From an optimization exercise on the open Yosys and OpenROAD flow, aimed at small area; shortcuts taken in it are not production practice.
Where RTL was checked, it was by simulation tests only, not by an equivalence proof against the original.
Not every run is shown, and edits may drop behaviour that the tests do not exercise.
No functional check of the RTL was part of run 2.
In runs 9 to 11 the design's own scripts or RTL, not TritonCTS, make the clock network.
The clock port is modelled as an ideal driver, which makes a skipped or thinned clock tree look cheaper than it is; a real chip needs a root buffer or a tree.

### flow/config.mk
export PLATFORM = sky130hd
export DESIGN_NAME = top
export DESIGN_NICKNAME = top
export VERILOG_FILES = /design/flow/design.v
export SDC_FILE = /design/flow/constraint.sdc
export NUM_CORES = 4
export LEC_CHECK = 0
export CAP_MARGIN = 20
export CORE_MARGIN = 2
export CORE_UTILIZATION = 40
export SLEW_MARGIN = 20
### flow/constraint.sdc
create_clock -name core_clock -period 10.0 [get_ports {opb_clk}]
set_input_delay 2.0000 -clock core_clock [delete_from_list [all_inputs] [get_ports {opb_clk}]]
set_output_delay 2.0000 -clock core_clock [all_outputs]
set_load 0.01 [all_outputs]
### flow/run.sh
#!/bin/bash
# synth_recipe.tcl (not shown) runs the flow's synth.tcl, then flattens the netlist and writes it again
# the make line also repeats each setting of config.mk as NAME=value (left out here)
make -C /OpenROAD-flow-scripts/flow DESIGN_CONFIG=/design/flow/config.mk WORK_HOME=/design/flow/orfs CLKGATE_MAP_FILE= SYNTH_SCRIPT=/design/flow/synth_recipe.tcl finish
### flow/design.v
`timescale 1ns / 1ps
module serialclockdvdr(write,m_ss_bar,reset,clock,m_sclk,address,opb_datain,opb_dataout,read,cs,MOSI_2);
input reset,clock,write,read,cs;
input [15:0] address;
input [31:0]opb_datain;
output [31:0] opb_dataout;
reg[0:7] spcr;
reg[0:7] temp;
reg[0:7] temp1;
reg [31:0]opb_dataout;
output m_sclk,m_ss_bar,MOSI_2;
reg m_sclk,m_ss_bar,MOSI_2;
integer count1,count2,count3,count4;
reg[15:0] n_clk_cycles,clk_hightime,clk_lowtime;
parameter idle=3'b000,delay=3'b001,sclk1=3'b010,sclk0=3'b011,sclkhigh=3'b100;
reg [2:0]nst;
integer cntr_tx ;
always @(posedge clock or posedge reset)
  begin 
	if (reset ==1)
	 begin
	  n_clk_cycles<=16'b0000000000000000;
	  clk_hightime<=16'b0000000000000000;
	  clk_lowtime<=16'b0000000000000000;
	  spcr<=8'b00000000;
	  temp1<=8'b00000000;
	 end
	 else if(write==1 && cs ==1)
     begin
	   if(address == 16'b0000000000000000)
	      begin
			n_clk_cycles<=opb_datain[15:0];
		   end
		else if(address ==16'b0000000000010000)
		temp1<=opb_datain[7:0];
		else if(address ==16'b0000000000000100)
         clk_hightime<=opb_datain[15:0];
      else if(address ==16'b0000000000001000)
	       clk_lowtime<=opb_datain[15:0];
		else if(address ==16'b0000000000001100)
	       begin
			 spcr<=opb_datain[7:0];
			 end
	  end
  end
always @(posedge clock or posedge reset)
 begin
 if (reset ==1)
	 begin
	  opb_dataout<=32'h00000000;
	 end
  else if(read==1 && cs==1)
   begin
    if(address==16'b0000000000000000)
	  opb_dataout<=n_clk_cycles;
    else if(address==16'b0000000000000100)
	  opb_dataout<=clk_hightime;
    else if(address==16'b0000000000001000)
	  opb_dataout<=clk_lowtime;
    else if (address==16'b000000000001100)
	  opb_dataout<=spcr;
	end
end
wire sclk_rise = (m_sclk==0) && ((nst==sclk1 && count2<=n_clk_cycles && count3<=clk_hightime) || nst==sclkhigh);
always @(posedge clock or posedge reset)
 begin
	if (reset==1)
	begin
	MOSI_2<=0;
	cntr_tx<=0;
	end
	else if (sclk_rise)
	begin
	if (cntr_tx<7)
	begin
   MOSI_2<=temp1[cntr_tx];  
	cntr_tx <= cntr_tx +1;
	end
	else 
	begin
	MOSI_2<=temp1[cntr_tx];  
	cntr_tx <= 0;
	end
	end
end  
always @(posedge clock or posedge reset)
 begin
 if(reset==1 )
                 begin 
	               m_ss_bar<=1;count1<=0;count2<=0;count3<=0;count4<=0;
	                nst<=idle;
					    m_sclk<=0;
					  end
  else 
  case(nst)
         idle:begin
			       if (write==1 &&  spcr==8'b01001010)
                 begin
                  m_ss_bar<=0;
                  nst<=delay;
                 end	
					  end
			delay:begin 
			       if(count1<=1)
                 begin
					   count1<=count1+1;
						nst<=delay;
					  end
					 else
                 begin 
						count1<=0;
                  nst<=sclk1;
                 end
               end
 			sclk1: begin
			          if(count2<=n_clk_cycles)
                    begin
                     if(count3<=clk_hightime)
                      begin
                       m_sclk<=1;
							  count3<=count3+1;
							  nst<=sclk1;
                      end
                     else
                      begin
                       count2<=count2+1;
							  count3<=0;
                       nst<=sclk0;
                      end
							end
						 else
						  begin
                     nst<=sclkhigh;
                    end
                  end
       sclk0:begin
                if(count2<=n_clk_cycles)
                 begin
                  if(count4<=clk_lowtime)
                   begin
                    count4<=count4+1;						 
						  m_sclk<=0;
                    nst<=sclk0;
                   end
                  else
                   begin 
						 count2<=count2+1;
						  count4<=0;						
                    nst<=sclk1;
                   end
                 	end
						else
                   begin
                    nst<=sclkhigh;
						 end
					end
     sclkhigh:begin
	          count2<=0;
				 m_sclk<=1;
				 m_ss_bar<=1;
				 nst<=idle;
				 end
	 default:begin
				nst<=idle;
            end	
	endcase
	end
endmodule
`timescale 1ns / 1ps
module slavebusint(opb_dbus,reset,opb_abus,opb_select,opb_rnw,o_sl_dbus,o_sl_xferack,o_sl_fullack,rd,wr,cs,opb_clk,opb_addrs,data_in,data_out);
    input [31:0] opb_dbus;
    input [15:0]opb_abus;
	 input [31:0]data_out;
	 input opb_clk,reset;
	 input opb_select;
    input opb_rnw;
    output [31:0] o_sl_dbus,data_in;
    output o_sl_xferack;
    output o_sl_fullack;
    output rd;
    output wr;
    output cs;
    output[15:0]  opb_addrs;
    reg o_sl_xferack,o_sl_fullack,rd,wr,cs;
	 reg[15:0] opb_addrs;
	 reg [31:0] o_sl_dbus,data_in;
    reg[2:0] nst;
	 integer readcount;
	 parameter idle=3'b000,write=3'b001,read=3'b010,readwait=3'b011,done=3'b100;
	 always @(posedge opb_clk or posedge reset )
	  begin 
	  if (reset==1)
				 begin
				  rd<=0;
				  wr<=0;
				  o_sl_xferack<=1'b0;
				  o_sl_fullack<=1'b0;
				  cs<=0;
				  opb_addrs<=16'h0000;
				  data_in<=32'h00000000;
				  o_sl_dbus<=32'h00000000;
				  nst<=idle;
				  readcount<=0;
				  end
			else
		case(nst)
		idle:begin				 
				 begin
				 if(opb_select==1) 
              begin
               cs<=1;
               opb_addrs<=opb_abus;	
               if(opb_rnw==0)
                 begin
					  wr<=1;
					  nst<=write;
					  end 
					else
                 nst<=read;
               end 					  
	          else
              begin
				  wr<=0;
				  rd<=0;
				  o_sl_xferack<=1'b0;
              o_sl_fullack<=1'b0;
				  nst<=idle;
              end                
	          end				 
				end 				  
       write:begin
		       wr<=1;
				 data_in<=opb_dbus;
				 o_sl_xferack<=1;
				 o_sl_fullack<=1;
				 nst<=done;
				 end
		 readwait:begin
		           if (readcount<2)
		            begin
                   readcount<=readcount+1;
                   nst<=readwait;
                  end
                 else
                  begin 					  
                   readcount<=0;
					   nst<=idle;
                  end					 
                end   
		 read:begin
		       rd<=1;
				 o_sl_dbus<=data_out;
				 o_sl_xferack<=1;
				 o_sl_fullack<=1;
				 nst<=readwait;
				end 
		 done:begin
		       cs<=0;
				 wr<=0;
				 rd<=0;
				 o_sl_xferack<=1;
				 nst<=idle;
				end
       default:
		         nst<=idle;
	endcase
 end	
endmodule
`timescale 1ns / 1ps
module top(m_ss_bar,reset,m_sclk,MOSI_2,opb_abus,opb_dbus,opb_select,opb_rnw,opb_clk,opb_dataout); 
	 input [31:0] opb_dbus;
    input [15:0]opb_abus;
	 input opb_clk,reset;
	 input opb_select;
    input opb_rnw;
	 wire read,cs,rd,wr;
	 wire [31:0]data_in;
	 wire [15:0]opb_addrs;
	 output [31:0] opb_dataout;
	 output m_sclk,m_ss_bar,MOSI_2;
	 wire m_sclk,m_ss_bar,MOSI_2;
	 wire [15:0]address;
	 wire [31:0] opb_datain;
	 wire [31:0] data_in_opb,data_out_m;
    wire [31:0] o_sl_dbus;
    wire o_sl_xferack;
    wire o_sl_fullack;
serialclockdvdr m1 (
    .write(wr), 
    .m_ss_bar(m_ss_bar), 
    .reset(reset), 
    .clock(opb_clk), 
    .m_sclk(m_sclk), 
    .address(address), 
    .opb_datain(data_in), 
    .opb_dataout(data_out_m), 
    .read(rd), 
    .cs(cs), 
    .MOSI_2(MOSI_2)
    );
slavebusint m3(
    .opb_dbus(opb_dbus), 
    .reset(reset), 
    .opb_abus(opb_abus), 
    .opb_select(opb_select), 
    .opb_rnw(opb_rnw), 
    .rd(rd),
    .wr(wr), 
    .cs(cs), 
    .opb_clk(opb_clk), 
    .opb_addrs(address),  
    .data_in(data_in), 
    .data_out(data_in_opb),
	 .o_sl_dbus (o_sl_dbus),
    .o_sl_xferack (o_sl_xferack),
    .o_sl_fullack (o_sl_fullack)
	 );
assign data_in_opb = data_out_m;
assign opb_dataout = o_sl_dbus;
endmodule
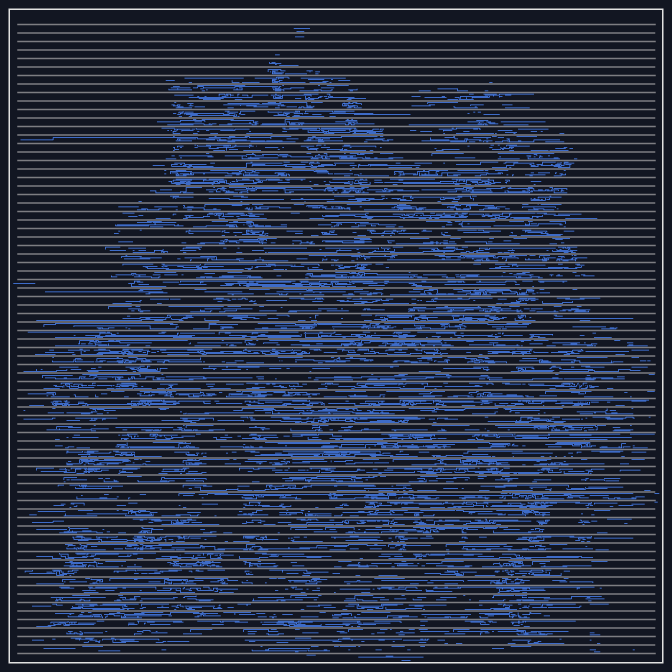
(run_1/layer_met1.png)
Supply wires on this layer in gray.
share of all routed wire	49%
longest straight run	60.7 microns
nets with wire on the layer	1660
main direction	horizontal

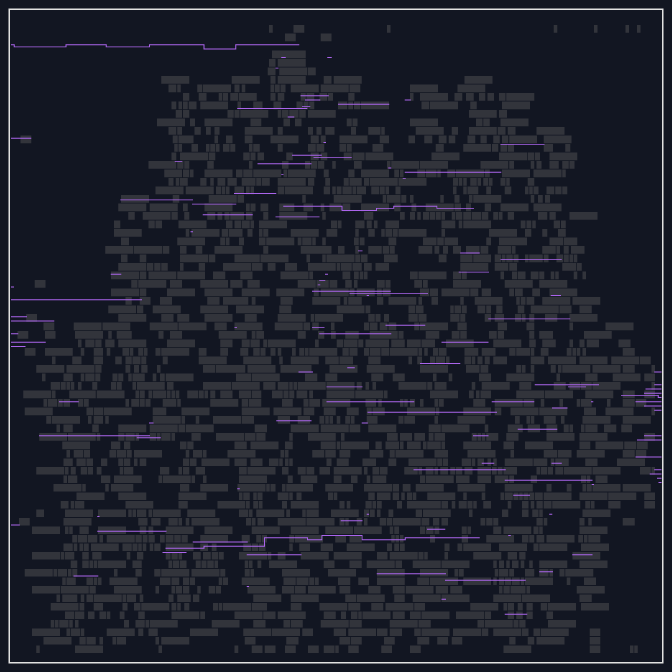
(run_1/layer_met3.png)
Cells faint in the background.
main direction	horizontal
longest straight run	41.6 microns
nets with wire on the layer	65
wire length on this layer	1270 microns

==> impl_metrics.tcl, run 1 <==
set metrics [dict create \
    outcome "timing/DRC/antenna clean" \
    first_global_vias 12199 \
    end_kind "flop" \
    fin_area_sq_mm 0.0191 \
    ff2ff_path_depth 7 \
    place_area_sq_mm 0.0178 \
    synth_mux_area_share_pct 7.86 \
    worstPathArrival_ns 4.23 \
    synth.avg_cell_area_sq_um 10.2 \
    rsz0062_at_grt "false" \
    via_per_inst 5.47 \
    hold_path.class "reg -> reg" \
    path_cells "nor4_1, nand4_1, or3_1, o31ai_4, a41oi_4, or2_1, o41ai_2" \
    numCtsBuffers 38 \
    setup_viol 0 \
    r2r-end "m1.cntr_tx[9]" \
    holdPathEnd "m1.opb_dataout[11]" \
    routedWlPerCell_microns 17.1 \
    area_growth_syn_to_layout_pct 13.9 \
    ys_warn_count 2 \
    grt_max_degree 184 \
    r2r_start "m1.count2[27]" \
    postCtsHoldBufs 0 \
    synthArstFlopShare_pct 100 \
    syn_area_sq_mm 0.0168 \
    critical-path-max-stage-delay_ns 0.64 \
    cts_sinks 332 \
    n_fill_cell 3842 \
    cts_tree "done" \
    routabilityCongestion 0.781 \
    tightest_slew_ns 1.02 \
    drv_slew 0 \
    max_freq_mhz 264 \
    ys.flop_type "dfrtp_1" \
    grt_usage_pct 18.0 \
]
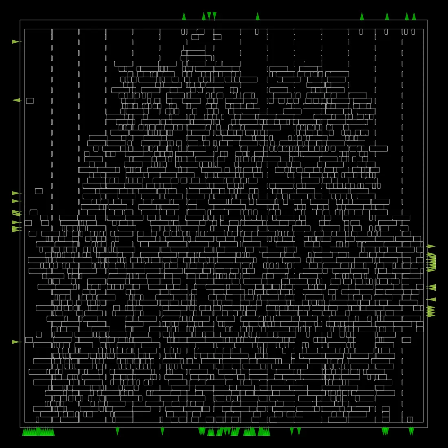
(run_1/placement.png)
Non-Filler Instances: 2250
Seq/total area: 43.5%

==> run 1: cells in the final DEF (no fill, tap or decap), types with 16 or more instances in the layout <==
master,Yosys,routed
clkbuf_16,0,39
mux2i_1,18,18
nor2b_1,21,21
o31ai_1,44,44
o21ai_0,137,137
clkdlybuf4s50_1,0,54
nor4_1,48,48
nand2_1,127,127
nand3_1,60,59
xnor2_1,20,20
dfrtp_1,331,331
xor2_1,29,29
inv_1,76,75
and3_1,36,36
buf_4,17,17
nand2b_1,20,20
conb_1,1,16
a21oi_1,56,56
mux2_2,97,97
or4_1,20,20
ha_1,58,58
nor2_1,127,127
and2_1,46,46
nand4_1,41,41
==> run 1: state kept, by name, summed over array words and instances (netlist names) <==
signal           cells
m1.cntr_tx          32
m1.count1           32
m1.count2           32
m1.count3           32
m1.count4           32
m3.readcount        32
m1.clk_hightime     16
m1.clk_lowtime      16
m1.n_clk_cycles     16
m1.opb_dataout      16
m3.data_in          16
m3.o_sl_dbus        16
m3.opb_addrs        16
m1.spcr              8
m1.temp1             8
m1.nst               3
m3.nst               3
m1.MOSI_2            1
m1.m_sclk            1
m1.m_ss_bar          1
m3.cs                1
m3.rd                1
m3.wr                1
==> run 1: critical path: cells and delay by family (launching register included) <==
| kind | cells | cell delay, ns |
|---|---|---|
| compound gates | 3 | 1.39 |
| simple gates | 4 | 1.89 |
| flops | 1 | 0.37 |
==> run 1: how the worst max path moves through the flow <==
stage / startpoint / endpoint / cells after the start
after floorplan: reset / m1.MOSI_2 / 1
after global placement: reset / m3.o_sl_dbus[10] / 4
after detailed placement: reset / m3.o_sl_dbus[10] / 4
after CTS: reset / m3.o_sl_dbus[9] / 4
after global routing: m1.count2[27] / m1.cntr_tx[9] / 7
final: m1.count2[27] / m1.cntr_tx[9] / 7
==> run 1: synth_stat cells, types with 21 or more instances <==
cell	n	area share [%]
nor4_1	48	1.8
inv_1	76	1.7
o21ai_0	137	4.1
clkbuf_1	51	1.1
nor2_1	127	2.8
nand4_1	41	1.5
a21oi_1	56	1.7
nor2b_1	21	0.78
and2_1	46	1.7
dfrtp_1	331	49
nand2_1	127	2.8
ha_1	58	4.3
mux2_2	97	6.5
o31ai_1	44	2.0
xor2_1	29	1.5
and3_1	36	1.3
nand3_1	60	1.8
==> run 1: routing by layer <==
layer / up-vias / global-route usage, % / share of wire (%)
met4: 0 / 5.91 / 2.7
met5: - / 0 / 0
met1: 6098 / 25.6 / 49
met3: 69 / 3.07 / 3.3
met2: 156 / 28.0 / 45
li1: 5989 / - / -
==> run 1: logic make-up after synthesis <==
group | count (synthesis)
other cells | 1
flops | 332
buf+inv | 157
compound gates | 316
xor+xnor | 49
fa+ha+maj | 58
simple gates | 616
mux | 117
==> run 1: cell type report <==
type	count	area, sq um	area share [%]
Sequential cell	332	8310	43.5
Multi-Input combinational cell	1172	7860	41.2
Clock buffer	53	1120	5.86
Timing Repair Buffer	73	716	3.75
Tap cell	532	666	3.49
Inverter	76	289	1.51
Clock inverter	12	120	0.630
==> run 1: metrics by stage <==
step	cells	hold slack (ns)
final	2250	0.475
after global routing	2250	0.512
after CTS	2249	0.481
after detailed placement	2184	0.468
after global placement	2184	0.458
after floorplan	1661	0.444
==> run_1/layer_met2.png <==
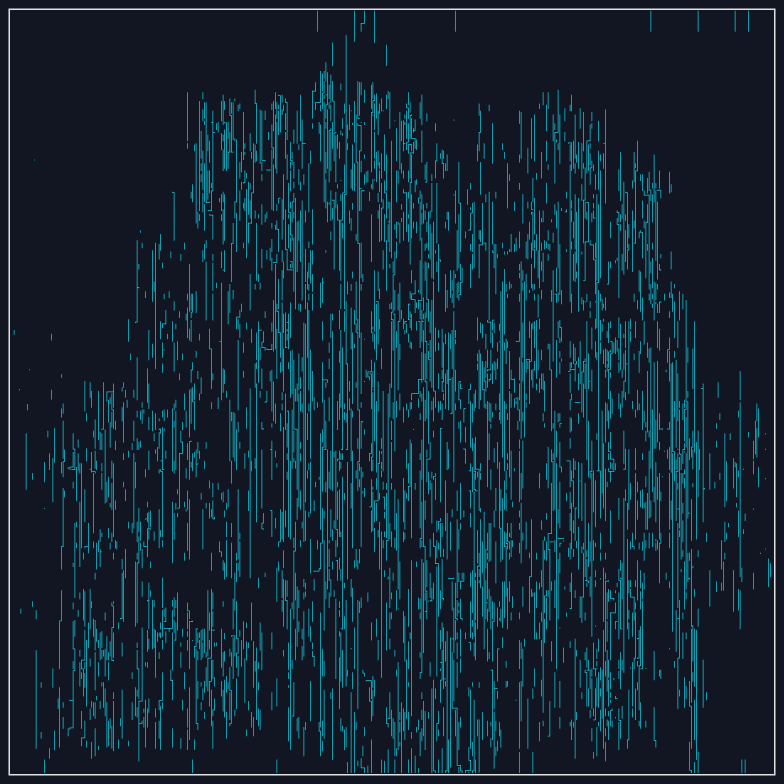

## Run 2: files that changed since run 1, shown whole
==> flow/design.v <==
module serialclockdvdr(clock, reset, write, read, asel, opb_datain, opb_dataout,
                       m_ss_bar, m_sclk, MOSI_2);
  input         clock, reset;
  input         write, read;
  input  [2:0]  asel;
  input  [15:0] opb_datain;
  output [15:0] opb_dataout;
  output        m_ss_bar, m_sclk, MOSI_2;
  localparam W = 16;    
  reg [W-1:0] n_clk_cycles, clk_hightime, clk_lowtime;
  reg [7:0]  spcr, txbyte;
  reg [15:0] opb_dataout;
  reg        m_sclk, MOSI_2;
  reg [2:0]  cntr_tx;
  reg [2:0]  st;
  reg [W-1:1] c2hi;
  wire [W-1:0] count2 = {c2hi, st == S0};
  reg [W:0]   count3, count4;
  localparam IDLE = 3'd0, D0 = 3'd1, D1 = 3'd2, D2 = 3'd3,
             S1 = 3'd4, S0 = 3'd5, SH = 3'd6, OVF = 3'd7;
  assign m_ss_bar = (st == IDLE);
  always @(posedge clock or posedge reset) begin
    if (reset) begin
      n_clk_cycles <= 0;
      clk_hightime <= 0;
      clk_lowtime <= 0;
      spcr <= 8'h00;
      txbyte <= 8'h00;
    end else if (write) begin
      case (asel)
        3'd0: n_clk_cycles <= opb_datain[W-1:0];
        3'd1: clk_hightime <= opb_datain[W-1:0];
        3'd2: clk_lowtime <= opb_datain[W-1:0];
        3'd3: spcr <= opb_datain[7:0];
        3'd4: txbyte <= opb_datain[7:0];
        default: ;
      endcase
    end
  end
  always @(posedge clock or posedge reset) begin
    if (reset)
      opb_dataout <= 16'h0000;
    else if (read && !asel[2]) begin
      case (asel[1:0])
        2'd0: opb_dataout <= n_clk_cycles;
        2'd1: opb_dataout <= clk_hightime;
        2'd2: opb_dataout <= clk_lowtime;
        default: opb_dataout <= {8'h00, spcr};
      endcase
    end
  end
  wire c2_le = count2 <= n_clk_cycles;
  wire c3_le = count3 <= {1'b0, clk_hightime};
  wire c4_le = count4 <= {1'b0, clk_lowtime};
  wire sclk_rise = !m_sclk && ((st == S1 && c2_le && c3_le) || st == SH);
  always @(posedge clock or posedge reset) begin
    if (reset) begin
      MOSI_2 <= 1'b0;
      cntr_tx <= 3'd0;
    end else if (sclk_rise) begin
      MOSI_2 <= txbyte[3'd7 - cntr_tx];
      cntr_tx <= cntr_tx + 3'd1;
    end
  end
  always @(posedge clock or posedge reset) begin
    if (reset) begin
      st <= IDLE;
      m_sclk <= 1'b0;
      c2hi <= 0;
      count3 <= 0;
      count4 <= 0;
    end else begin
      case (st)
        IDLE: if (write && spcr == 8'h4a) st <= D0;
        D0: st <= D1;
        D1: st <= D2;
        D2: st <= S1;
        S1: begin
          if (c2_le) begin
            if (c3_le) begin
              m_sclk <= 1'b1;
              count3 <= count3 + 1'b1;
            end else begin
              count3 <= 0;
              st <= S0;
            end
          end else
            st <= SH;
        end
        S0: begin
          if (c2_le) begin
            if (c4_le) begin
              m_sclk <= 1'b0;
              count4 <= count4 + 1'b1;
            end else begin
              c2hi <= c2hi + 1'b1;
              count4 <= 0;
              st <= (&c2hi) ? OVF : S1;
            end
          end else
            st <= SH;
        end
        SH: begin
          c2hi <= 0;
          m_sclk <= 1'b1;
          st <= IDLE;
        end
        default: st <= SH;
      endcase
    end
  end
endmodule
module slavebusint(opb_clk, reset, opb_select, opb_rnw, opb_abus, opb_dbus,
                   rd, wr, asel, data_in, data_out, o_sl_dbus);
  input         opb_clk, reset;
  input         opb_select, opb_rnw;
  input  [15:0] opb_abus;
  input  [31:0] opb_dbus;
  input  [15:0] data_out;
  output        rd, wr;
  output [2:0]  asel;
  output [15:0] data_in;
  output [15:0] o_sl_dbus;
  reg        rd;
  reg [2:0]  asel;
  reg [15:0] data_in;
  reg [15:0] o_sl_dbus;
  reg [2:0]  st;
  localparam IDLE = 3'd0, WRITE = 3'd1, DONE = 3'd2, READ = 3'd4,
             RW0 = 3'd5, RW1 = 3'd6, RW2 = 3'd7;
  assign wr = (st == WRITE) || (st == DONE);
  wire avalid = (opb_abus[15:5] == 11'd0) && (opb_abus[1:0] == 2'd0) &&
                !(opb_abus[4] && (opb_abus[3] || opb_abus[2]));
  always @(posedge opb_clk or posedge reset) begin
    if (reset) begin
      rd <= 1'b0;
      asel <= 3'd0;
      data_in <= 16'h0000;
      o_sl_dbus <= 16'h0000;
      st <= IDLE;
    end else begin
      case (st)
        IDLE: begin
          if (opb_select) begin
            asel <= avalid ? opb_abus[4:2] : 3'd7;
            st <= opb_rnw ? READ : WRITE;
          end else
            rd <= 1'b0;
        end
        WRITE: begin
          data_in <= opb_dbus[15:0];
          st <= DONE;
        end
        DONE: begin
          rd <= 1'b0;
          st <= IDLE;
        end
        READ: begin
          rd <= 1'b1;
          o_sl_dbus <= data_out;
          st <= RW0;
        end
        RW0: st <= RW1;
        RW1: st <= RW2;
        RW2: st <= IDLE;
        default: st <= IDLE;
      endcase
    end
  end
endmodule
module top(m_ss_bar,reset,m_sclk,MOSI_2,opb_abus,opb_dbus,opb_select,opb_rnw,opb_clk,opb_dataout);
  input  [31:0] opb_dbus;
  input  [15:0] opb_abus;
  input         opb_clk, reset;
  input         opb_select;
  input         opb_rnw;
  output [31:0] opb_dataout;
  output        m_sclk, m_ss_bar, MOSI_2;
  wire        rd, wr;
  wire [2:0]  asel;
  wire [15:0] wdata;
  wire [15:0] rback;
  wire [15:0] dout;
  slavebusint m3 (
    .opb_clk(opb_clk), .reset(reset),
    .opb_select(opb_select), .opb_rnw(opb_rnw), .opb_abus(opb_abus), .opb_dbus(opb_dbus),
    .rd(rd), .wr(wr), .asel(asel), .data_in(wdata), .data_out(rback), .o_sl_dbus(dout));
  serialclockdvdr m1 (
    .clock(opb_clk), .reset(reset),
    .write(wr), .read(rd), .asel(asel), .opb_datain(wdata), .opb_dataout(rback),
    .m_ss_bar(m_ss_bar), .m_sclk(m_sclk), .MOSI_2(MOSI_2));
  assign opb_dataout = {16'h0000, dout};
endmodule
==> flow/config.mk <==
export PLATFORM = sky130hd
export DESIGN_NAME = top
export DESIGN_NICKNAME = top
export VERILOG_FILES = /design/flow/design.v
export SDC_FILE = /design/flow/constraint.sdc
export NUM_CORES = 4
export LEC_CHECK = 0
export CAP_MARGIN = 20
export CORE_MARGIN = 2
export CORE_UTILIZATION = 40
export CTS_BUF_LIST = sky130_fd_sc_hd__clkbuf_8
export SLEW_MARGIN = 20
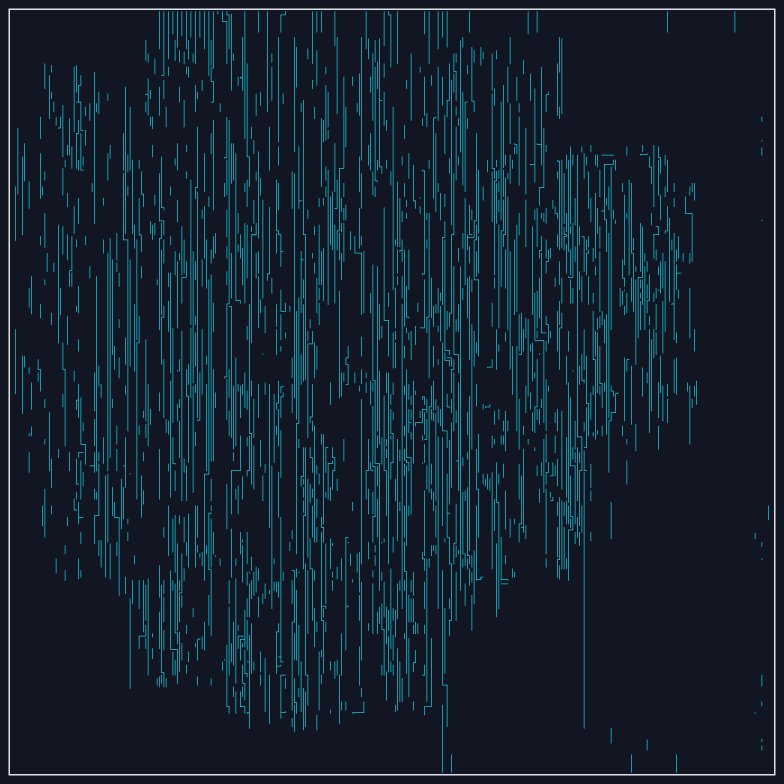
(run_2/layer_met2.png)
main direction	vertical
nets with wire on the layer	842
drt total wl: 21.0 mm
DR vias: 6496
met2 Track Usage GR: 28.9%

==> impl_metrics.tcl, run 2 <==
set metrics [dict create \
    setup_viol 0 \
    ys_warn_count 2 \
    synth_top_area_share_pct 47.4 \
    worstPathArrival_ns 2.18 \
    routabilityCongestion 0.801 \
    critPathLaunch "m1.st[0]" \
    place_area_sq_mm 0.0100 \
    fin_area_sq_mm 0.0105 \
    synth.avg_cell_area_sq_um 10.8 \
    seqCellArea_sq_mm 0.00441 \
    cts_sinks 176 \
    final_common_cell "dfrtp_1" \
    tightest_slew_ns 0.938 \
    outcome "timing/DRC/antenna clean" \
    hold_ws_ns 0.487 \
    n_fill_cell 2076 \
    grt_max_degree 65 \
    rsz0062_at_grt "false" \
    synth_most_common_cell "dfrtp_1" \
    routedWlPerCell_microns 17.4 \
    cts_tree "done" \
    synth_xor_area_share_pct 0.283 \
    synth_common_cells "dfrtp_1, mux2_2, inv_1, nor2_1, o21ai_0" \
    first_global_vias 6340 \
    postCtsHoldBufs 0 \
    syn_area_sq_mm 0.00929 \
    drv_slew 0 \
    via_per_inst 5.39 \
    reg.largest.list "m1.count3 x17, m1.count4 x17" \
    multi_input_area_sq_mm 0.00446 \
    hold_path.class "reg -> reg" \
    end_kind "output port" \
    fin_crit_sh_pct 41.8 \
    max_freq_mhz 239 \
    ys_seq_area_share_pct 47.4 \
    mostFrequentLayoutCells "dfrtp_1, mux2_2, inv_1, nor2_1, o21ai_0" \
    grt_usage_pct 18.1 \
    synth_top_area_cell "dfrtp_1" \
    ys.flop_type "dfrtp_1" \
    synthArstFlopShare_pct 100 \
]
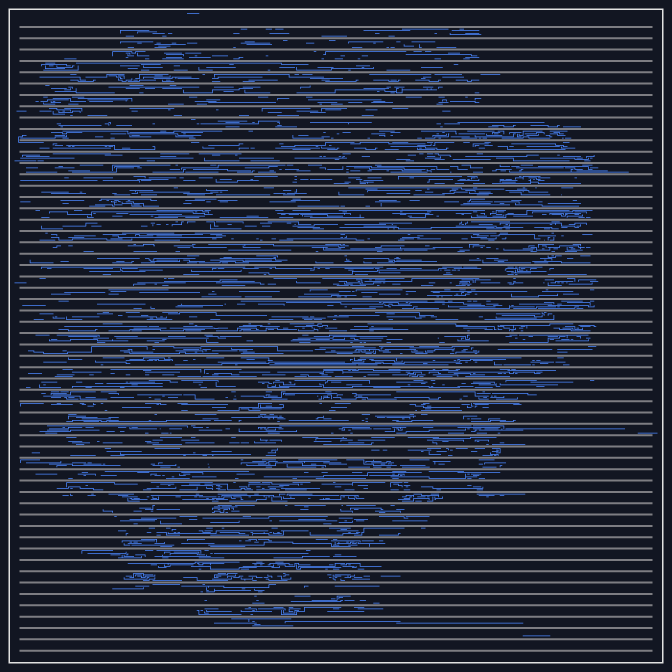
(run_2/layer_met1.png)
Supply wires on this layer in gray.
longest straight run	72.2 microns
nets with wire on the layer	905
share of all routed wire	47%
main direction	horizontal
wire length on this layer	9960 microns
met1 global-route usage: 25.4%

[run 2: layout make-up]
class / instances / area share [%]
Timing Repair Buffer: 60 / 5.60
Multi-Input combinational cell: 593 / 42.6
Clock inverter: 15 / 1.78
Sequential cell: 176 / 42.1
Tap cell: 285 / 3.41
Clock buffer: 17 / 2.24
Inverter: 60 / 2.20
[run 2: cell families after synthesis]
group / count (synthesis)
buf+inv: 108
fa+ha+maj: 52
other cells: 1
simple gates: 228
xor+xnor: 3
compound gates: 167
mux: 127
flops: 176
[run 2: critical path: stages (launching register included)]
cell and delay, ns:
dfrtp_1 0.51, nor3_1 0.55, clkdlybuf4s50_1 0.65
[run 2: final timing paths]
path	end	slack (ns)	cells past startpoint
max in group asynchronous	m3.data_in[6]	6.20	4
hold reg to reg	m1.cntr_tx[2]	0.49	1
hold / removal	m1.cntr_tx[2]	0.49	1
min in group asynchronous	m1.c2hi[11]	1.97	2
setup / recovery	m_ss_bar	5.82	2
setup reg to reg	m1.count4[14]	6.66	8
[run 2: routing by layer]
layer,vias up,part of all wire [%]
li1,3163,-
met1,3235,47
met2,88,48
met3,10,3.3
met4,0,1.0
met5,-,0
[run 2: stage by stage]
step,util (%),std cells
2_1_floorplan,-,877
3_3_place_gp,44.2,1174
3_5_place_dp,44.2,1174
4_1_cts,46.0,1206
5_1_grt,46.0,1206
6_report,46.0,1206
--- run 3 (diff from run 2) ---
--- a/flow/design.v
+++ b/flow/design.v
@@ -8,4 +8,3 @@
   output        m_ss_bar, m_sclk, MOSI_2;
-  localparam W = 16;    
-  reg [W-1:0] n_clk_cycles, clk_hightime, clk_lowtime;
+  reg [15:0] n_clk_cycles, clk_hightime, clk_lowtime;
   reg [7:0]  spcr, txbyte;
@@ -15,5 +14,4 @@
   reg [2:0]  st;
-  reg [W-1:1] c2hi;
-  wire [W-1:0] count2 = {c2hi, st == S0};
-  reg [W:0]   count3, count4;
+  reg [15:0] count2;
+  reg [16:0] count3, count4;
   localparam IDLE = 3'd0, D0 = 3'd1, D1 = 3'd2, D2 = 3'd3,
@@ -23,5 +21,5 @@
     if (reset) begin
-      n_clk_cycles <= 0;
-      clk_hightime <= 0;
-      clk_lowtime <= 0;
+      n_clk_cycles <= 16'h0000;
+      clk_hightime <= 16'h0000;
+      clk_lowtime <= 16'h0000;
       spcr <= 8'h00;
@@ -30,5 +28,5 @@
       case (asel)
-        3'd0: n_clk_cycles <= opb_datain[W-1:0];
-        3'd1: clk_hightime <= opb_datain[W-1:0];
-        3'd2: clk_lowtime <= opb_datain[W-1:0];
+        3'd0: n_clk_cycles <= opb_datain;
+        3'd1: clk_hightime <= opb_datain;
+        3'd2: clk_lowtime <= opb_datain;
         3'd3: spcr <= opb_datain[7:0];
@@ -68,5 +66,5 @@
       m_sclk <= 1'b0;
-      c2hi <= 0;
-      count3 <= 0;
-      count4 <= 0;
+      count2 <= 16'h0000;
+      count3 <= 17'h00000;
+      count4 <= 17'h00000;
     end else begin
@@ -81,6 +79,7 @@
               m_sclk <= 1'b1;
-              count3 <= count3 + 1'b1;
+              count3 <= count3 + 17'd1;
             end else begin
-              count3 <= 0;
-              st <= S0;
+              count2 <= count2 + 16'd1;
+              count3 <= 17'h00000;
+              st <= (count2 == 16'hffff) ? OVF : S0;
             end
@@ -93,7 +92,7 @@
               m_sclk <= 1'b0;
-              count4 <= count4 + 1'b1;
+              count4 <= count4 + 17'd1;
             end else begin
-              c2hi <= c2hi + 1'b1;
-              count4 <= 0;
-              st <= (&c2hi) ? OVF : S1;
+              count2 <= count2 + 16'd1;
+              count4 <= 17'h00000;
+              st <= (count2 == 16'hffff) ? OVF : S1;
             end
@@ -103,3 +102,3 @@
         SH: begin
-          c2hi <= 0;
+          count2 <= 16'h0000;
           m_sclk <= 1'b1;
--- a/flow/config.mk
+++ b/flow/config.mk
@@ -10,3 +10,2 @@
 export CORE_UTILIZATION = 40
-export CTS_BUF_LIST = sky130_fd_sc_hd__clkbuf_8
 export SLEW_MARGIN = 20
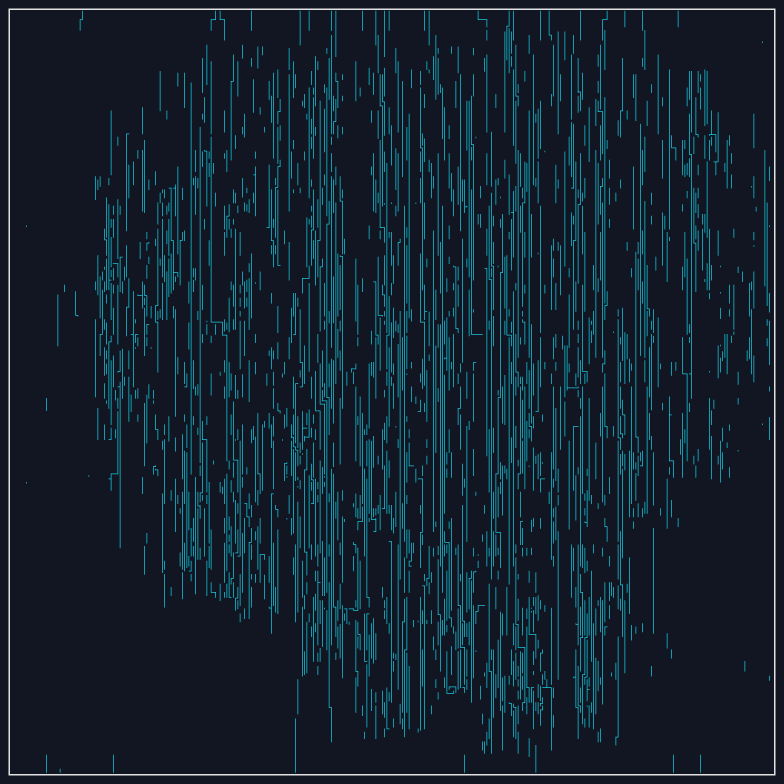
(run_3/layer_met2.png)
wire length on this layer	10800 microns
main direction	vertical
nets with wire on the layer	920

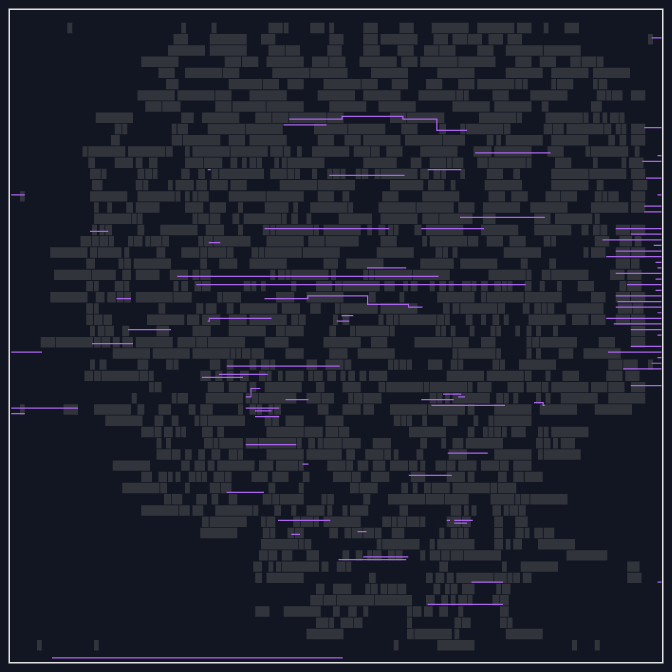
(run_3/layer_met3.png)
Cells faint in the background.
main direction	horizontal
wire length on this layer	943 microns
longest straight run	79.6 microns
nets with wire on the layer	73
DR vias: 7144
drt total wl: 23.0 mm
GR Util met3: 3.75%

==> impl_metrics.tcl, run 3 <==
set metrics [dict create \
    outcome "timing/DRC/antenna clean" \
    min_period_ns 3.99 \
    post-route-util_pct 46.9 \
    routabilityCongestion 0.822 \
    place_area_sq_mm 0.0103 \
    synth_most_common_cell "dfrtp_1" \
    ys_warn_count 2 \
    cts_sinks 177 \
    rows 56 \
    hold_path.class "reg -> reg" \
    final_layout_size_suffix_gt1_share_pct 13.4 \
    mostFrequentLayoutCells "dfrtp_1, nand2_1, o21ai_0" \
    fin_crit_sh_pct 39.9 \
    grt_usage_pct 19.5 \
    tightest_slew_ns 0.989 \
    end_kind "output port" \
    critical-path-max-stage-delay_ns 0.69 \
    reg.largest.list "m1.count3 x17, m1.count4 x17" \
    cts_tree "done" \
    critical-path-slowest-cell "dfrtp_1" \
    hold_viol 0 \
    routedWlPerCell_microns 17.2 \
    synth_top_area_share_pct 46.7 \
    grt_max_degree 107 \
    hold_ws_ns 0.491 \
    via_per_inst 5.35 \
    final_common_cell "dfrtp_1" \
    syn_area_sq_mm 0.00949 \
    seqCellArea_sq_mm 0.00443 \
    fin_area_sq_mm 0.0110 \
    drv_slew 0 \
    rsz0062_at_grt "false" \
    ys_seq_area_share_pct 46.7 \
    postCtsHoldBufs 0 \
    n_fill_cell 2228 \
    synth_common_cells "dfrtp_1, nand2_1, o21ai_0, nor2_1, mux2_2" \
    max_freq_mhz 251 \
    path_cells "nor3_1, clkdlybuf4s50_1" \
    first_global_vias 6825 \
    worstPathArrival_ns 1.99 \
    ys.flop_type "dfrtp_1" \
]
-- run 3: final timing paths --
path	startpoint	end	slack [ns]	depth (start not counted)
worst min register to register	m1.cntr_tx[2]	m1.cntr_tx[2]	0.49	1
min in group asynchronous	reset	m1.count2[7]	1.94	2
max in group asynchronous	reset	m1.count4[2]	6.46	4
worst min-delay path	m1.cntr_tx[2]	m1.cntr_tx[2]	0.49	1
worst max-delay path	flop	m_ss_bar	6.01	2
worst max register to register	m1.count2[13]	m1.count3[11]	6.54	8
-- run 3: routing by layer --
metal	GRT usage [%]	part of all wire, %	vias to the layer above	wire length, microns
met4	5.36	0.76	0	174
met2	30.5	47	137	10800
met5	0	0	-	0
met1	27.5	48	3506	11100
met3	3.75	4.1	11	942
li1	-	-	3490	-
-- run 3: critical path, delay by kind of cell (launching register included) --
family | cells | cell delay, ns
buffers and inverters | 1 | 0.57
flip-flops | 1 | 0.69
AND/OR/NAND/NOR | 1 | 0.29
-- run 3: through the flow --
stage / cells
floorplan: 971
global placement: 1303
detailed placement: 1303
CTS: 1335
global route: 1336
finish: 1336
-- run 3: kinds of logic after synthesis --
kind of cell | synth area share, %
simple gates | 16.4
compound gates | 14.0
flops | 46.7
buf+inv | 5.17
mux | 10.7
fa+ha+maj | 6.85
xor+xnor | 0.185
other cells | 0.0395
-- run 3: area by class of cell --
cell class                      instances  share of cell area, %
Tap cell                              319                   3.63
Inverter                               60                   2.10
Sequential cell                       177                   40.3
Clock buffer                           17                   3.87
Clock inverter                         15                   1.90
Timing Repair Buffer                   66                   5.92
Multi-Input combinational cell        682                   42.2
--- run 4 (diff from run 3) ---
--- a/flow/design.v
+++ b/flow/design.v
@@ -8,3 +8,4 @@
   output        m_ss_bar, m_sclk, MOSI_2;
-  reg [15:0] n_clk_cycles, clk_hightime, clk_lowtime;
+  localparam W = 16;    
+  reg [W-1:0] n_clk_cycles, clk_hightime, clk_lowtime;
   reg [7:0]  spcr, txbyte;
@@ -14,4 +15,5 @@
   reg [2:0]  st;
-  reg [15:0] count2;
-  reg [16:0] count3, count4;
+  reg [W-1:1] c2hi;
+  wire [W-1:0] count2 = {c2hi, st == S0};
+  reg [W:0]   count3, count4;
   localparam IDLE = 3'd0, D0 = 3'd1, D1 = 3'd2, D2 = 3'd3,
@@ -21,5 +23,5 @@
     if (reset) begin
-      n_clk_cycles <= 16'h0000;
-      clk_hightime <= 16'h0000;
-      clk_lowtime <= 16'h0000;
+      n_clk_cycles <= 0;
+      clk_hightime <= 0;
+      clk_lowtime <= 0;
       spcr <= 8'h00;
@@ -28,5 +30,5 @@
       case (asel)
-        3'd0: n_clk_cycles <= opb_datain;
-        3'd1: clk_hightime <= opb_datain;
-        3'd2: clk_lowtime <= opb_datain;
+        3'd0: n_clk_cycles <= opb_datain[W-1:0];
+        3'd1: clk_hightime <= opb_datain[W-1:0];
+        3'd2: clk_lowtime <= opb_datain[W-1:0];
         3'd3: spcr <= opb_datain[7:0];
@@ -49,5 +51,15 @@
   end
-  wire c2_le = count2 <= n_clk_cycles;
-  wire c3_le = count3 <= {1'b0, clk_hightime};
-  wire c4_le = count4 <= {1'b0, clk_lowtime};
+  function automatic le(input [W-1:0] a, input [W-1:0] b);
+    integer i;
+    reg c;
+    begin
+      c = 1'b1;
+      for (i = 0; i < W; i = i + 1)
+        c = (~a[i] & b[i]) | (~a[i] & c) | (b[i] & c);
+      le = c;
+    end
+  endfunction
+  wire c2_le = le(count2, n_clk_cycles);
+  wire c3_le = !count3[W] && le(count3[W-1:0], clk_hightime);
+  wire c4_le = !count4[W] && le(count4[W-1:0], clk_lowtime);
   wire sclk_rise = !m_sclk && ((st == S1 && c2_le && c3_le) || st == SH);
@@ -62,2 +74,31 @@
   end
+  function automatic [W:0] incr(input [W:0] a, input cin);
+    integer i;
+    reg c;
+    begin
+      c = cin;
+      for (i = 0; i <= W; i = i + 1) begin
+        incr[i] = a[i] ^ c;
+        c = a[i] & c;
+      end
+    end
+  endfunction
+  wire in_s1 = (st == S1);
+  wire in_s0 = (st == S0);
+  wire en3 = in_s1 && c2_le;
+  wire en4 = in_s0 && c2_le;
+  wire [W:0] count3_inc = incr(count3, en3 && c3_le);
+  wire [W:0] count4_inc = incr(count4, en4 && c4_le);
+  wire [W:0] c2hi_inc = incr({2'b00, c2hi}, en4 && !c4_le);
+  always @(posedge clock or posedge reset) begin
+    if (reset) begin
+      count3 <= 0;
+      count4 <= 0;
+      c2hi <= 0;
+    end else begin
+      count3 <= (en3 && !c3_le) ? {(W+1){1'b0}} : count3_inc;
+      count4 <= (en4 && !c4_le) ? {(W+1){1'b0}} : count4_inc;
+      c2hi <= (st == SH) ? {(W-1){1'b0}} : c2hi_inc[W-2:0];
+    end
+  end
   always @(posedge clock or posedge reset) begin
@@ -66,5 +107,2 @@
       m_sclk <= 1'b0;
-      count2 <= 16'h0000;
-      count3 <= 17'h00000;
-      count4 <= 17'h00000;
     end else begin
@@ -77,10 +115,4 @@
           if (c2_le) begin
-            if (c3_le) begin
-              m_sclk <= 1'b1;
-              count3 <= count3 + 17'd1;
-            end else begin
-              count2 <= count2 + 16'd1;
-              count3 <= 17'h00000;
-              st <= (count2 == 16'hffff) ? OVF : S0;
-            end
+            if (c3_le) m_sclk <= 1'b1;
+            else st <= S0;
           end else
@@ -90,10 +122,4 @@
           if (c2_le) begin
-            if (c4_le) begin
-              m_sclk <= 1'b0;
-              count4 <= count4 + 17'd1;
-            end else begin
-              count2 <= count2 + 16'd1;
-              count4 <= 17'h00000;
-              st <= (count2 == 16'hffff) ? OVF : S1;
-            end
+            if (c4_le) m_sclk <= 1'b0;
+            else st <= (&c2hi) ? OVF : S1;
           end else
@@ -102,3 +128,2 @@
         SH: begin
-          count2 <= 16'h0000;
           m_sclk <= 1'b1;
--- a/flow/config.mk
+++ b/flow/config.mk
@@ -10,2 +10,3 @@
 export CORE_UTILIZATION = 40
+export CTS_BUF_LIST = sky130_fd_sc_hd__clkbuf_8
 export SLEW_MARGIN = 20
==> impl_metrics.tcl, run 4 <==
set metrics [dict create \
    fin_crit_sh_pct 56.4 \
    cp_num_buf_inv 0 \
    postCtsHoldBufs 0 \
    outcome "timing/DRC/antenna clean" \
    synth_xor_area_share_pct 0.612 \
    critical-path-max-stage-delay_ns 0.53 \
    cts_sinks 176 \
    via_per_inst 5.21 \
    final_layout_size_suffix_gt1_share_pct 20.3 \
    rsz0062_at_grt "false" \
    synth_most_common_cell "dfrtp_1" \
    synthSimpleGateAreaFrac_pct 11.6 \
    hold_ws_ns 0.489 \
    synth_top_area_share_pct 51.3 \
    critical-path-slowest-cell "dfrtp_1" \
    end_kind "flop" \
    tightest_slew_ns 1.10 \
    rows 53 \
    ys.flop_type "dfrtp_1" \
    hold_viol 0 \
    grt_usage_pct 17.0 \
    mostFrequentLayoutCells "dfrtp_1, mux2_2, clkdlybuf4s50_1" \
    cp_top_family "adder cells" \
    cts_tree "done" \
    routabilityCongestion 0.839 \
    ys_warn_count 2 \
    first_global_vias 5620 \
    min_period_ns 5.64 \
]
run 4: cell count changes after synthesis, moves of 15 or more:
cell / before / now
nand2_1: 108 / 32
o21ai_0: 90 / 27
nor2_1: 63 / 26
mux2_2: 62 / 95
a21oi_1: 50 / 20
and2_1: 4 / 34
nand3_1: 28 / 4
nor2b_1: 15 / 33
inv_1: 60 / 45
run 4: worst reg2reg max path, cell delays in order, from the launching register on:
cell      delay (ns)
dfrtp_1         0.53
nand3b_1        0.27
a211oi_1        0.25
nor3_1          0.08
o21ai_0         0.36
a31oi_4         0.19
nand2_2         0.15
nor3_1          0.12
ha_1            0.26
ha_1            0.20
ha_1            0.19
ha_1            0.20
ha_1            0.20
ha_1            0.21
ha_1            0.21
ha_1            0.20
ha_1            0.20
ha_1            0.20
ha_1            0.22
ha_1            0.20
ha_1            0.21
ha_1            0.21
ha_1            0.21
ha_1            0.28
nor2b_1         0.13
run 4: cell type report:
class,instances,share of cell area [%]
multi-input cells,465,39.3
flip-flops and latches,176,45.2
inverters,46,1.85
well taps,275,3.53
repair buffers,58,5.85
clock buffers,17,2.40
clock inverters,15,1.90
run 4: logic make-up after synthesis:
logic type / count (synthesis)
fa+ha+maj: 56
flops: 176
buf+inv: 86
simple gates: 176
other cells: 1
xor+xnor: 6
mux: 115
compound gates: 96
run 4: final timing paths:
check	from	endpoint	slack, ns	depth (start not counted)
max in group asynchronous	reset	m1.count4[6]	6.69	3
setup reg to reg	m1.st[1]	m1.count3[15]	4.36	24
hold / removal	m1.opb_dataout[11]	m1.opb_dataout[11]	0.49	2
min in group asynchronous	reset	m3.o_sl_dbus[12]	2.04	2
hold reg to reg	m1.opb_dataout[11]	m1.opb_dataout[11]	0.49	2
setup / recovery	m1.st[1]	m1.count3[15]	4.36	24
run 4: per-layer routing:
layer | wire [microns] | GRT usage (%) | vias up
li1 | - | - | 2583
met1 | 8150 | 22.7 | 2755
met2 | 8540 | 27.5 | 117
met3 | 805 | 3.12 | 26
met4 | 369 | 6.51 | 0
met5 | 0 | 0 | -
run 4: metrics by stage:
step	setup slack, ns	instance area (sq um)	utilization (%)	cells
after floorplan	3.23	8640	-	727
after global placement	4.41	9330	44.4	1020
after detailed placement	4.32	9330	44.4	1020
after CTS	4.29	9750	46.4	1052
after global routing	4.06	9750	46.4	1052
final	4.36	9750	46.4	1052
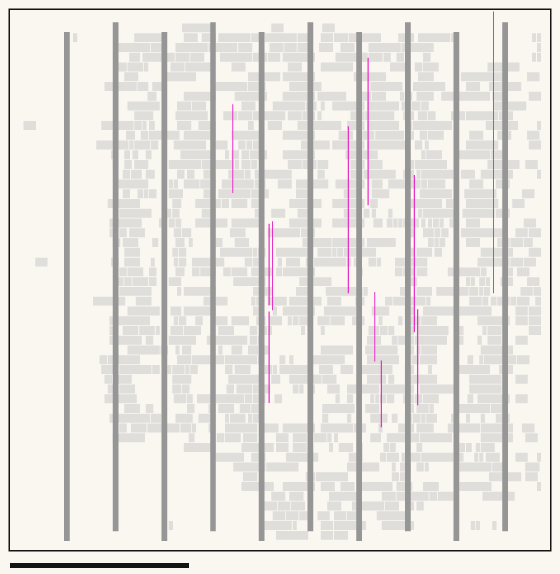
(run_4/layer_met4.png)
Scale bar: 50 microns. Supply wires on this layer in gray. Cells faint in the background.
longest straight run	78.2 microns
wire length on this layer	369 microns
nets with wire on the layer	8
main direction	vertical
share of all routed wire	2.1%
drt total wl: 17.9 mm
DR vias: 5481

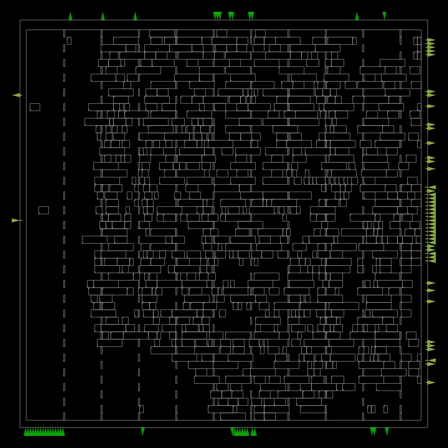
(run_4/placement.png)
sequential cells: 176
Fillers: 1892
post-layout util: 46.4%

==> run_4/layer_met2.png <==
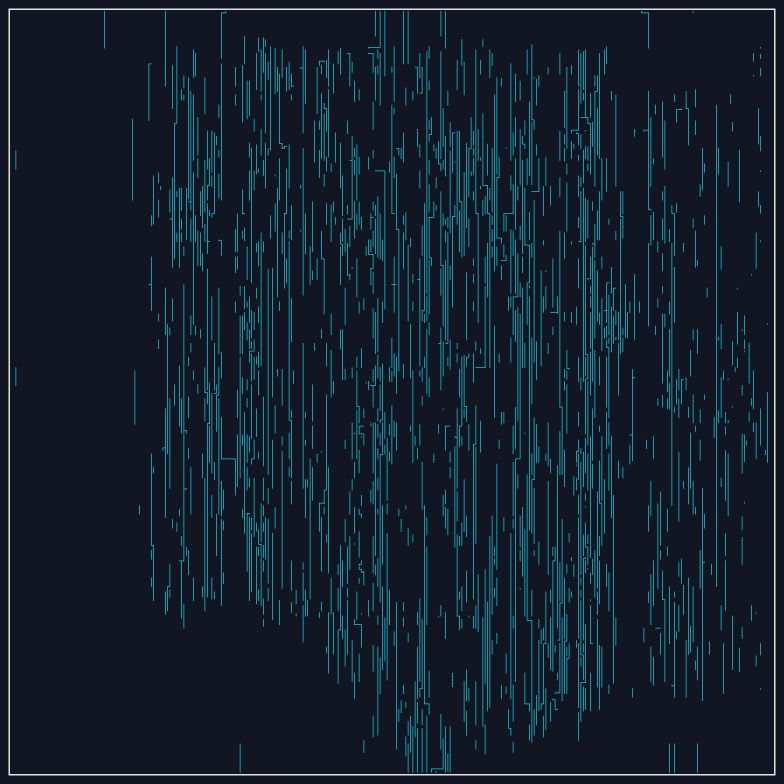

--- run 5 (diff from run 4) ---
==> flow/flow/run.sh (new file) <==
#!/bin/bash
# Own layout flow: the standard ORFS flow (standard.sh) with three changes that only
# affect how the layout is built:
#  - synthesis runs synth_recipe.tcl unchanged except that ABC maps the logic with an
#    area-oriented script (area.abc) instead of ORFS's speed script; registers are mapped
#    by the same dfflibmap step, so their names and cells are the standard ones;
#  - every input and output port still gets a buffer, but a 1x one (buf_1);
#  - the clock tree uses clkbuf_8 and no dummy loads.
# Each tool's output goes to its own log in this folder (and ORFS's logs under orfs/logs).
set -euo pipefail
W=$(pwd)
sed "s#synth_recipe\.tcl#flow/synth_area.tcl#" standard.sh > run_standard.sh
export MY_ABC_SCRIPT="$W/flow/area.abc"
bash run_standard.sh \
  "BUFFER_PORTS_ARGS=-buffer_cell sky130_fd_sc_hd__buf_1" \
  "CTS_ARGS=-sink_clustering_enable -repair_clock_nets -buf_list sky130_fd_sc_hd__clkbuf_8 -dont_use_dummy_load" \
  finish > "$W/flow_make.log" 2>&1
for f in orfs/logs/*/*/*/*.log; do cp "$f" "$W/log_$(basename "$f")"; done
==> flow/flow/area.abc (new file) <==
strash
dc2
dch -f
amap
topo
==> flow/flow/synth_area.tcl (new file) <==
# synth_recipe.tcl with one change: ABC's script is $::env(MY_ABC_SCRIPT).
proc synth {args} { yosys synth -nofsm -noshare {*}$args }
proc abc {args} {
  set i [lsearch -exact $args -script]
  if {$i >= 0} { lset args [expr {$i + 1}] $::env(MY_ABC_SCRIPT) }
  yosys abc {*}$args
}
source $::env(SCRIPTS_DIR)/synth.tcl
# left out here: clear keep_hierarchy, flatten, clean up, hide names made inside functions, write 1_2_yosys.v
==> flow/standard.sh (new file) <==
#!/bin/bash
# synth_recipe.tcl (not shown) runs the flow's synth.tcl, then flattens the netlist and writes it again
# the make line also repeats each setting of config.mk as NAME=value (left out here)
make -C /OpenROAD-flow-scripts/flow DESIGN_CONFIG=/design/flow/config.mk WORK_HOME=/design/flow/orfs CLKGATE_MAP_FILE= SYNTH_SCRIPT=/design/flow/synth_recipe.tcl "${@:-finish}"
removed: flow/run.sh
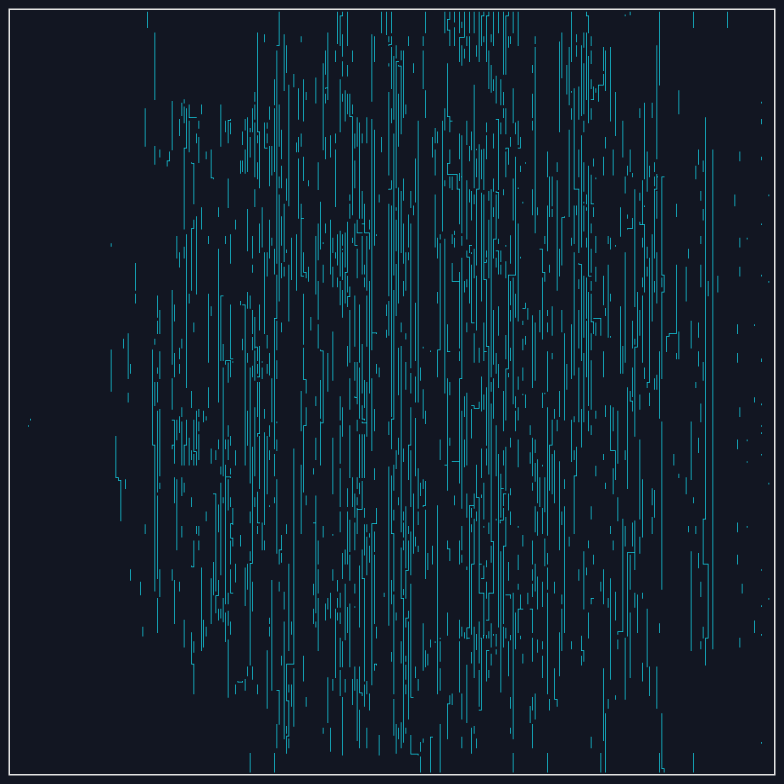
(run_5/layer_met2.png)
main direction	vertical
longest straight run	94.2 microns
nets with wire on the layer	756
share of all routed wire	45%
wire length on this layer	7710 microns

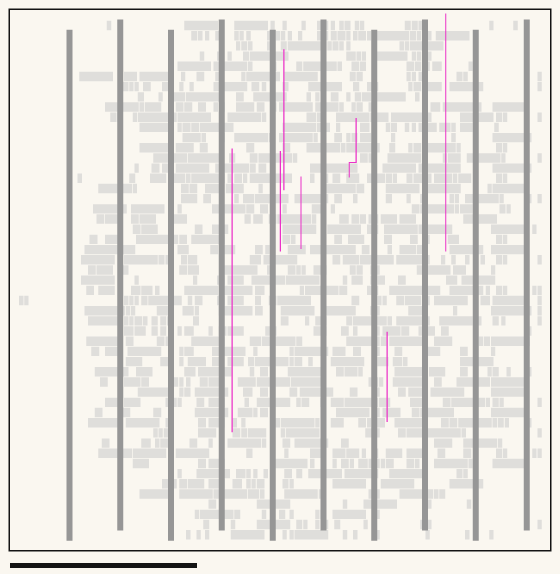
(run_5/layer_met4.png)
Scale bar: 50 microns. Supply wires on this layer in gray. Cells faint in the background.
longest straight run	75.5 microns
main direction	vertical
share of all routed wire	1.6%
wire length on this layer	263 microns
drt total wl: 17.0 mm
DR vias: 5770

==> impl_metrics.tcl, run 5 <==
set metrics [dict create \
    outcome "timing/DRC/antenna clean" \
    grt_usage_pct 17.4 \
    critical-path-slowest-cell "nor3b_1" \
    synth_most_common_cell "dfrtp_1" \
    hold_ws_ns 0.482 \
    hold_viol 0 \
    tightest_slew_ns 1.03 \
    r2r-end "m1.count3[15]" \
    mostFrequentLayoutCells "dfrtp_1, clkinv_1, o22ai_1" \
    end_kind "flop" \
    min_path_cells 1 \
    rows 51 \
    postCtsHoldBufs 0 \
    dp_cells 1088 \
    worst_slack_ns 3.28 \
    post-route-util_pct 44.6 \
    holdPathEnd "m1.count4[16]" \
    fin_crit_sh_pct 67.2 \
    ys_warn_count 2 \
    drc 0 \
    routabilityCongestion 0.805 \
    min_period_ns 6.72 \
    rrSetupSlack_ns 3.28 \
    hold_start "m1.count4[16]" \
    synth_top_area_share_pct 56.0 \
    critical-path-max-stage-delay_ns 0.52 \
    first_global_vias 5388 \
    ff2ff_path_depth 37 \
    cts_sinks 176 \
    ys.flop_type "dfrtp_1" \
    via_per_inst 5.22 \
    n_fill_cell 1910 \
    fin_cells 1105 \
    final_layout_size_suffix_gt1_share_pct 3.57 \
]
-- run 5: cell types whose count changed after synthesis, moves of 14 or more --
| cell | delta |
|---|---|
| clkinv_1 | +119 |
| mux2_2 | -95 |
| o22ai_1 | +63 |
| inv_1 | -45 |
| nor2_1 | +40 |
| and2_1 | -34 |
| o21ai_0 | +22 |
| a222oi_1 | +19 |
| nand2_1 | +16 |
| clkbuf_1 | -14 |
-- run 5: cells by family (layout without fill, tap and decap cells) --
| group | Yosys count | in the layout | synth area share, % |
|---|---|---|---|
| and+or+nand+nor | 188 | 188 | 11.1 |
| DFF | 176 | 176 | 56.0 |
| other | 1 | 16 | 0.0477 |
| adders and majority gates | 47 | 47 | 7.48 |
| AOI/OAI and AO/OA | 215 | 215 | 18.2 |
| buffers and inverters | 135 | 198 | 7.21 |
-- run 5: area by class of cell --
class	count	area (sq um)	area share (%)
Multi-Input combinational cell	466	2970	34.3
Inverter	119	452	5.22
Sequential cell	176	4400	50.9
Clock buffer	17	234	2.70
Tap cell	265	332	3.83
Timing Repair Buffer	62	263	3.04
-- run 5: worst max-delay path: cells and delay by family, from the launching register on --
| family | cells | cell delay [ns] |
|---|---|---|
| simple gates | 9 | 1.52 |
| compound gates | 10 | 1.06 |
| fa+ha+maj | 16 | 3.27 |
| buf+inv | 2 | 0.27 |
| flops | 1 | 0.46 |
-- run 5: worst max path at each step --
| stage | cells past startpoint | endpoint |
|---|---|---|
| floorplan | 37 | m1.count4[15] |
| detailed placement | 37 | m1.count3[15] |
| CTS | 37 | m1.count3[15] |
| finish | 37 | m1.count3[15] |
| global placement | 37 | m1.count3[15] |
| global route | 37 | m1.count3[16] |
-- run 5: metal layers --
metal,part of all wire [%],vias up,track usage (%),wire (microns)
met2,45,124,26.4,7710
li1,-,2837,-,-
met1,49,2790,25.4,8370
met3,3.9,19,3.28,665
met4,1.5,0,5.16,262
met5,0,-,0,0
-- run 5: per-stage QoR --
| stage | cell area, sq um |
|---|---|
| 2_1_floorplan | 7920 |
| 3_3_place_gp | 8410 |
| 3_5_place_dp | 8410 |
| 4_1_cts | 8640 |
| 5_1_grt | 8650 |
| 6_report | 8650 |
--- run 6 (diff from run 5) ---
--- a/flow/design.v
+++ b/flow/design.v
@@ -14,3 +14,6 @@
   reg [2:0]  cntr_tx;
-  reg [2:0]  st;
+  reg        st2, st1, st0;
+  wire [2:0] st = {st2, st1, st0};
+  reg [2:0]  st_nx;
+  reg        sclk_nx;
   reg [W-1:1] c2hi;
@@ -18,4 +21,4 @@
   reg [W:0]   count3, count4;
-  localparam IDLE = 3'd0, D0 = 3'd1, D1 = 3'd2, D2 = 3'd3,
-             S1 = 3'd4, S0 = 3'd5, SH = 3'd6, OVF = 3'd7;
+  localparam IDLE = 3'd0, D0 = 3'd1, D1 = 3'd3, D2 = 3'd7,
+             S1 = 3'd6, S0 = 3'd4, SH = 3'd2, OVF = 3'd5;
   assign m_ss_bar = (st == IDLE);
@@ -103,32 +106,42 @@
   end
-  always @(posedge clock or posedge reset) begin
-    if (reset) begin
-      st <= IDLE;
+  always @* begin
+    st_nx = st;
+    sclk_nx = m_sclk;
+    case (st)
+      IDLE: if (write && spcr == 8'h4a) st_nx = D0;
+      D0: st_nx = D1;
+      D1: st_nx = D2;
+      D2: st_nx = S1;
+      S1: begin
+        if (c2_le) begin
+          if (c3_le) sclk_nx = 1'b1;
+          else st_nx = S0;
+        end else
+          st_nx = SH;
+      end
+      S0: begin
+        if (c2_le) begin
+          if (c4_le) sclk_nx = 1'b0;
+          else st_nx = (&c2hi) ? OVF : S1;
+        end else
+          st_nx = SH;
+      end
+      SH: begin
+        sclk_nx = 1'b1;
+        st_nx = IDLE;
+      end
+      default: st_nx = SH;
+    endcase
+  end
+  always @(posedge clock or posedge reset) begin
+    if (reset) begin
+      st2 <= 1'b0;
+      st1 <= 1'b0;
+      st0 <= 1'b0;
       m_sclk <= 1'b0;
     end else begin
-      case (st)
-        IDLE: if (write && spcr == 8'h4a) st <= D0;
-        D0: st <= D1;
-        D1: st <= D2;
-        D2: st <= S1;
-        S1: begin
-          if (c2_le) begin
-            if (c3_le) m_sclk <= 1'b1;
-            else st <= S0;
-          end else
-            st <= SH;
-        end
-        S0: begin
-          if (c2_le) begin
-            if (c4_le) m_sclk <= 1'b0;
-            else st <= (&c2hi) ? OVF : S1;
-          end else
-            st <= SH;
-        end
-        SH: begin
-          m_sclk <= 1'b1;
-          st <= IDLE;
-        end
-        default: st <= SH;
-      endcase
+      st2 <= st_nx[2];
+      st1 <= st_nx[1];
+      st0 <= st_nx[0];
+      m_sclk <= sclk_nx;
     end
--- a/flow/flow/run.sh
+++ b/flow/flow/run.sh
@@ -6,2 +6,3 @@
 #    by the same dfflibmap step, so their names and cells are the standard ones;
+#    ORFS's half/full-adder extraction is also skipped so that ABC maps adders too;
 #  - every input and output port still gets a buffer, but a 1x one (buf_1);
@@ -14,2 +15,3 @@
 bash run_standard.sh \
+  ADDER_MAP_FILE= SKIP_REPAIR_TIE_FANOUT=1 \
   "BUFFER_PORTS_ARGS=-buffer_cell sky130_fd_sc_hd__buf_1" \
==> flow/flow/area.abc (replaced) <==
strash
dc2
dch -f
amap -m
topo
--- a/flow/config.mk
+++ b/flow/config.mk
@@ -9,3 +9,3 @@
 export CORE_MARGIN = 2
-export CORE_UTILIZATION = 40
+export CORE_UTILIZATION = 70
 export CTS_BUF_LIST = sky130_fd_sc_hd__clkbuf_8
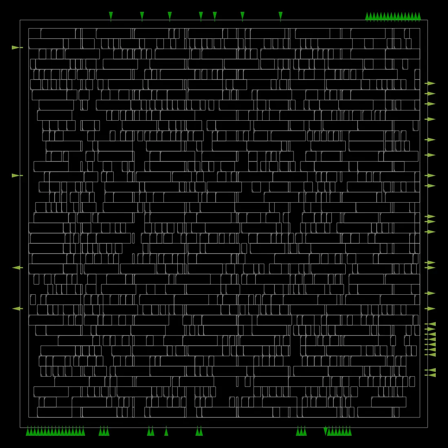
(run_6/placement.png)
post-layout util: 75.9%
Fillers: 802

==> impl_metrics.tcl, run 6 <==
set metrics [dict create \
    outcome "timing/DRC/antenna clean" \
    ys_warn_count 2 \
    nets 923 \
    clkTransAtPathRegs_ns 0.09 \
    firstDrtPassIters 6 \
    ys.flop_type "dfrtp_1" \
    postCtsHoldBufs 0 \
    end_kind "flop" \
    worst_slack_ns 4.17 \
    antenna_left 0 \
    fin_crit_sh_pct 58.3 \
    tightest_slew_ns 1.02 \
    routabilityCongestion 0.880 \
    critical-path-slowest-cell "nor3_1" \
    grt_usage_pct 32.1 \
    drc 0 \
    final_layout_size_suffix_gt1_share_pct 3.11 \
    via_per_inst 6.22 \
    synth_most_common_cell "dfrtp_1" \
    ys_seq_area_share_pct 57.8 \
    hold_ws_ns 0.481 \
    dieWidth_microns 108 \
    initial_utilization_pct 70.9 \
    hold_viol 0 \
    cp_num_buf_inv 2 \
    rows 38 \
    mostFrequentLayoutCells "dfrtp_1, clkinv_1, nor2_1" \
    first_global_vias 5789 \
    min_period_ns 5.83 \
    grt_max_degree 101 \
    cts_sinks 176 \
    setup_viol 0 \
    worstPathMaxFanout 5 \
    cp_top_family "simple AND/OR/NAND/NOR gates" \
    synth_top_area_share_pct 57.8 \
    critical-path-max-stage-delay_ns 0.55 \
]
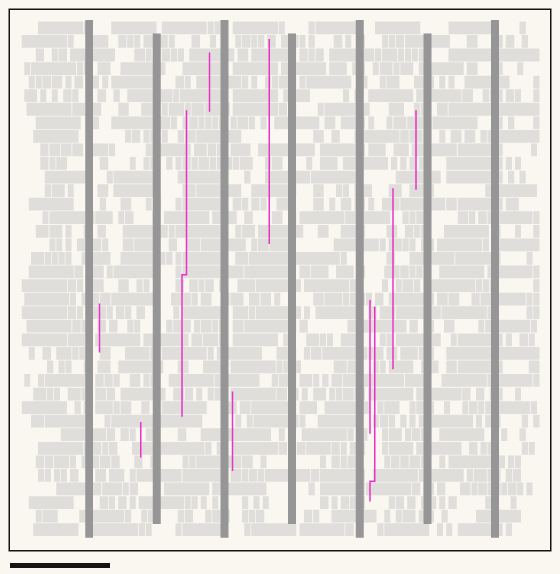
(run_6/layer_met4.png)
Scale bar: 20 microns. Supply wires on this layer in gray. Cells faint in the background.
nets with wire on the layer	6
main direction	vertical
share of all routed wire	1.5%
wire length on this layer	264 microns
longest straight run	40.8 microns
drt total wl: 17.7 mm
DR vias: 6279

[run 6: worst paths after layout]
kind,cells past startpoint,endpoint,slack (ns),startpoint
setup / recovery,33,m1.count3[15],4.17,m1.st2
hold / removal,2,m3.o_sl_dbus[8],0.48,m3.o_sl_dbus[8]
setup reg to reg,33,m1.count3[15],4.17,m1.st2
hold reg to reg,2,m3.o_sl_dbus[8],0.48,m3.o_sl_dbus[8]
max in group asynchronous,3,m1.clk_lowtime[1],6.79,reset
min in group asynchronous,2,m1.cntr_tx[1],1.74,reset
[run 6: stage by stage]
step                      cell area, sq um  instances  utilization [%]
after detailed placement              7920        992             73.7
final                                 8160       1009             75.9
after CTS                             8150       1009             75.9
after global placement                7920        992             73.7
after floorplan                       7620        809                -
after global routing                  8160       1009             75.9
[run 6: worst min-delay path, stage by stage, from the launching register on]
cell and delay [ns]:
dfrtp_1 0.34, nand2_1 0.05, o21ai_0 0.06
[run 6: logic make-up after synthesis]
kind of cell,synth area share [%]
compound gates,20.4
buf+inv,7.84
flops,57.8
other cells,0.0492
simple gates,13.9
[run 6: layout make-up]
cell class / count / area, sq um
Clock buffer: 17 / 234
Sequential cell: 176 / 4400
Timing Repair Buffer: 59 / 240
Tap cell: 140 / 175
Fill cell: 802 / 2590
Multi-Input combinational cell: 490 / 2620
Inverter: 127 / 482
[run 6: per-layer routing]
layer	GRT usage [%]	up-vias	routed length [microns]
met1	44.3	3016	7550
met2	50.5	266	8510
li1	-	2971	-
met5	0	-	0
met4	9.80	0	264
met3	8.56	26	1370
==> run_6/layer_met3.png <==
Cells faint in the background.
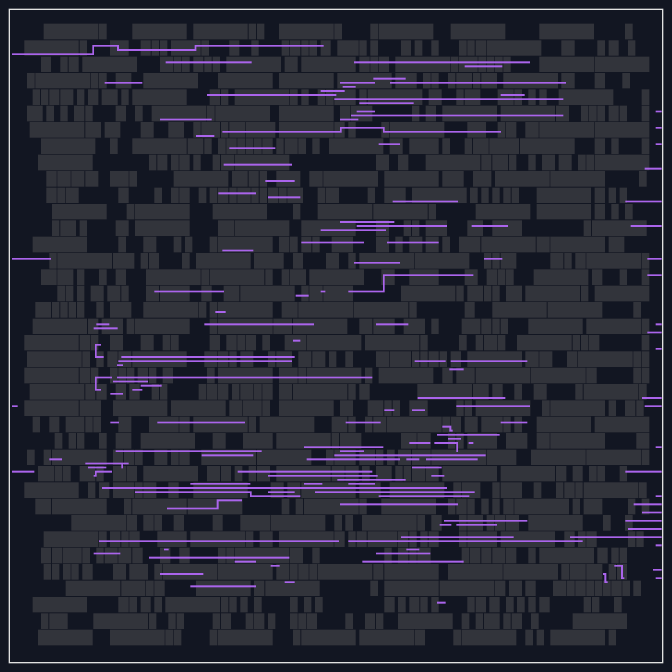

--- run 7 (diff from run 6) ---
--- a/flow/flow/run.sh
+++ b/flow/flow/run.sh
@@ -15,3 +15,3 @@
 bash run_standard.sh \
-  ADDER_MAP_FILE= SKIP_REPAIR_TIE_FANOUT=1 \
+  ADDER_MAP_FILE= \
   "BUFFER_PORTS_ARGS=-buffer_cell sky130_fd_sc_hd__buf_1" \
--- a/flow/config.mk
+++ b/flow/config.mk
@@ -9,3 +9,3 @@
 export CORE_MARGIN = 2
-export CORE_UTILIZATION = 70
+export CORE_UTILIZATION = 40
 export CTS_BUF_LIST = sky130_fd_sc_hd__clkbuf_8
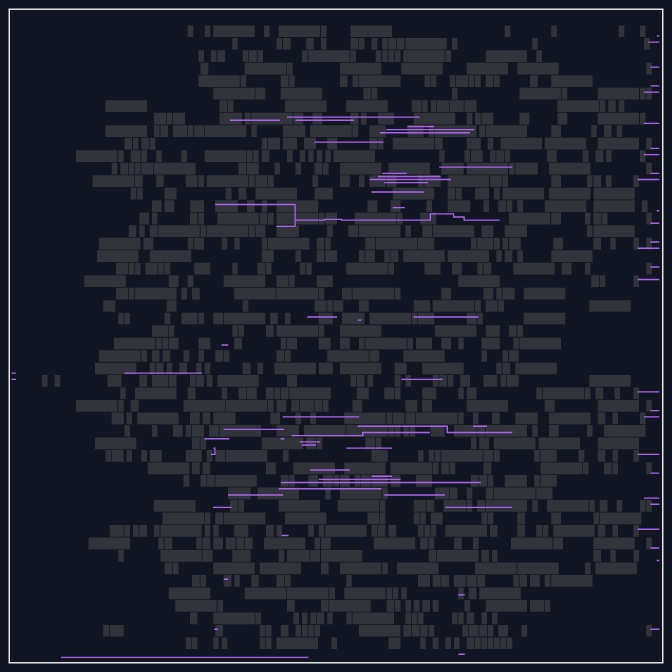
(run_7/layer_met3.png)
Cells faint in the background.
main direction	horizontal
longest straight run	53.6 microns
drt total wl: 17.1 mm
GR Util met3: 3.70%
DR vias: 5929

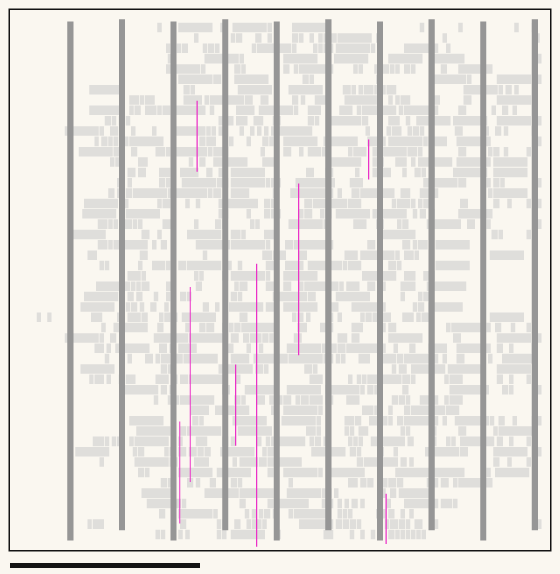
(run_7/layer_met4.png)
Scale bar: 50 microns. Supply wires on this layer in gray. Cells faint in the background.
main direction	vertical
longest straight run	74.1 microns
wire length on this layer	259 microns
share of all routed wire	1.5%

==> impl_metrics.tcl, run 7 <==
set metrics [dict create \
    dr.max_layer_used "met4" \
    drt-met1-wl_mm 8.49 \
    cts_sinks 176 \
    antenna_left 0 \
    nets 940 \
    fin_crit_sh_pct 56.4 \
    via_per_inst 5.29 \
    fin_area_sq_mm 0.00835 \
    clkTransAtPathRegs_ns 0.07 \
    outcome "timing/DRC/antenna clean" \
    tightest_slew_ns 1.08 \
    r2r_start "m1.n_clk_cycles[2]" \
    worstPathMaxFanout 5 \
    setup_viol 0 \
    critPathLaunch "m1.n_clk_cycles[2]" \
    mostFrequentLayoutCells "dfrtp_1, clkinv_1, nor2_1" \
    dr_wl_met3_microns 685 \
    grt_max_degree 99 \
    min_period_ns 5.64 \
    critical-path-max-stage-delay_ns 0.50 \
    ys.flop_type "dfrtp_1" \
    worst_slack_ns 4.36 \
    routabilityCongestion 0.822 \
    n_fill_cell 1840 \
    wl_met2_mm 7.68 \
    first_global_vias 5502 \
    final_layout_size_suffix_gt1_share_pct 3.05 \
    end_kind "flop" \
]
## run 7: per-layer routing
| layer | vias up | track usage, % |
|---|---|---|
| met4 | 0 | 5.26 |
| met5 | - | 0 |
| met3 | 19 | 3.70 |
| met2 | 118 | 27.9 |
| met1 | 2803 | 26.6 |
| li1 | 2989 | - |
## run 7: worst paths after layout
| kind | end | slack [ns] | cells after the start |
|---|---|---|---|
| max | m1.count3[15] | 4.36 | 32 |
| min in group asynchronous | m3.data_in[3] | 1.73 | 2 |
| min | m3.o_sl_dbus[1] | 0.47 | 2 |
| max in group asynchronous | m1.count3[11] | 7.03 | 3 |
| min reg2reg | m3.o_sl_dbus[1] | 0.47 | 2 |
| max reg2reg | m1.count3[15] | 4.36 | 32 |
## run 7: worst max-delay path: cells and delay by family (launching register included)
family | cells | cell delay (ns)
AND/OR/NAND/NOR | 18 | 3.10
AO/OA/AOI/OAI | 12 | 1.72
buffers and inverters | 2 | 0.27
flip-flops | 1 | 0.39
## run 7: stage by stage
| step | std cells | hold WS, ns | util, % |
|---|---|---|---|
| global placement | 1103 | 0.458 | 43.3 |
| floorplan | 824 | 0.450 | - |
| finish | 1120 | 0.474 | 44.6 |
| detailed placement | 1103 | 0.469 | 43.3 |
| global route | 1120 | 0.503 | 44.6 |
| CTS | 1120 | 0.484 | 44.6 |
## run 7: kinds of logic after synthesis
logic type,share of synthesized area (%)
AND/OR/NAND/NOR,13.9
flip-flops,57.8
buffers and inverters,7.84
AO/OA/AOI/OAI,20.4
other,0.0492
## run 7: cell type report
type / count / area, sq um / area share [%]
flip-flops and latches: 176 / 4400 / 52.8
inverters: 127 / 482 / 5.77
repair buffers: 61 / 259 / 3.10
multi-input cells: 505 / 2680 / 32.0
clock buffers: 17 / 234 / 2.80
well taps: 234 / 293 / 3.51
==> run_7/layer_met2.png <==
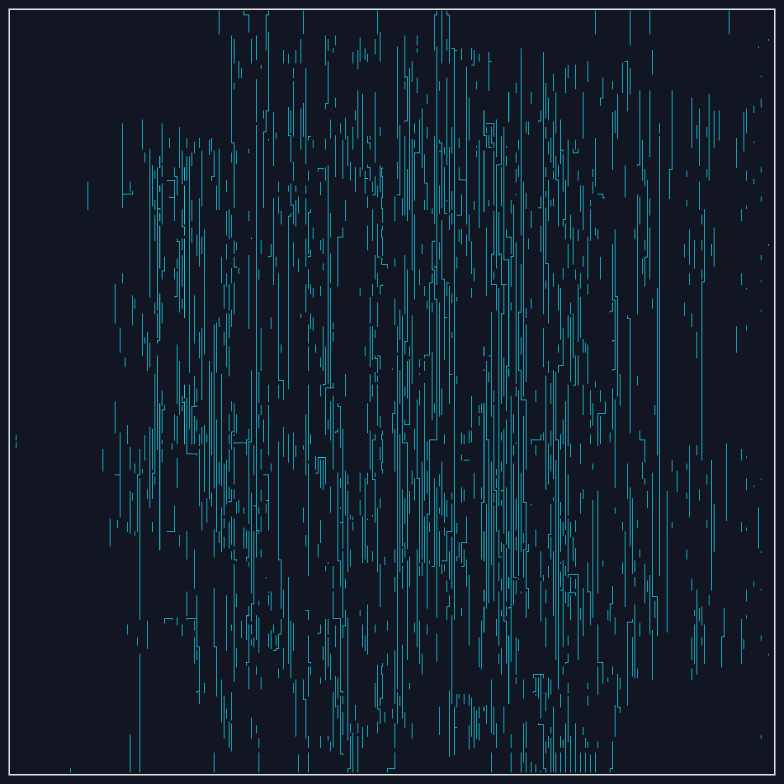

--- run 8 (diff from run 7) ---
--- a/flow/flow/run.sh
+++ b/flow/flow/run.sh
@@ -15,5 +15,5 @@
 bash run_standard.sh \
-  ADDER_MAP_FILE= \
+  ADDER_MAP_FILE= SKIP_REPAIR_TIE_FANOUT=1 \
   "BUFFER_PORTS_ARGS=-buffer_cell sky130_fd_sc_hd__buf_1" \
-  "CTS_ARGS=-sink_clustering_enable -repair_clock_nets -buf_list sky130_fd_sc_hd__clkbuf_8 -dont_use_dummy_load" \
+  "CTS_ARGS=-sink_clustering_enable -repair_clock_nets -buf_list {sky130_fd_sc_hd__clkbuf_4 sky130_fd_sc_hd__clkbuf_8} -dont_use_dummy_load" \
   finish > "$W/flow_make.log" 2>&1
--- a/flow/config.mk
+++ b/flow/config.mk
@@ -9,3 +9,3 @@
 export CORE_MARGIN = 2
-export CORE_UTILIZATION = 40
+export CORE_UTILIZATION = 70
 export CTS_BUF_LIST = sky130_fd_sc_hd__clkbuf_8
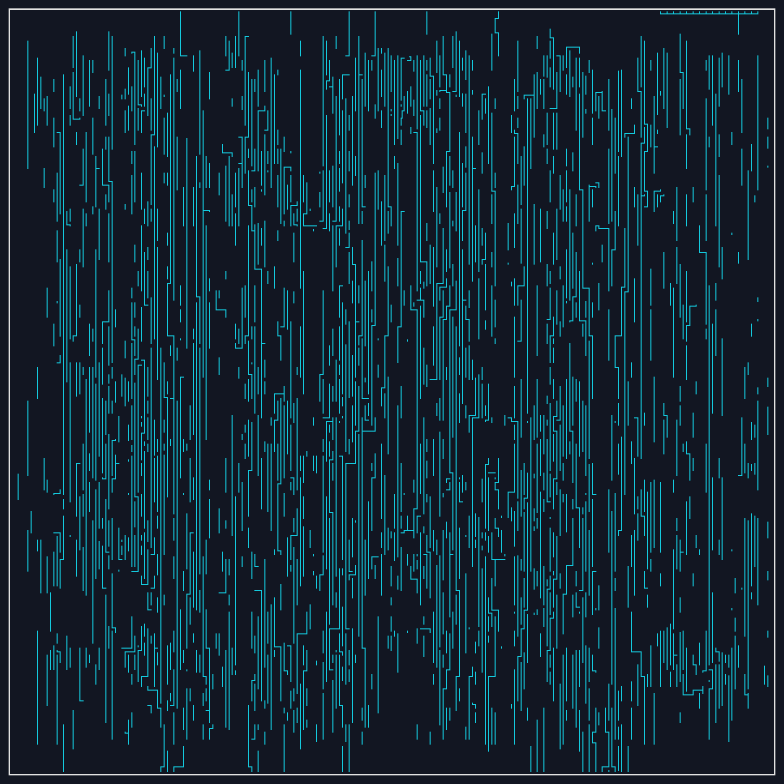
(run_8/layer_met2.png)
share of all routed wire	48%
wire length on this layer	8510 microns
main direction	vertical
nets with wire on the layer	802

==> impl_metrics.tcl, run 8 <==
set metrics [dict create \
    syn_inst 809 \
    fin_crit_sh_pct 58.3 \
    diodes 0 \
    fin_area_sq_mm 0.00816 \
    syn_area_sq_mm 0.00762 \
    first_global_vias 5789 \
    ys_ff_latch 176 \
    via_per_inst 6.22 \
    synth_top_family_by_area "compound AO/OA/AOI/OAI gates" \
    rrSetupSlack_ns 4.17 \
    design.core.area_sq_mm 0.0107 \
    end_kind "flop" \
    nets 923 \
    synth_mux_area_share_pct 0 \
    cts_tree "done" \
    synth_edf_count 0 \
    synthSimpleGateAreaFrac_pct 13.9 \
    clkTransAtPathRegs_ns 0.09 \
    ys_warn_count 2 \
    vias 6279 \
    outcome "timing/DRC/antenna clean" \
    min_period_ns 5.83 \
    rsz0062_at_grt "false" \
    routabilityCongestion 0.880 \
    setup_viol 0 \
    final_layout_size_suffix_gt1_share_pct 3.11 \
    critical-path-max-stage-delay_ns 0.55 \
    htreeDepth 4 \
    cts_root_buf "clkbuf_8" \
    ys.flop_type "dfrtp_1" \
    dp_hpwl_mm 12.4 \
    finClkSkew_ns 0.0281 \
    synth-compound-area-share_pct 20.4 \
    synth.distinct_cells 34 \
    tightest_slew_ns 1.02 \
    hold_path.class "reg -> reg" \
    grt_max_degree 101 \
    grt_pass1_wl_mm 28.4 \
    mostFrequentLayoutCells "dfrtp_1, clkinv_1, nor2_1" \
    antenna_left 0 \
    synth_xor_area_share_pct 0 \
    synthAdderAreaFrac_pct 0 \
    worstPathMaxFanout 5 \
    cts_sinks 176 \
    reg.largest.list "m1.count3 x17, m1.count4 x17" \
]
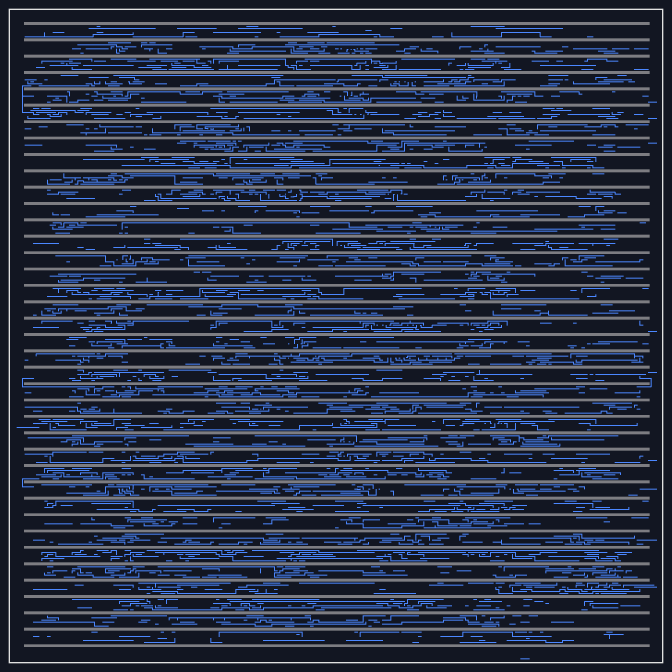
(run_8/layer_met1.png)
Supply wires on this layer in gray.
wire length on this layer	7550 microns
main direction	horizontal
met1 global-route usage: 44.3%
drt total wl: 17.7 mm

-- run 8: layout make-up --
type / instances / area [sq um]
fillers: 802 / 2590
well taps: 140 / 175
multi-input cells: 490 / 2620
flip-flops and latches: 176 / 4400
inverters: 127 / 482
repair buffers: 59 / 240
clock buffers: 17 / 234
-- run 8: path summary, 6_finish.rpt --
check | startpoint | endpoint | cells past startpoint
setup / recovery | m1.st2 | m1.count3[15] | 33
min in group asynchronous | reset | m1.cntr_tx[1] | 2
hold / removal | m3.o_sl_dbus[8] | m3.o_sl_dbus[8] | 2
setup reg to reg | m1.st2 | m1.count3[15] | 33
max in group asynchronous | reset | m1.clk_lowtime[1] | 3
hold reg to reg | m3.o_sl_dbus[8] | m3.o_sl_dbus[8] | 2
-- run 8: worst max-delay path: cells and delay by family (launching register included) --
family                 cells  cell delay, ns
and+or+nand+nor           19            3.32
AOI/OAI and AO/OA         12            1.67
DFF                        1            0.44
buffers and inverters      2            0.24
-- run 8: cells by family after synthesis --
family          count (synthesis)
simple gates                  251
compound gates                238
flops                         176
buf+inv                       143
other cells                     1
-- run 8: metal layers --
layer / share of wire [%] / track usage, % / vias to the layer above / routed length (microns)
li1: - / - / 2971 / -
met1: 43 / 44.3 / 3016 / 7550
met2: 48 / 50.5 / 266 / 8510
met3: 7.7 / 8.56 / 26 / 1370
met4: 1.5 / 9.80 / 0 / 264
met5: 0 / 0 / - / 0
-- run 8: through the flow --
stage / util (%) / hold slack [ns] / instances / setup WS, ns
2_1_floorplan: - / 0.450 / 809 / 4.84
3_3_place_gp: 73.7 / 0.459 / 992 / 4.49
3_5_place_dp: 73.7 / 0.471 / 992 / 4.28
4_1_cts: 75.9 / 0.489 / 1009 / 4.25
5_1_grt: 75.9 / 0.527 / 1009 / 3.51
6_report: 75.9 / 0.481 / 1009 / 4.17
--- run 9 (diff from run 8) ---
==> flow/flow/run.sh (replaced) <==
#!/bin/bash
# Own layout flow: the standard ORFS flow (standard.sh) with changes that only
# affect how the layout is built:
#  - synthesis runs synth_recipe.tcl unchanged except that ABC maps the logic with an
#    area-oriented script (area.abc) instead of ORFS's speed script, and ORFS's
#    half/full-adder extraction is skipped so that ABC maps the adders too; registers
#    are mapped by the same dfflibmap step, so their names and cells are the standard ones;
#  - every input and output port still gets a buffer, but a 1x one (buf_1);
#  - constant outputs share one tie cell (SKIP_REPAIR_TIE_FANOUT);
#  - the clock tree is built by manual_cts.tcl (a PRE_CTS hook that replaces TritonCTS):
#    two root buffers and ten leaf buffers, each leaf driving the flip-flops of one
#    region; all flip-flops sit at the same depth, so the clock reaches them together.
# Each tool's output goes to its own log in this folder (and ORFS's logs under orfs/logs).
set -euo pipefail
W=$(pwd)
sed "s#synth_recipe\.tcl#flow/synth_area.tcl#" standard.sh > run_standard.sh
export MY_ABC_SCRIPT="$W/flow/area.abc"
bash run_standard.sh \
  ADDER_MAP_FILE= SKIP_REPAIR_TIE_FANOUT=1 \
  "BUFFER_PORTS_ARGS=-buffer_cell sky130_fd_sc_hd__buf_1" \
  "PRE_CTS_TCL=$W/flow/manual_cts.tcl" \
  finish > "$W/flow_make.log" 2>&1
for f in orfs/logs/*/*/*/*.log; do cp "$f" "$W/log_$(basename "$f")"; done
==> flow/flow/manual_cts.tcl (new file) <==
# Clock tree built here in place of TritonCTS (cts.tcl calls clock_tree_synthesis):
# the flip-flops are split into 5 x 2 groups of equal size
# (by x, then by y), each driven by one leaf buffer placed at the group's centre; the
# leaves are driven by 2 root buffers, which the clock port drives.
proc mcts_split {items index parts} {
  set s [lsort -integer -index $index $items]
  set n [llength $s]
  set out {}
  for {set k 0} {$k < $parts} {incr k} {
    set a [expr {($k * $n) / $parts}]
    set b [expr {(($k + 1) * $n) / $parts - 1}]
    lappend out [lrange $s $a $b]
  }
  return $out
}

proc mcts_buffer {block master name in_net items} {
  set sx 0; set sy 0
  foreach s $items { incr sx [lindex $s 1]; incr sy [lindex $s 2] }
  set cx [expr {$sx / [llength $items]}]
  set cy [expr {$sy / [llength $items]}]
  set inst [odb::dbInst_create $block $master $name]
  set net [odb::dbNet_create $block "${name}_net"]
  $net setSigType CLOCK
  foreach s $items {
    set it [lindex $s 0]
    $it disconnect
    $it connect $net
  }
  [$inst findITerm A] connect $in_net
  [$inst findITerm X] connect $net
  $inst setLocation $cx $cy
  $inst setPlacementStatus PLACED
  puts "manual cts: $name ([$master getName]) at ($cx, $cy) drives [llength $items] pins"
  return [list [$inst findITerm A] $cx $cy]
}

proc clock_tree_synthesis {args} {
  set cols 5
  set rows 2
  set roots 2
  set db [ord::get_db]
  set block [ord::get_db_block]
  set leaf [$db findMaster sky130_fd_sc_hd__clkbuf_8]
  set root [$db findMaster sky130_fd_sc_hd__clkbuf_4]
  set clk [$block findNet opb_clk]
  set sinks {}
  foreach it [$clk getITerms] {
    set bb [[$it getInst] getBBox]
    lappend sinks [list $it [expr {([$bb xMin] + [$bb xMax]) / 2}] [expr {([$bb yMin] + [$bb yMax]) / 2}]]
  }
  set leaves {}
  set i 0
  foreach col [mcts_split $sinks 1 $cols] {
    foreach g [mcts_split $col 2 $rows] {
      lappend leaves [mcts_buffer $block $leaf "clkbuf_leaf_$i" $clk $g]
      incr i
    }
  }
  if {$roots > 0} {
    set i 0
    foreach g [mcts_split $leaves 1 $roots] {
      mcts_buffer $block $root "clkbuf_root_$i" $clk $g
      incr i
    }
  }
  set_propagated_clock [all_clocks]
}
--- a/flow/config.mk
+++ b/flow/config.mk
@@ -10,3 +10,2 @@
 export CORE_UTILIZATION = 70
-export CTS_BUF_LIST = sky130_fd_sc_hd__clkbuf_8
 export SLEW_MARGIN = 20
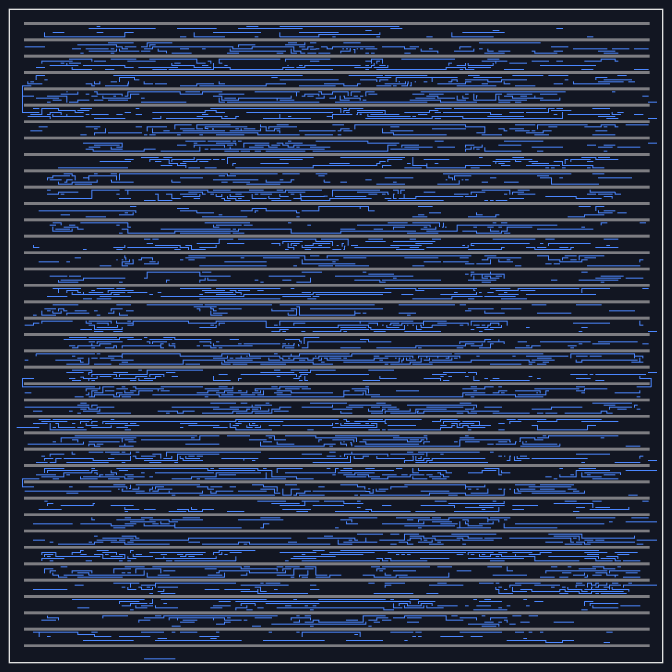
(run_9/layer_met1.png)
Supply wires on this layer in gray.
main direction	horizontal
nets with wire on the layer	833
wire length on this layer	7620 microns

==> impl_metrics.tcl, run 9 <==
set metrics [dict create \
    grt_max_degree 101 \
    end_kind "flop" \
    syn_inst 809 \
    min_period_ns 5.85 \
    setup_viol 0 \
    routedWlPerCell_microns 17.4 \
    hold_path.class "reg -> reg" \
    tightest_slew_ns 1.02 \
    critical-path-max-stage-delay_ns 0.57 \
    outcome "timing/DRC/antenna clean" \
    worstPathMaxFanout 5 \
    routabilityCongestion 0.880 \
    rsz0062_at_grt "false" \
    clkTransAtPathRegs_ns 0.10 \
    pre_cts_slack_ns 4.28 \
    n_fill_cell 814 \
    final_layout_size_suffix_gt1_share_pct 2.55 \
    fin_crit_sh_pct 58.5 \
    synth_edf_count 0 \
    grt_pass1_wl_mm 28.4 \
    synth.distinct_cells 34 \
    critical-path-slowest-cell "nor3_1" \
    via_per_inst 6.18 \
    antenna_left 0 \
    post-route-util_pct 75.2 \
    design.core.area_sq_mm 0.0107 \
    ys.flop_type "dfrtp_1" \
    syn_area_sq_mm 0.00762 \
    fin_cells 1004 \
    ys_warn_count 2 \
    mostFrequentLayoutCells "dfrtp_1, clkinv_1, nor2_1" \
    first_global_vias 5814 \
    reg.largest.list "m1.count3 x17, m1.count4 x17" \
    dp_cells 992 \
    diodes 0 \
    dp_hpwl_mm 12.4 \
    hold_viol 0 \
    worst_slack_ns 4.15 \
    finClkSkew_ns 0.0155 \
    nets 918 \
]
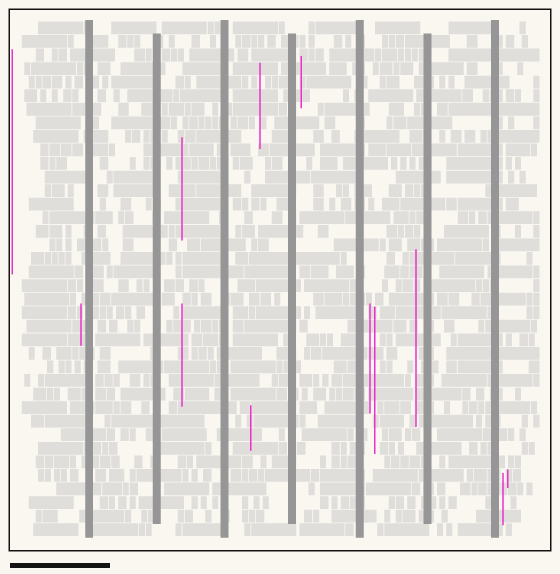
(run_9/layer_met4.png)
Scale bar: 20 microns. Supply wires on this layer in gray. Cells faint in the background.
nets with wire on the layer	10
wire length on this layer	230 microns
main direction	vertical
DR vias: 6203
drt total wl: 17.5 mm

[run 9: cell counts after synthesis]
No cell type changed its count.
[run 9: path summary, 6_finish.rpt]
kind                            cells past startpoint               end               start  slack [ns]
max in group asynchronous                           3  m3.o_sl_dbus[14]               reset        6.77
worst min register to register                      2   m3.o_sl_dbus[8]     m3.o_sl_dbus[8]        0.49
worst max-delay path                               32     m1.count3[15]  m1.n_clk_cycles[2]        4.15
min in group asynchronous                           2         m1.MOSI_2               reset        1.76
worst max register to register                     32     m1.count3[15]  m1.n_clk_cycles[2]        4.15
worst min-delay path                                2   m3.o_sl_dbus[8]     m3.o_sl_dbus[8]        0.49
[run 9: layout make-up]
cell class	instances	area (sq um)	share of cell area, %
flip-flops and latches	176	4400	54.5
multi-input cells	490	2620	32.5
inverters	127	482	5.96
repair buffers	59	240	2.97
well taps	140	175	2.17
plain buffers	12	153	1.89
[run 9: cell families (layout without fill, tap and decap cells)]
group                  Yosys count  count (layout)  share of synthesized area (%)
buffers and inverters          143             198                           7.84
and+or+nand+nor                251             251                           13.9
AOI/OAI and AO/OA              238             238                           20.4
DFF                            176             176                           57.8
other                            1               1                         0.0492
[run 9: per-stage QoR]
stage                     instance area [sq um]  hold slack [ns]
after floorplan                            7620            0.450
after global placement                     7920            0.459
after CTS                                  8070            0.495
after global routing                       8080            0.534
final                                      8080            0.487
after detailed placement                   7920            0.471
[run 9: worst max-delay path, delay by kind of cell, from the launching register on]
family | cells | cell delay [ns]
AND/OR/NAND/NOR | 18 | 3.27
AO/OA/AOI/OAI | 12 | 1.79
flip-flops | 1 | 0.38
buffers and inverters | 2 | 0.27
[run 9: metal layers]
| metal | part of all wire (%) | track usage, % | up-vias | wire, microns |
|---|---|---|---|---|
| li1 | - | - | 2958 | - |
| met1 | 44 | 44.3 | 2996 | 7620 |
| met2 | 48 | 50.7 | 225 | 8440 |
| met3 | 6.9 | 4.46 | 24 | 1210 |
| met4 | 1.3 | 5.40 | 0 | 229 |
| met5 | 0 | 0 | - | 0 |
==> run_9/layer_met3.png <==
Cells faint in the background.
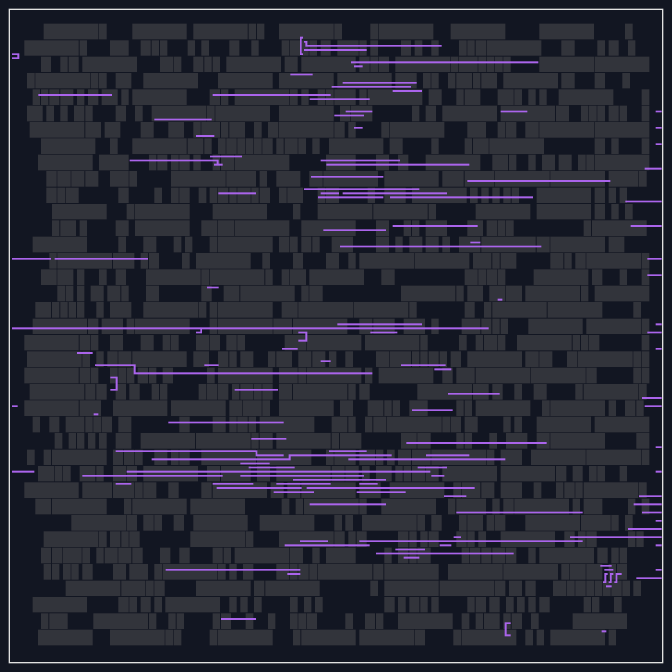

--- run 10 (diff from run 9) ---
==> flow/flow/area.abc (replaced) <==
strash
dc2
dch -f
amap -m -Q 0.1
topo
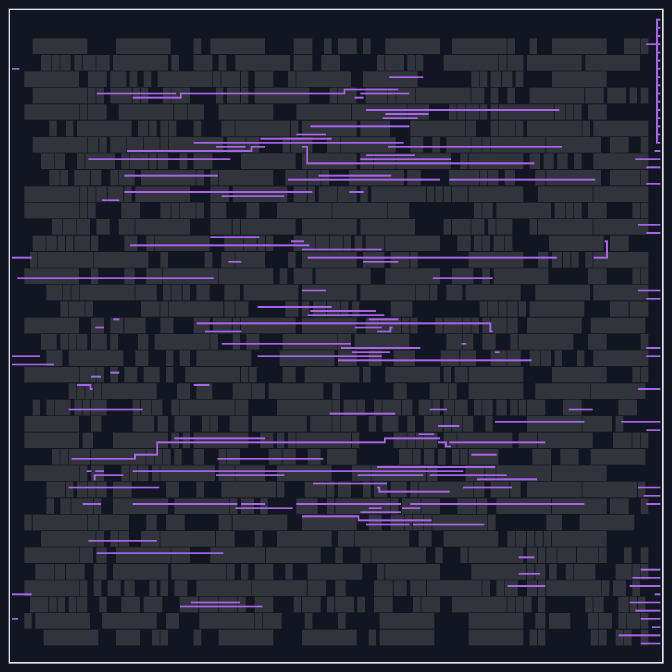
(run_10/layer_met3.png)
Cells faint in the background.
main direction	horizontal
share of all routed wire	8.5%
wire length on this layer	1460 microns
nets with wire on the layer	107

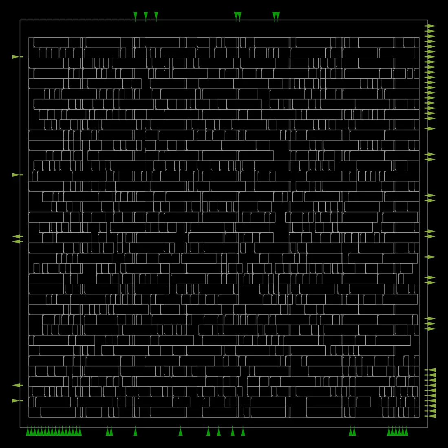
(run_10/placement.png)
Core Area: 0.0104 sq mm
Seq/total area: 54.7%

==> impl_metrics.tcl, run 10 <==
set metrics [dict create \
    synthAdderAreaFrac_pct 0 \
    mostFrequentLayoutCells "dfrtp_1, clkinv_1, nor2_1" \
    finClkSkew_ns 0.0194 \
    setup_viol 0 \
    fin_crit_sh_pct 54.9 \
    outcome "timing/DRC/antenna clean" \
    min_period_ns 5.49 \
    nets 847 \
    worst_slack_ns 4.51 \
    synth_xor_area_share_pct 0 \
    pre_cts_slack_ns 4.58 \
    critical-path-max-stage-delay_ns 0.44 \
    hold_viol 0 \
    synthSimpleGateAreaFrac_pct 11.0 \
    synth_top_family_by_area "compound AO/OA/AOI/OAI gates" \
    fin_area_sq_mm 0.00805 \
    fin_cells 929 \
    ys_warn_count 2 \
    synth_mux_area_share_pct 0 \
    clkTransAtPathRegs_ns 0.11 \
    dp_cells 917 \
    synth-compound-area-share_pct 23.6 \
    syn_area_sq_mm 0.00757 \
    routabilityCongestion 0.899 \
    worstPathMaxFanout 6 \
]
==> run 10: cell types whose count changed in the layout (fill, tap and decap cells not counted), moves of 4 or more <==
cell	before	now
a21oi_1	22	13
a22o_1	1	41
clkinv_1	126	112
nand2_1	89	40
nor2_1	95	84
o21ai_0	78	31
o22ai_1	58	53
o2bb2ai_1	0	17
o32ai_1	0	4
==> run 10: worst register-to-register path: cells and delay by family, from the launching register on <==
family	cells	cell delay, ns
AND/OR/NAND/NOR	17	2.81
AO/OA/AOI/OAI	12	1.64
flip-flops	1	0.44
buffers and inverters	3	0.45
==> run 10: per-layer routing <==
metal	vias to the layer above	part of all wire [%]	track usage (%)	wire length (microns)
met1	2929	43	45.0	7400
met4	0	1.5	4.21	261
met2	233	47	51.2	8000
met3	29	8.5	4.34	1460
met5	-	0	0	0
li1	2828	-	-	-
==> run 10: cell type report <==
class | count | area [sq um]
sequential | 176 | 4400
multi-input combinational | 430 | 2630
fill | 738 | 2370
inverter | 113 | 429
timing repair buffer | 62 | 263
tap | 136 | 170
buffer | 12 | 153
==> run 10: worst paths after layout <==
check                                 from         endpoint  slack [ns]  cells after the start
setup reg to reg                    m1.st2    m1.count3[15]        4.51                     32
hold reg to reg            m3.o_sl_dbus[6]  m3.o_sl_dbus[6]        0.50                      1
setup / recovery                    m1.st2    m1.count3[15]        4.51                     32
hold / removal             m3.o_sl_dbus[6]  m3.o_sl_dbus[6]        0.50                      1
min in group asynchronous            reset    m1.cntr_tx[1]        1.77                      2
max in group asynchronous            reset     m1.count3[2]        6.68                      3
==> run 10: per-stage QoR <==
stage          utilization [%]  hold WS, ns
3_3_place_gp              75.8        0.463
4_1_cts                   77.2        0.503
3_5_place_dp              75.8        0.480
5_1_grt                   77.2        0.526
6_report                  77.2        0.500
2_1_floorplan                -        0.450
==> run 10: kinds of logic (layout without fill, tap and decap cells) <==
kind of cell           Yosys count  count (layout)
buffers and inverters          129             187
and+or+nand+nor                190             190
AOI/OAI and AO/OA              239             239
DFF                            176             176
other                            1               1
--- run 11 (diff from run 10) ---
--- a/flow/config.mk
+++ b/flow/config.mk
@@ -9,3 +9,3 @@
 export CORE_MARGIN = 2
-export CORE_UTILIZATION = 70
+export CORE_UTILIZATION = 85
 export SLEW_MARGIN = 20
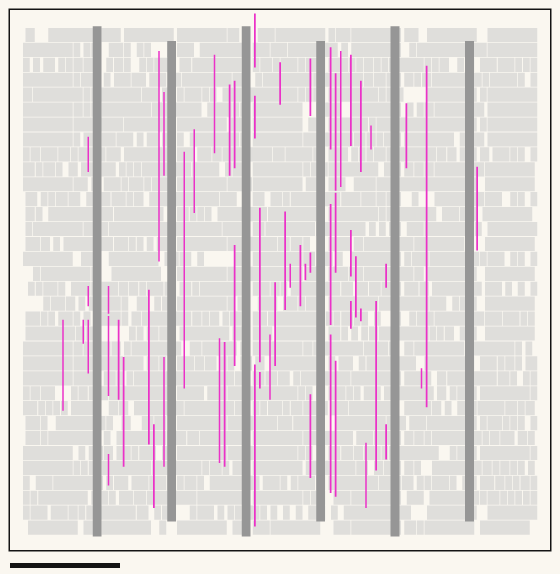
(run_11/layer_met4.png)
Scale bar: 20 microns. Supply wires on this layer in gray. Cells faint in the background.
longest straight run	61.9 microns
wire length on this layer	922 microns
share of all routed wire	4.7%
drt total wl: 19.8 mm
DR vias: 6615

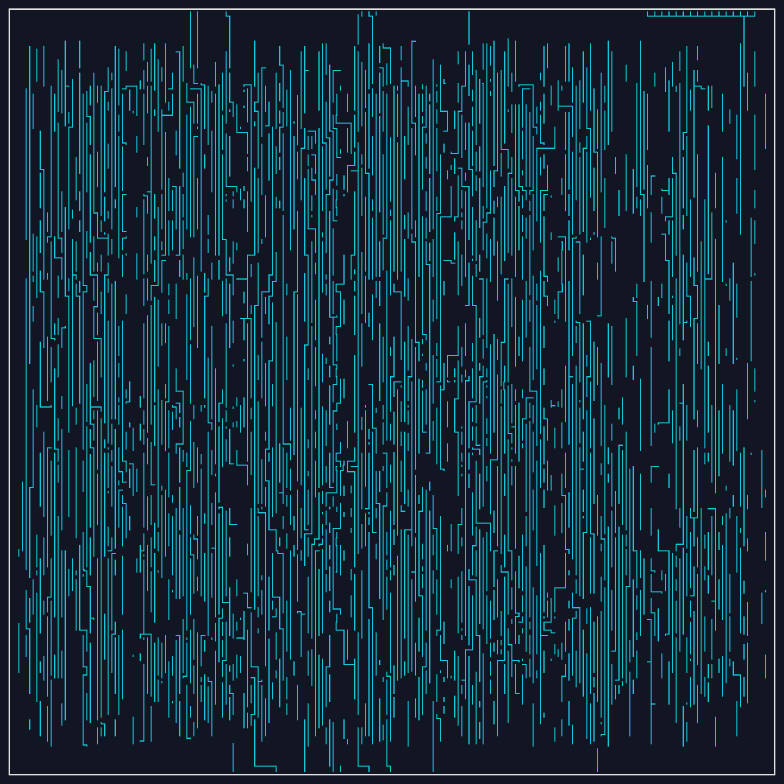
(run_11/layer_met2.png)
share of all routed wire	49%
nets with wire on the layer	759
wire length on this layer	9770 microns
longest straight run	52.9 microns
main direction	vertical
met2 Track Usage GR: 70.3%

==> impl_metrics.tcl, run 11 <==
set metrics [dict create \
    synth.distinct_cells 38 \
    synthArstFlopShare_pct 100 \
    cp_common_cell "nand2_1" \
    pre_cts_slack_ns 4.31 \
    hold_ws_ns 0.500 \
    fin_area_sq_mm 0.00802 \
    synth_top_area_share_pct 58.2 \
    rsz0062_at_grt "false" \
    cts_resized 0 \
    ys_warn_count 2 \
    setup_viol 0 \
    end_kind "flop" \
    design.core.area_sq_mm 0.00868 \
    drt_iter0_drc 1021 \
    finClkSkew_ns 0.00991 \
    die_h_microns 98.4 \
    rows 34 \
    nets 847 \
    syn_area_sq_mm 0.00757 \
    crit_required_ns 10.27 \
    outcome "timing/DRC/antenna clean" \
    worst_slack_ns 4.01 \
    synth_top_area_cell "dfrtp_1" \
    ys_top_cells_by_area "dfrtp_1, clkinv_1, a22o_1" \
    postCtsHoldBufs 0 \
    ys_seq_area_share_pct 58.2 \
    min_period_ns 5.99 \
    clkTransAtPathRegs_ns 0.11 \
    mostFrequentLayoutCells "dfrtp_1, clkinv_1, nor2_1" \
    dieArea_sq_mm 0.00968 \
    fin_crit_sh_pct 59.9 \
    critical-path-max-stage-delay_ns 0.45 \
    diodes 0 \
    ff2ff_path_depth 32 \
    hold_path.class "reg -> reg" \
    grt_usage_pct 41.9 \
    hold_viol 0 \
    synth_common_cells "dfrtp_1, clkinv_1, nor2_1, o22ai_1, a22o_1" \
    worstPathMaxFanout 6 \
    crit_path_start_kind "flop" \
    firstDrtPassIters 10 \
    routabilityCongestion 0.961 \
    min_path_cells 2 \
    top_level_ports 87 \
    final_common_cell "dfrtp_1" \
]
==> run 11: cell counts after synthesis <==
Identical to the previous run, type by type.
==> run 11: area by class of cell <==
cell class,count,area [sq um]
sequential,176,4400
inverter,113,429
timing repair buffer,62,263
multi-input combinational,430,2630
buffer,12,153
tap,108,135
fill,328,662
==> run 11: stage by stage <==
stage | cells | utilization [%]
after floorplan | 735 | -
after CTS | 901 | 92.3
after global placement | 889 | 90.5
after detailed placement | 889 | 90.5
final | 901 | 92.4
after global routing | 901 | 92.4
==> run 11: cells by family (layout without fill, tap and decap cells) <==
logic type	count (synthesis)	in the layout	synth area share, %
DFF	176	176	58.2
buffers and inverters	129	187	7.19
other	1	1	0.0495
AOI/OAI and AO/OA	239	239	23.6
and+or+nand+nor	190	190	11.0
==> run 11: critical path: cells and delay by family (launching register included) <==
kind	cells	cell delay, ns
AND/OR/NAND/NOR	17	3.16
AO/OA/AOI/OAI	12	1.75
flip-flops	1	0.45
buffers and inverters	3	0.46
==> run 11: final timing paths <==
path	start	end	slack, ns
worst max register to register	m1.st2	m1.count3[15]	4.01
worst min register to register	m1.opb_dataout[14]	m1.opb_dataout[14]	0.50
worst min-delay path	m1.opb_dataout[14]	m1.opb_dataout[14]	0.50
min in group asynchronous	reset	m1.count4[2]	1.81
worst max-delay path	m1.st2	m1.count3[15]	4.01
max in group asynchronous	reset	m1.clk_hightime[12]	6.87
==> run 11: layer usage <==
layer	wire length, microns	vias to the layer above	track usage [%]
li1	-	2834	-
met1	6920	3116	56.3
met2	9770	540	70.3
met3	2230	125	7.30
met4	922	0	15.0
met5	0	-	0

==> layout pictures side by side <==
The metal 1 layer.
Supply wires on this layer in gray.
image #1
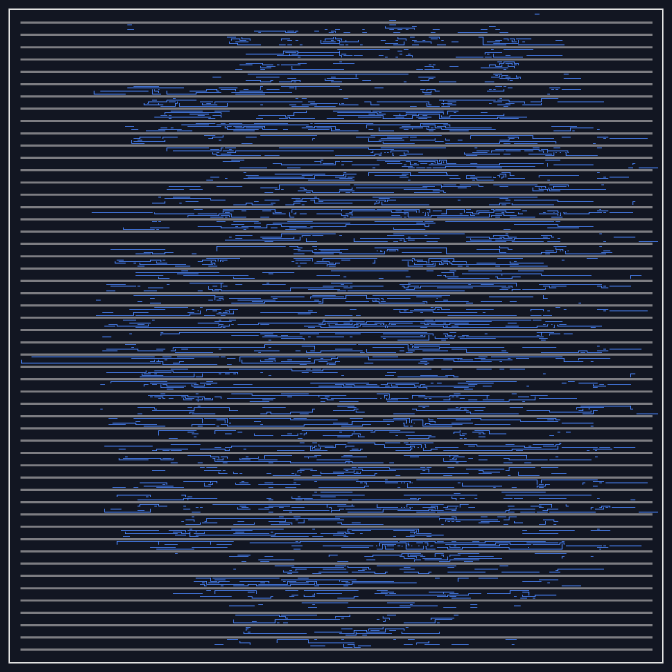
image #2
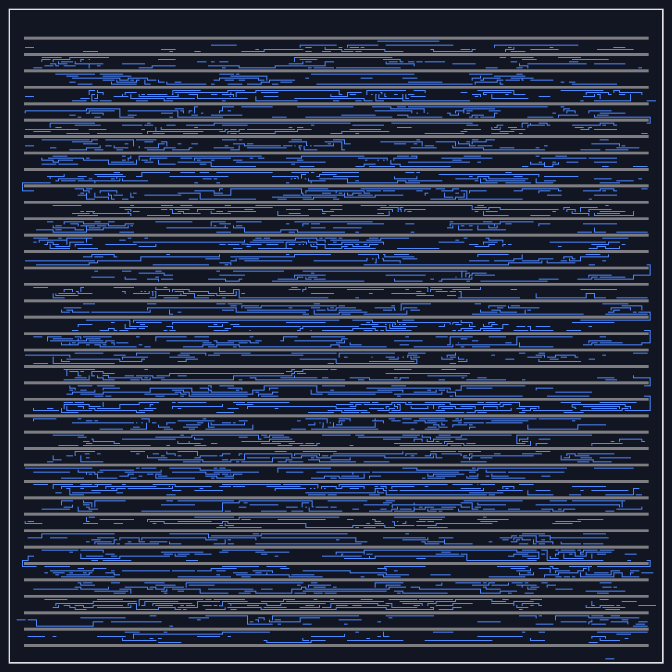
image #3
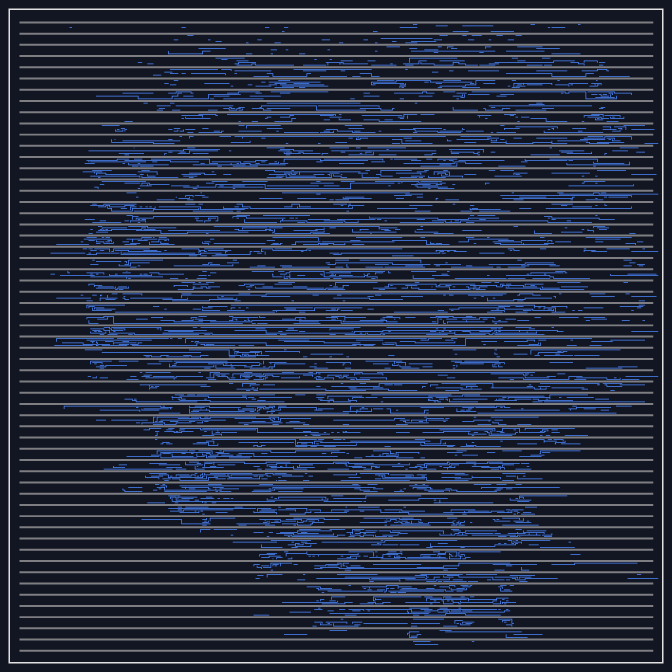
image #4
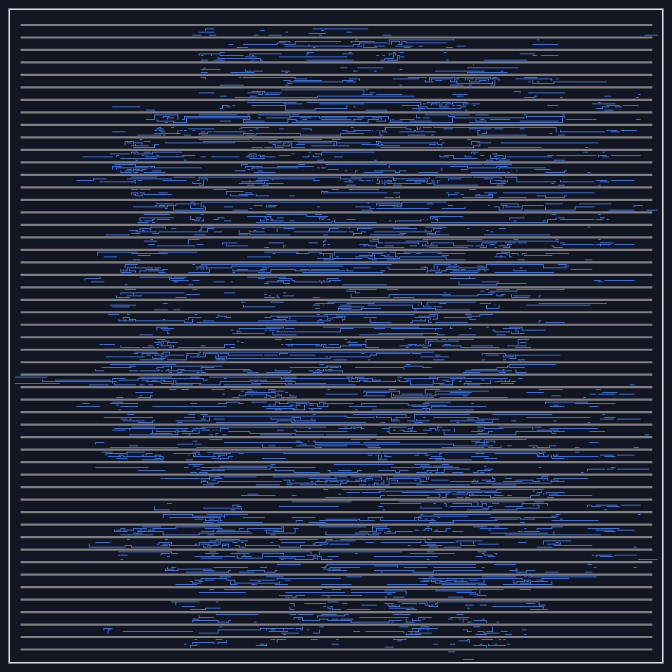
image #5
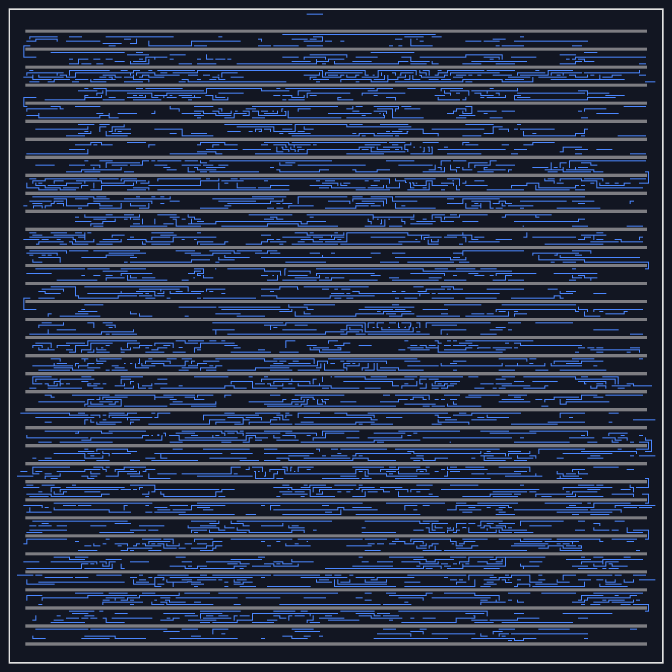
image #6
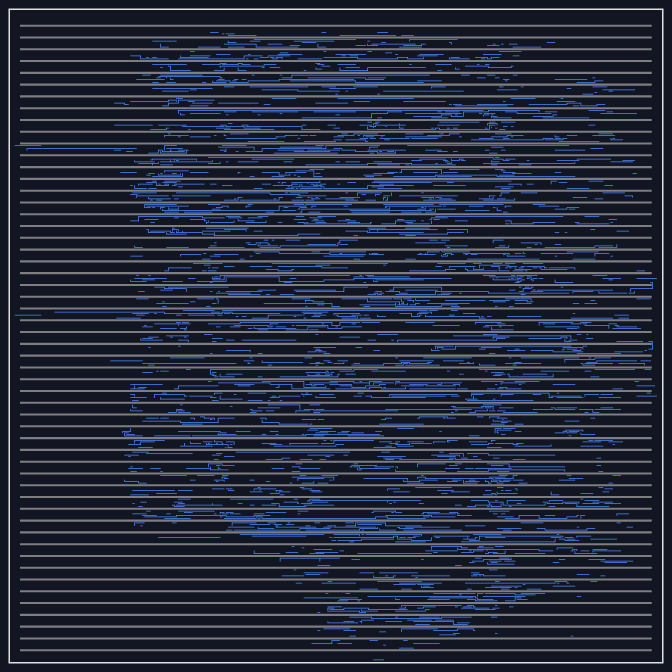
For run 10, see image #2.
For run 5, see image #1.
For run 7, see image #4.
For run 3, see image #3.
For run 4, see image #6.
For run 11, see image #5.

Key to image #1:
nets with wire on the layer	852
share of all routed wire	49%
main direction	horizontal
wire length on this layer	8370 microns
longest straight run	54.7 microns


==> gallery <==
Metal 3.
Cells faint in the background.
Plate I
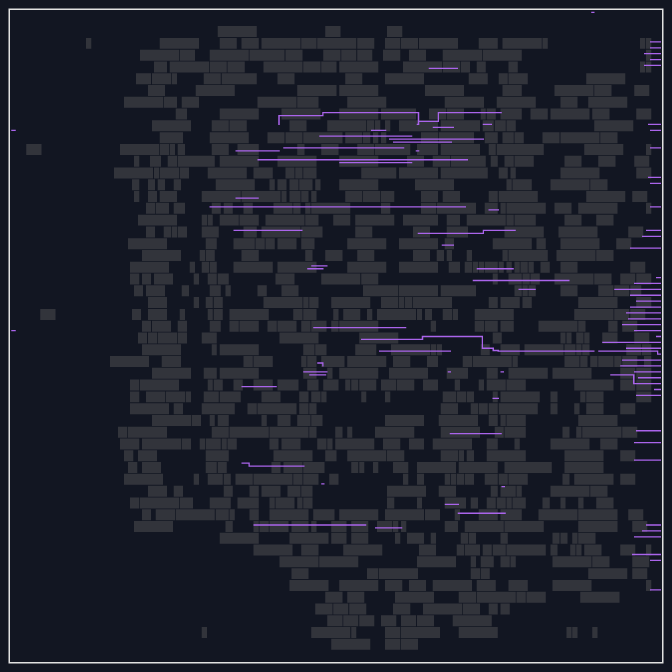
Plate II
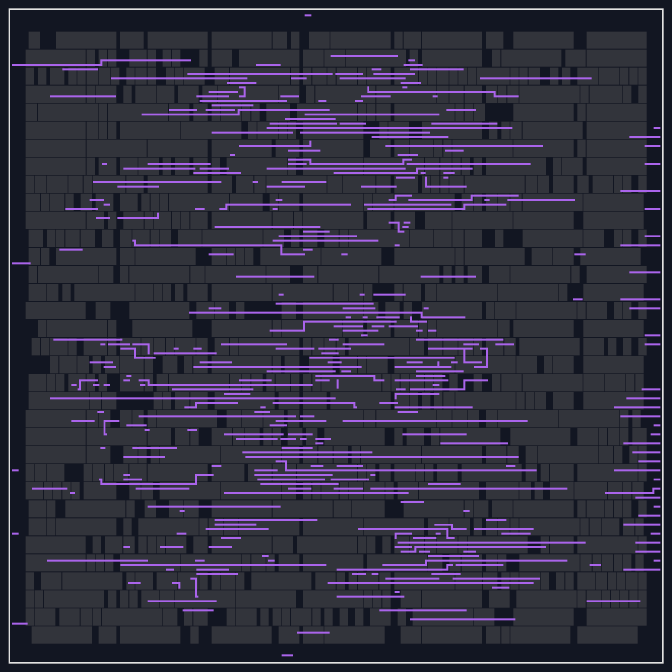
Plate III
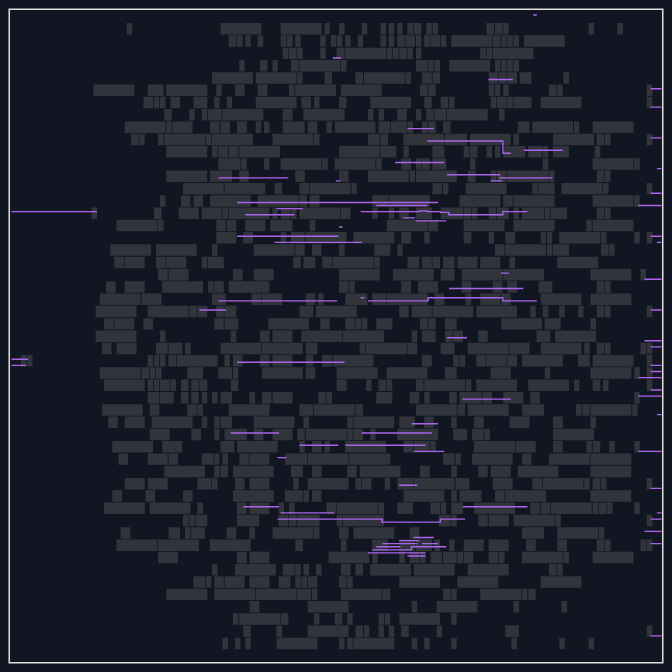
Plate IV
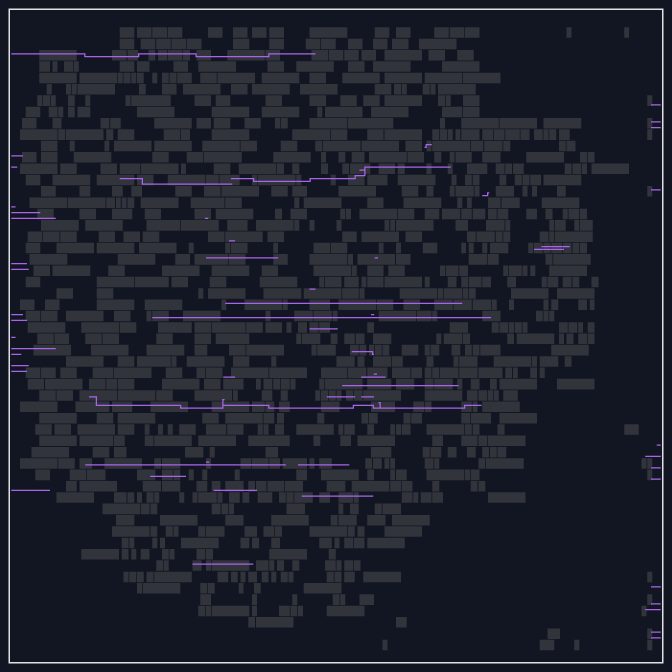
For run 2, see Plate IV.
For run 5, see Plate III.
For run 4, see Plate I.
For run 11, see Plate II.

[static timing again, ports no longer ideal]
No port has a modelled driver above. Below, the same layouts with a new extraction and two added sets of constraints. Step 1 (the two cells are an assumption about what drives the block):
set clk [get_ports {opb_clk}]
set_driving_cell -lib_cell sky130_fd_sc_hd__clkbuf_16 $clk
set_driving_cell -lib_cell sky130_fd_sc_hd__buf_2 [delete_from_list [all_inputs] $clk]
Step 2 adds t to the input delays and takes it off the output delays; t is the mean of the earliest and latest rising clock arrival at the registers after step 1. Input paths then give back, and output paths get back, about the clock's delay inside the block. Slacks: no drivers / after step 1 / after step 2; pairs: no drivers / after step 1.
| run | t (ns) | slack for setup (ns) | latest minus earliest clock arrival (ns) | worst slew at a driven data input, ns |
|---|---|---|---|---|
| run 1 | 0.593 | 6.214 / 6.214 / 5.928 | 0.018 / 0.018 | 0.07 |
| run 2 | 0.506 | 5.818 / 5.778 / 5.718 | 0.022 / 0.021 | 0.04 |
| run 3 | 0.480 | 6.009 / 5.964 / 6.002 | 0.012 / 0.013 | 0.04 |
| run 4 | 0.503 | 4.359 / 4.359 / 4.359 | 0.014 / 0.014 | 0.04 |
| run 5 | 0.491 | 3.282 / 3.282 / 3.282 | 0.018 / 0.018 | 0.03 |
| run 6 | 0.485 | 4.172 / 4.172 / 4.172 | 0.033 / 0.033 | 0.04 |
| run 7 | 0.483 | 4.355 / 4.355 / 4.355 | 0.020 / 0.020 | 0.04 |
| run 8 | 0.485 | 4.172 / 4.172 / 4.172 | 0.033 / 0.033 | 0.04 |
| run 9 | 0.445 | 4.146 / 4.146 / 4.146 | 0.016 / 0.016 | 0.04 |
| run 10 | 0.432 | 4.515 / 4.514 / 4.514 | 0.020 / 0.020 | 0.04 |
| run 11 | 0.444 | 4.009 / 4.009 / 4.009 | 0.010 / 0.010 | 0.04 |
After both steps setup and hold are still met in every run listed. The setup slack of run 1, which loses most, moves by 0.000 ns with the drivers and by -0.286 ns with both steps. The worst setup slack also covers recovery checks on asynchronous resets.
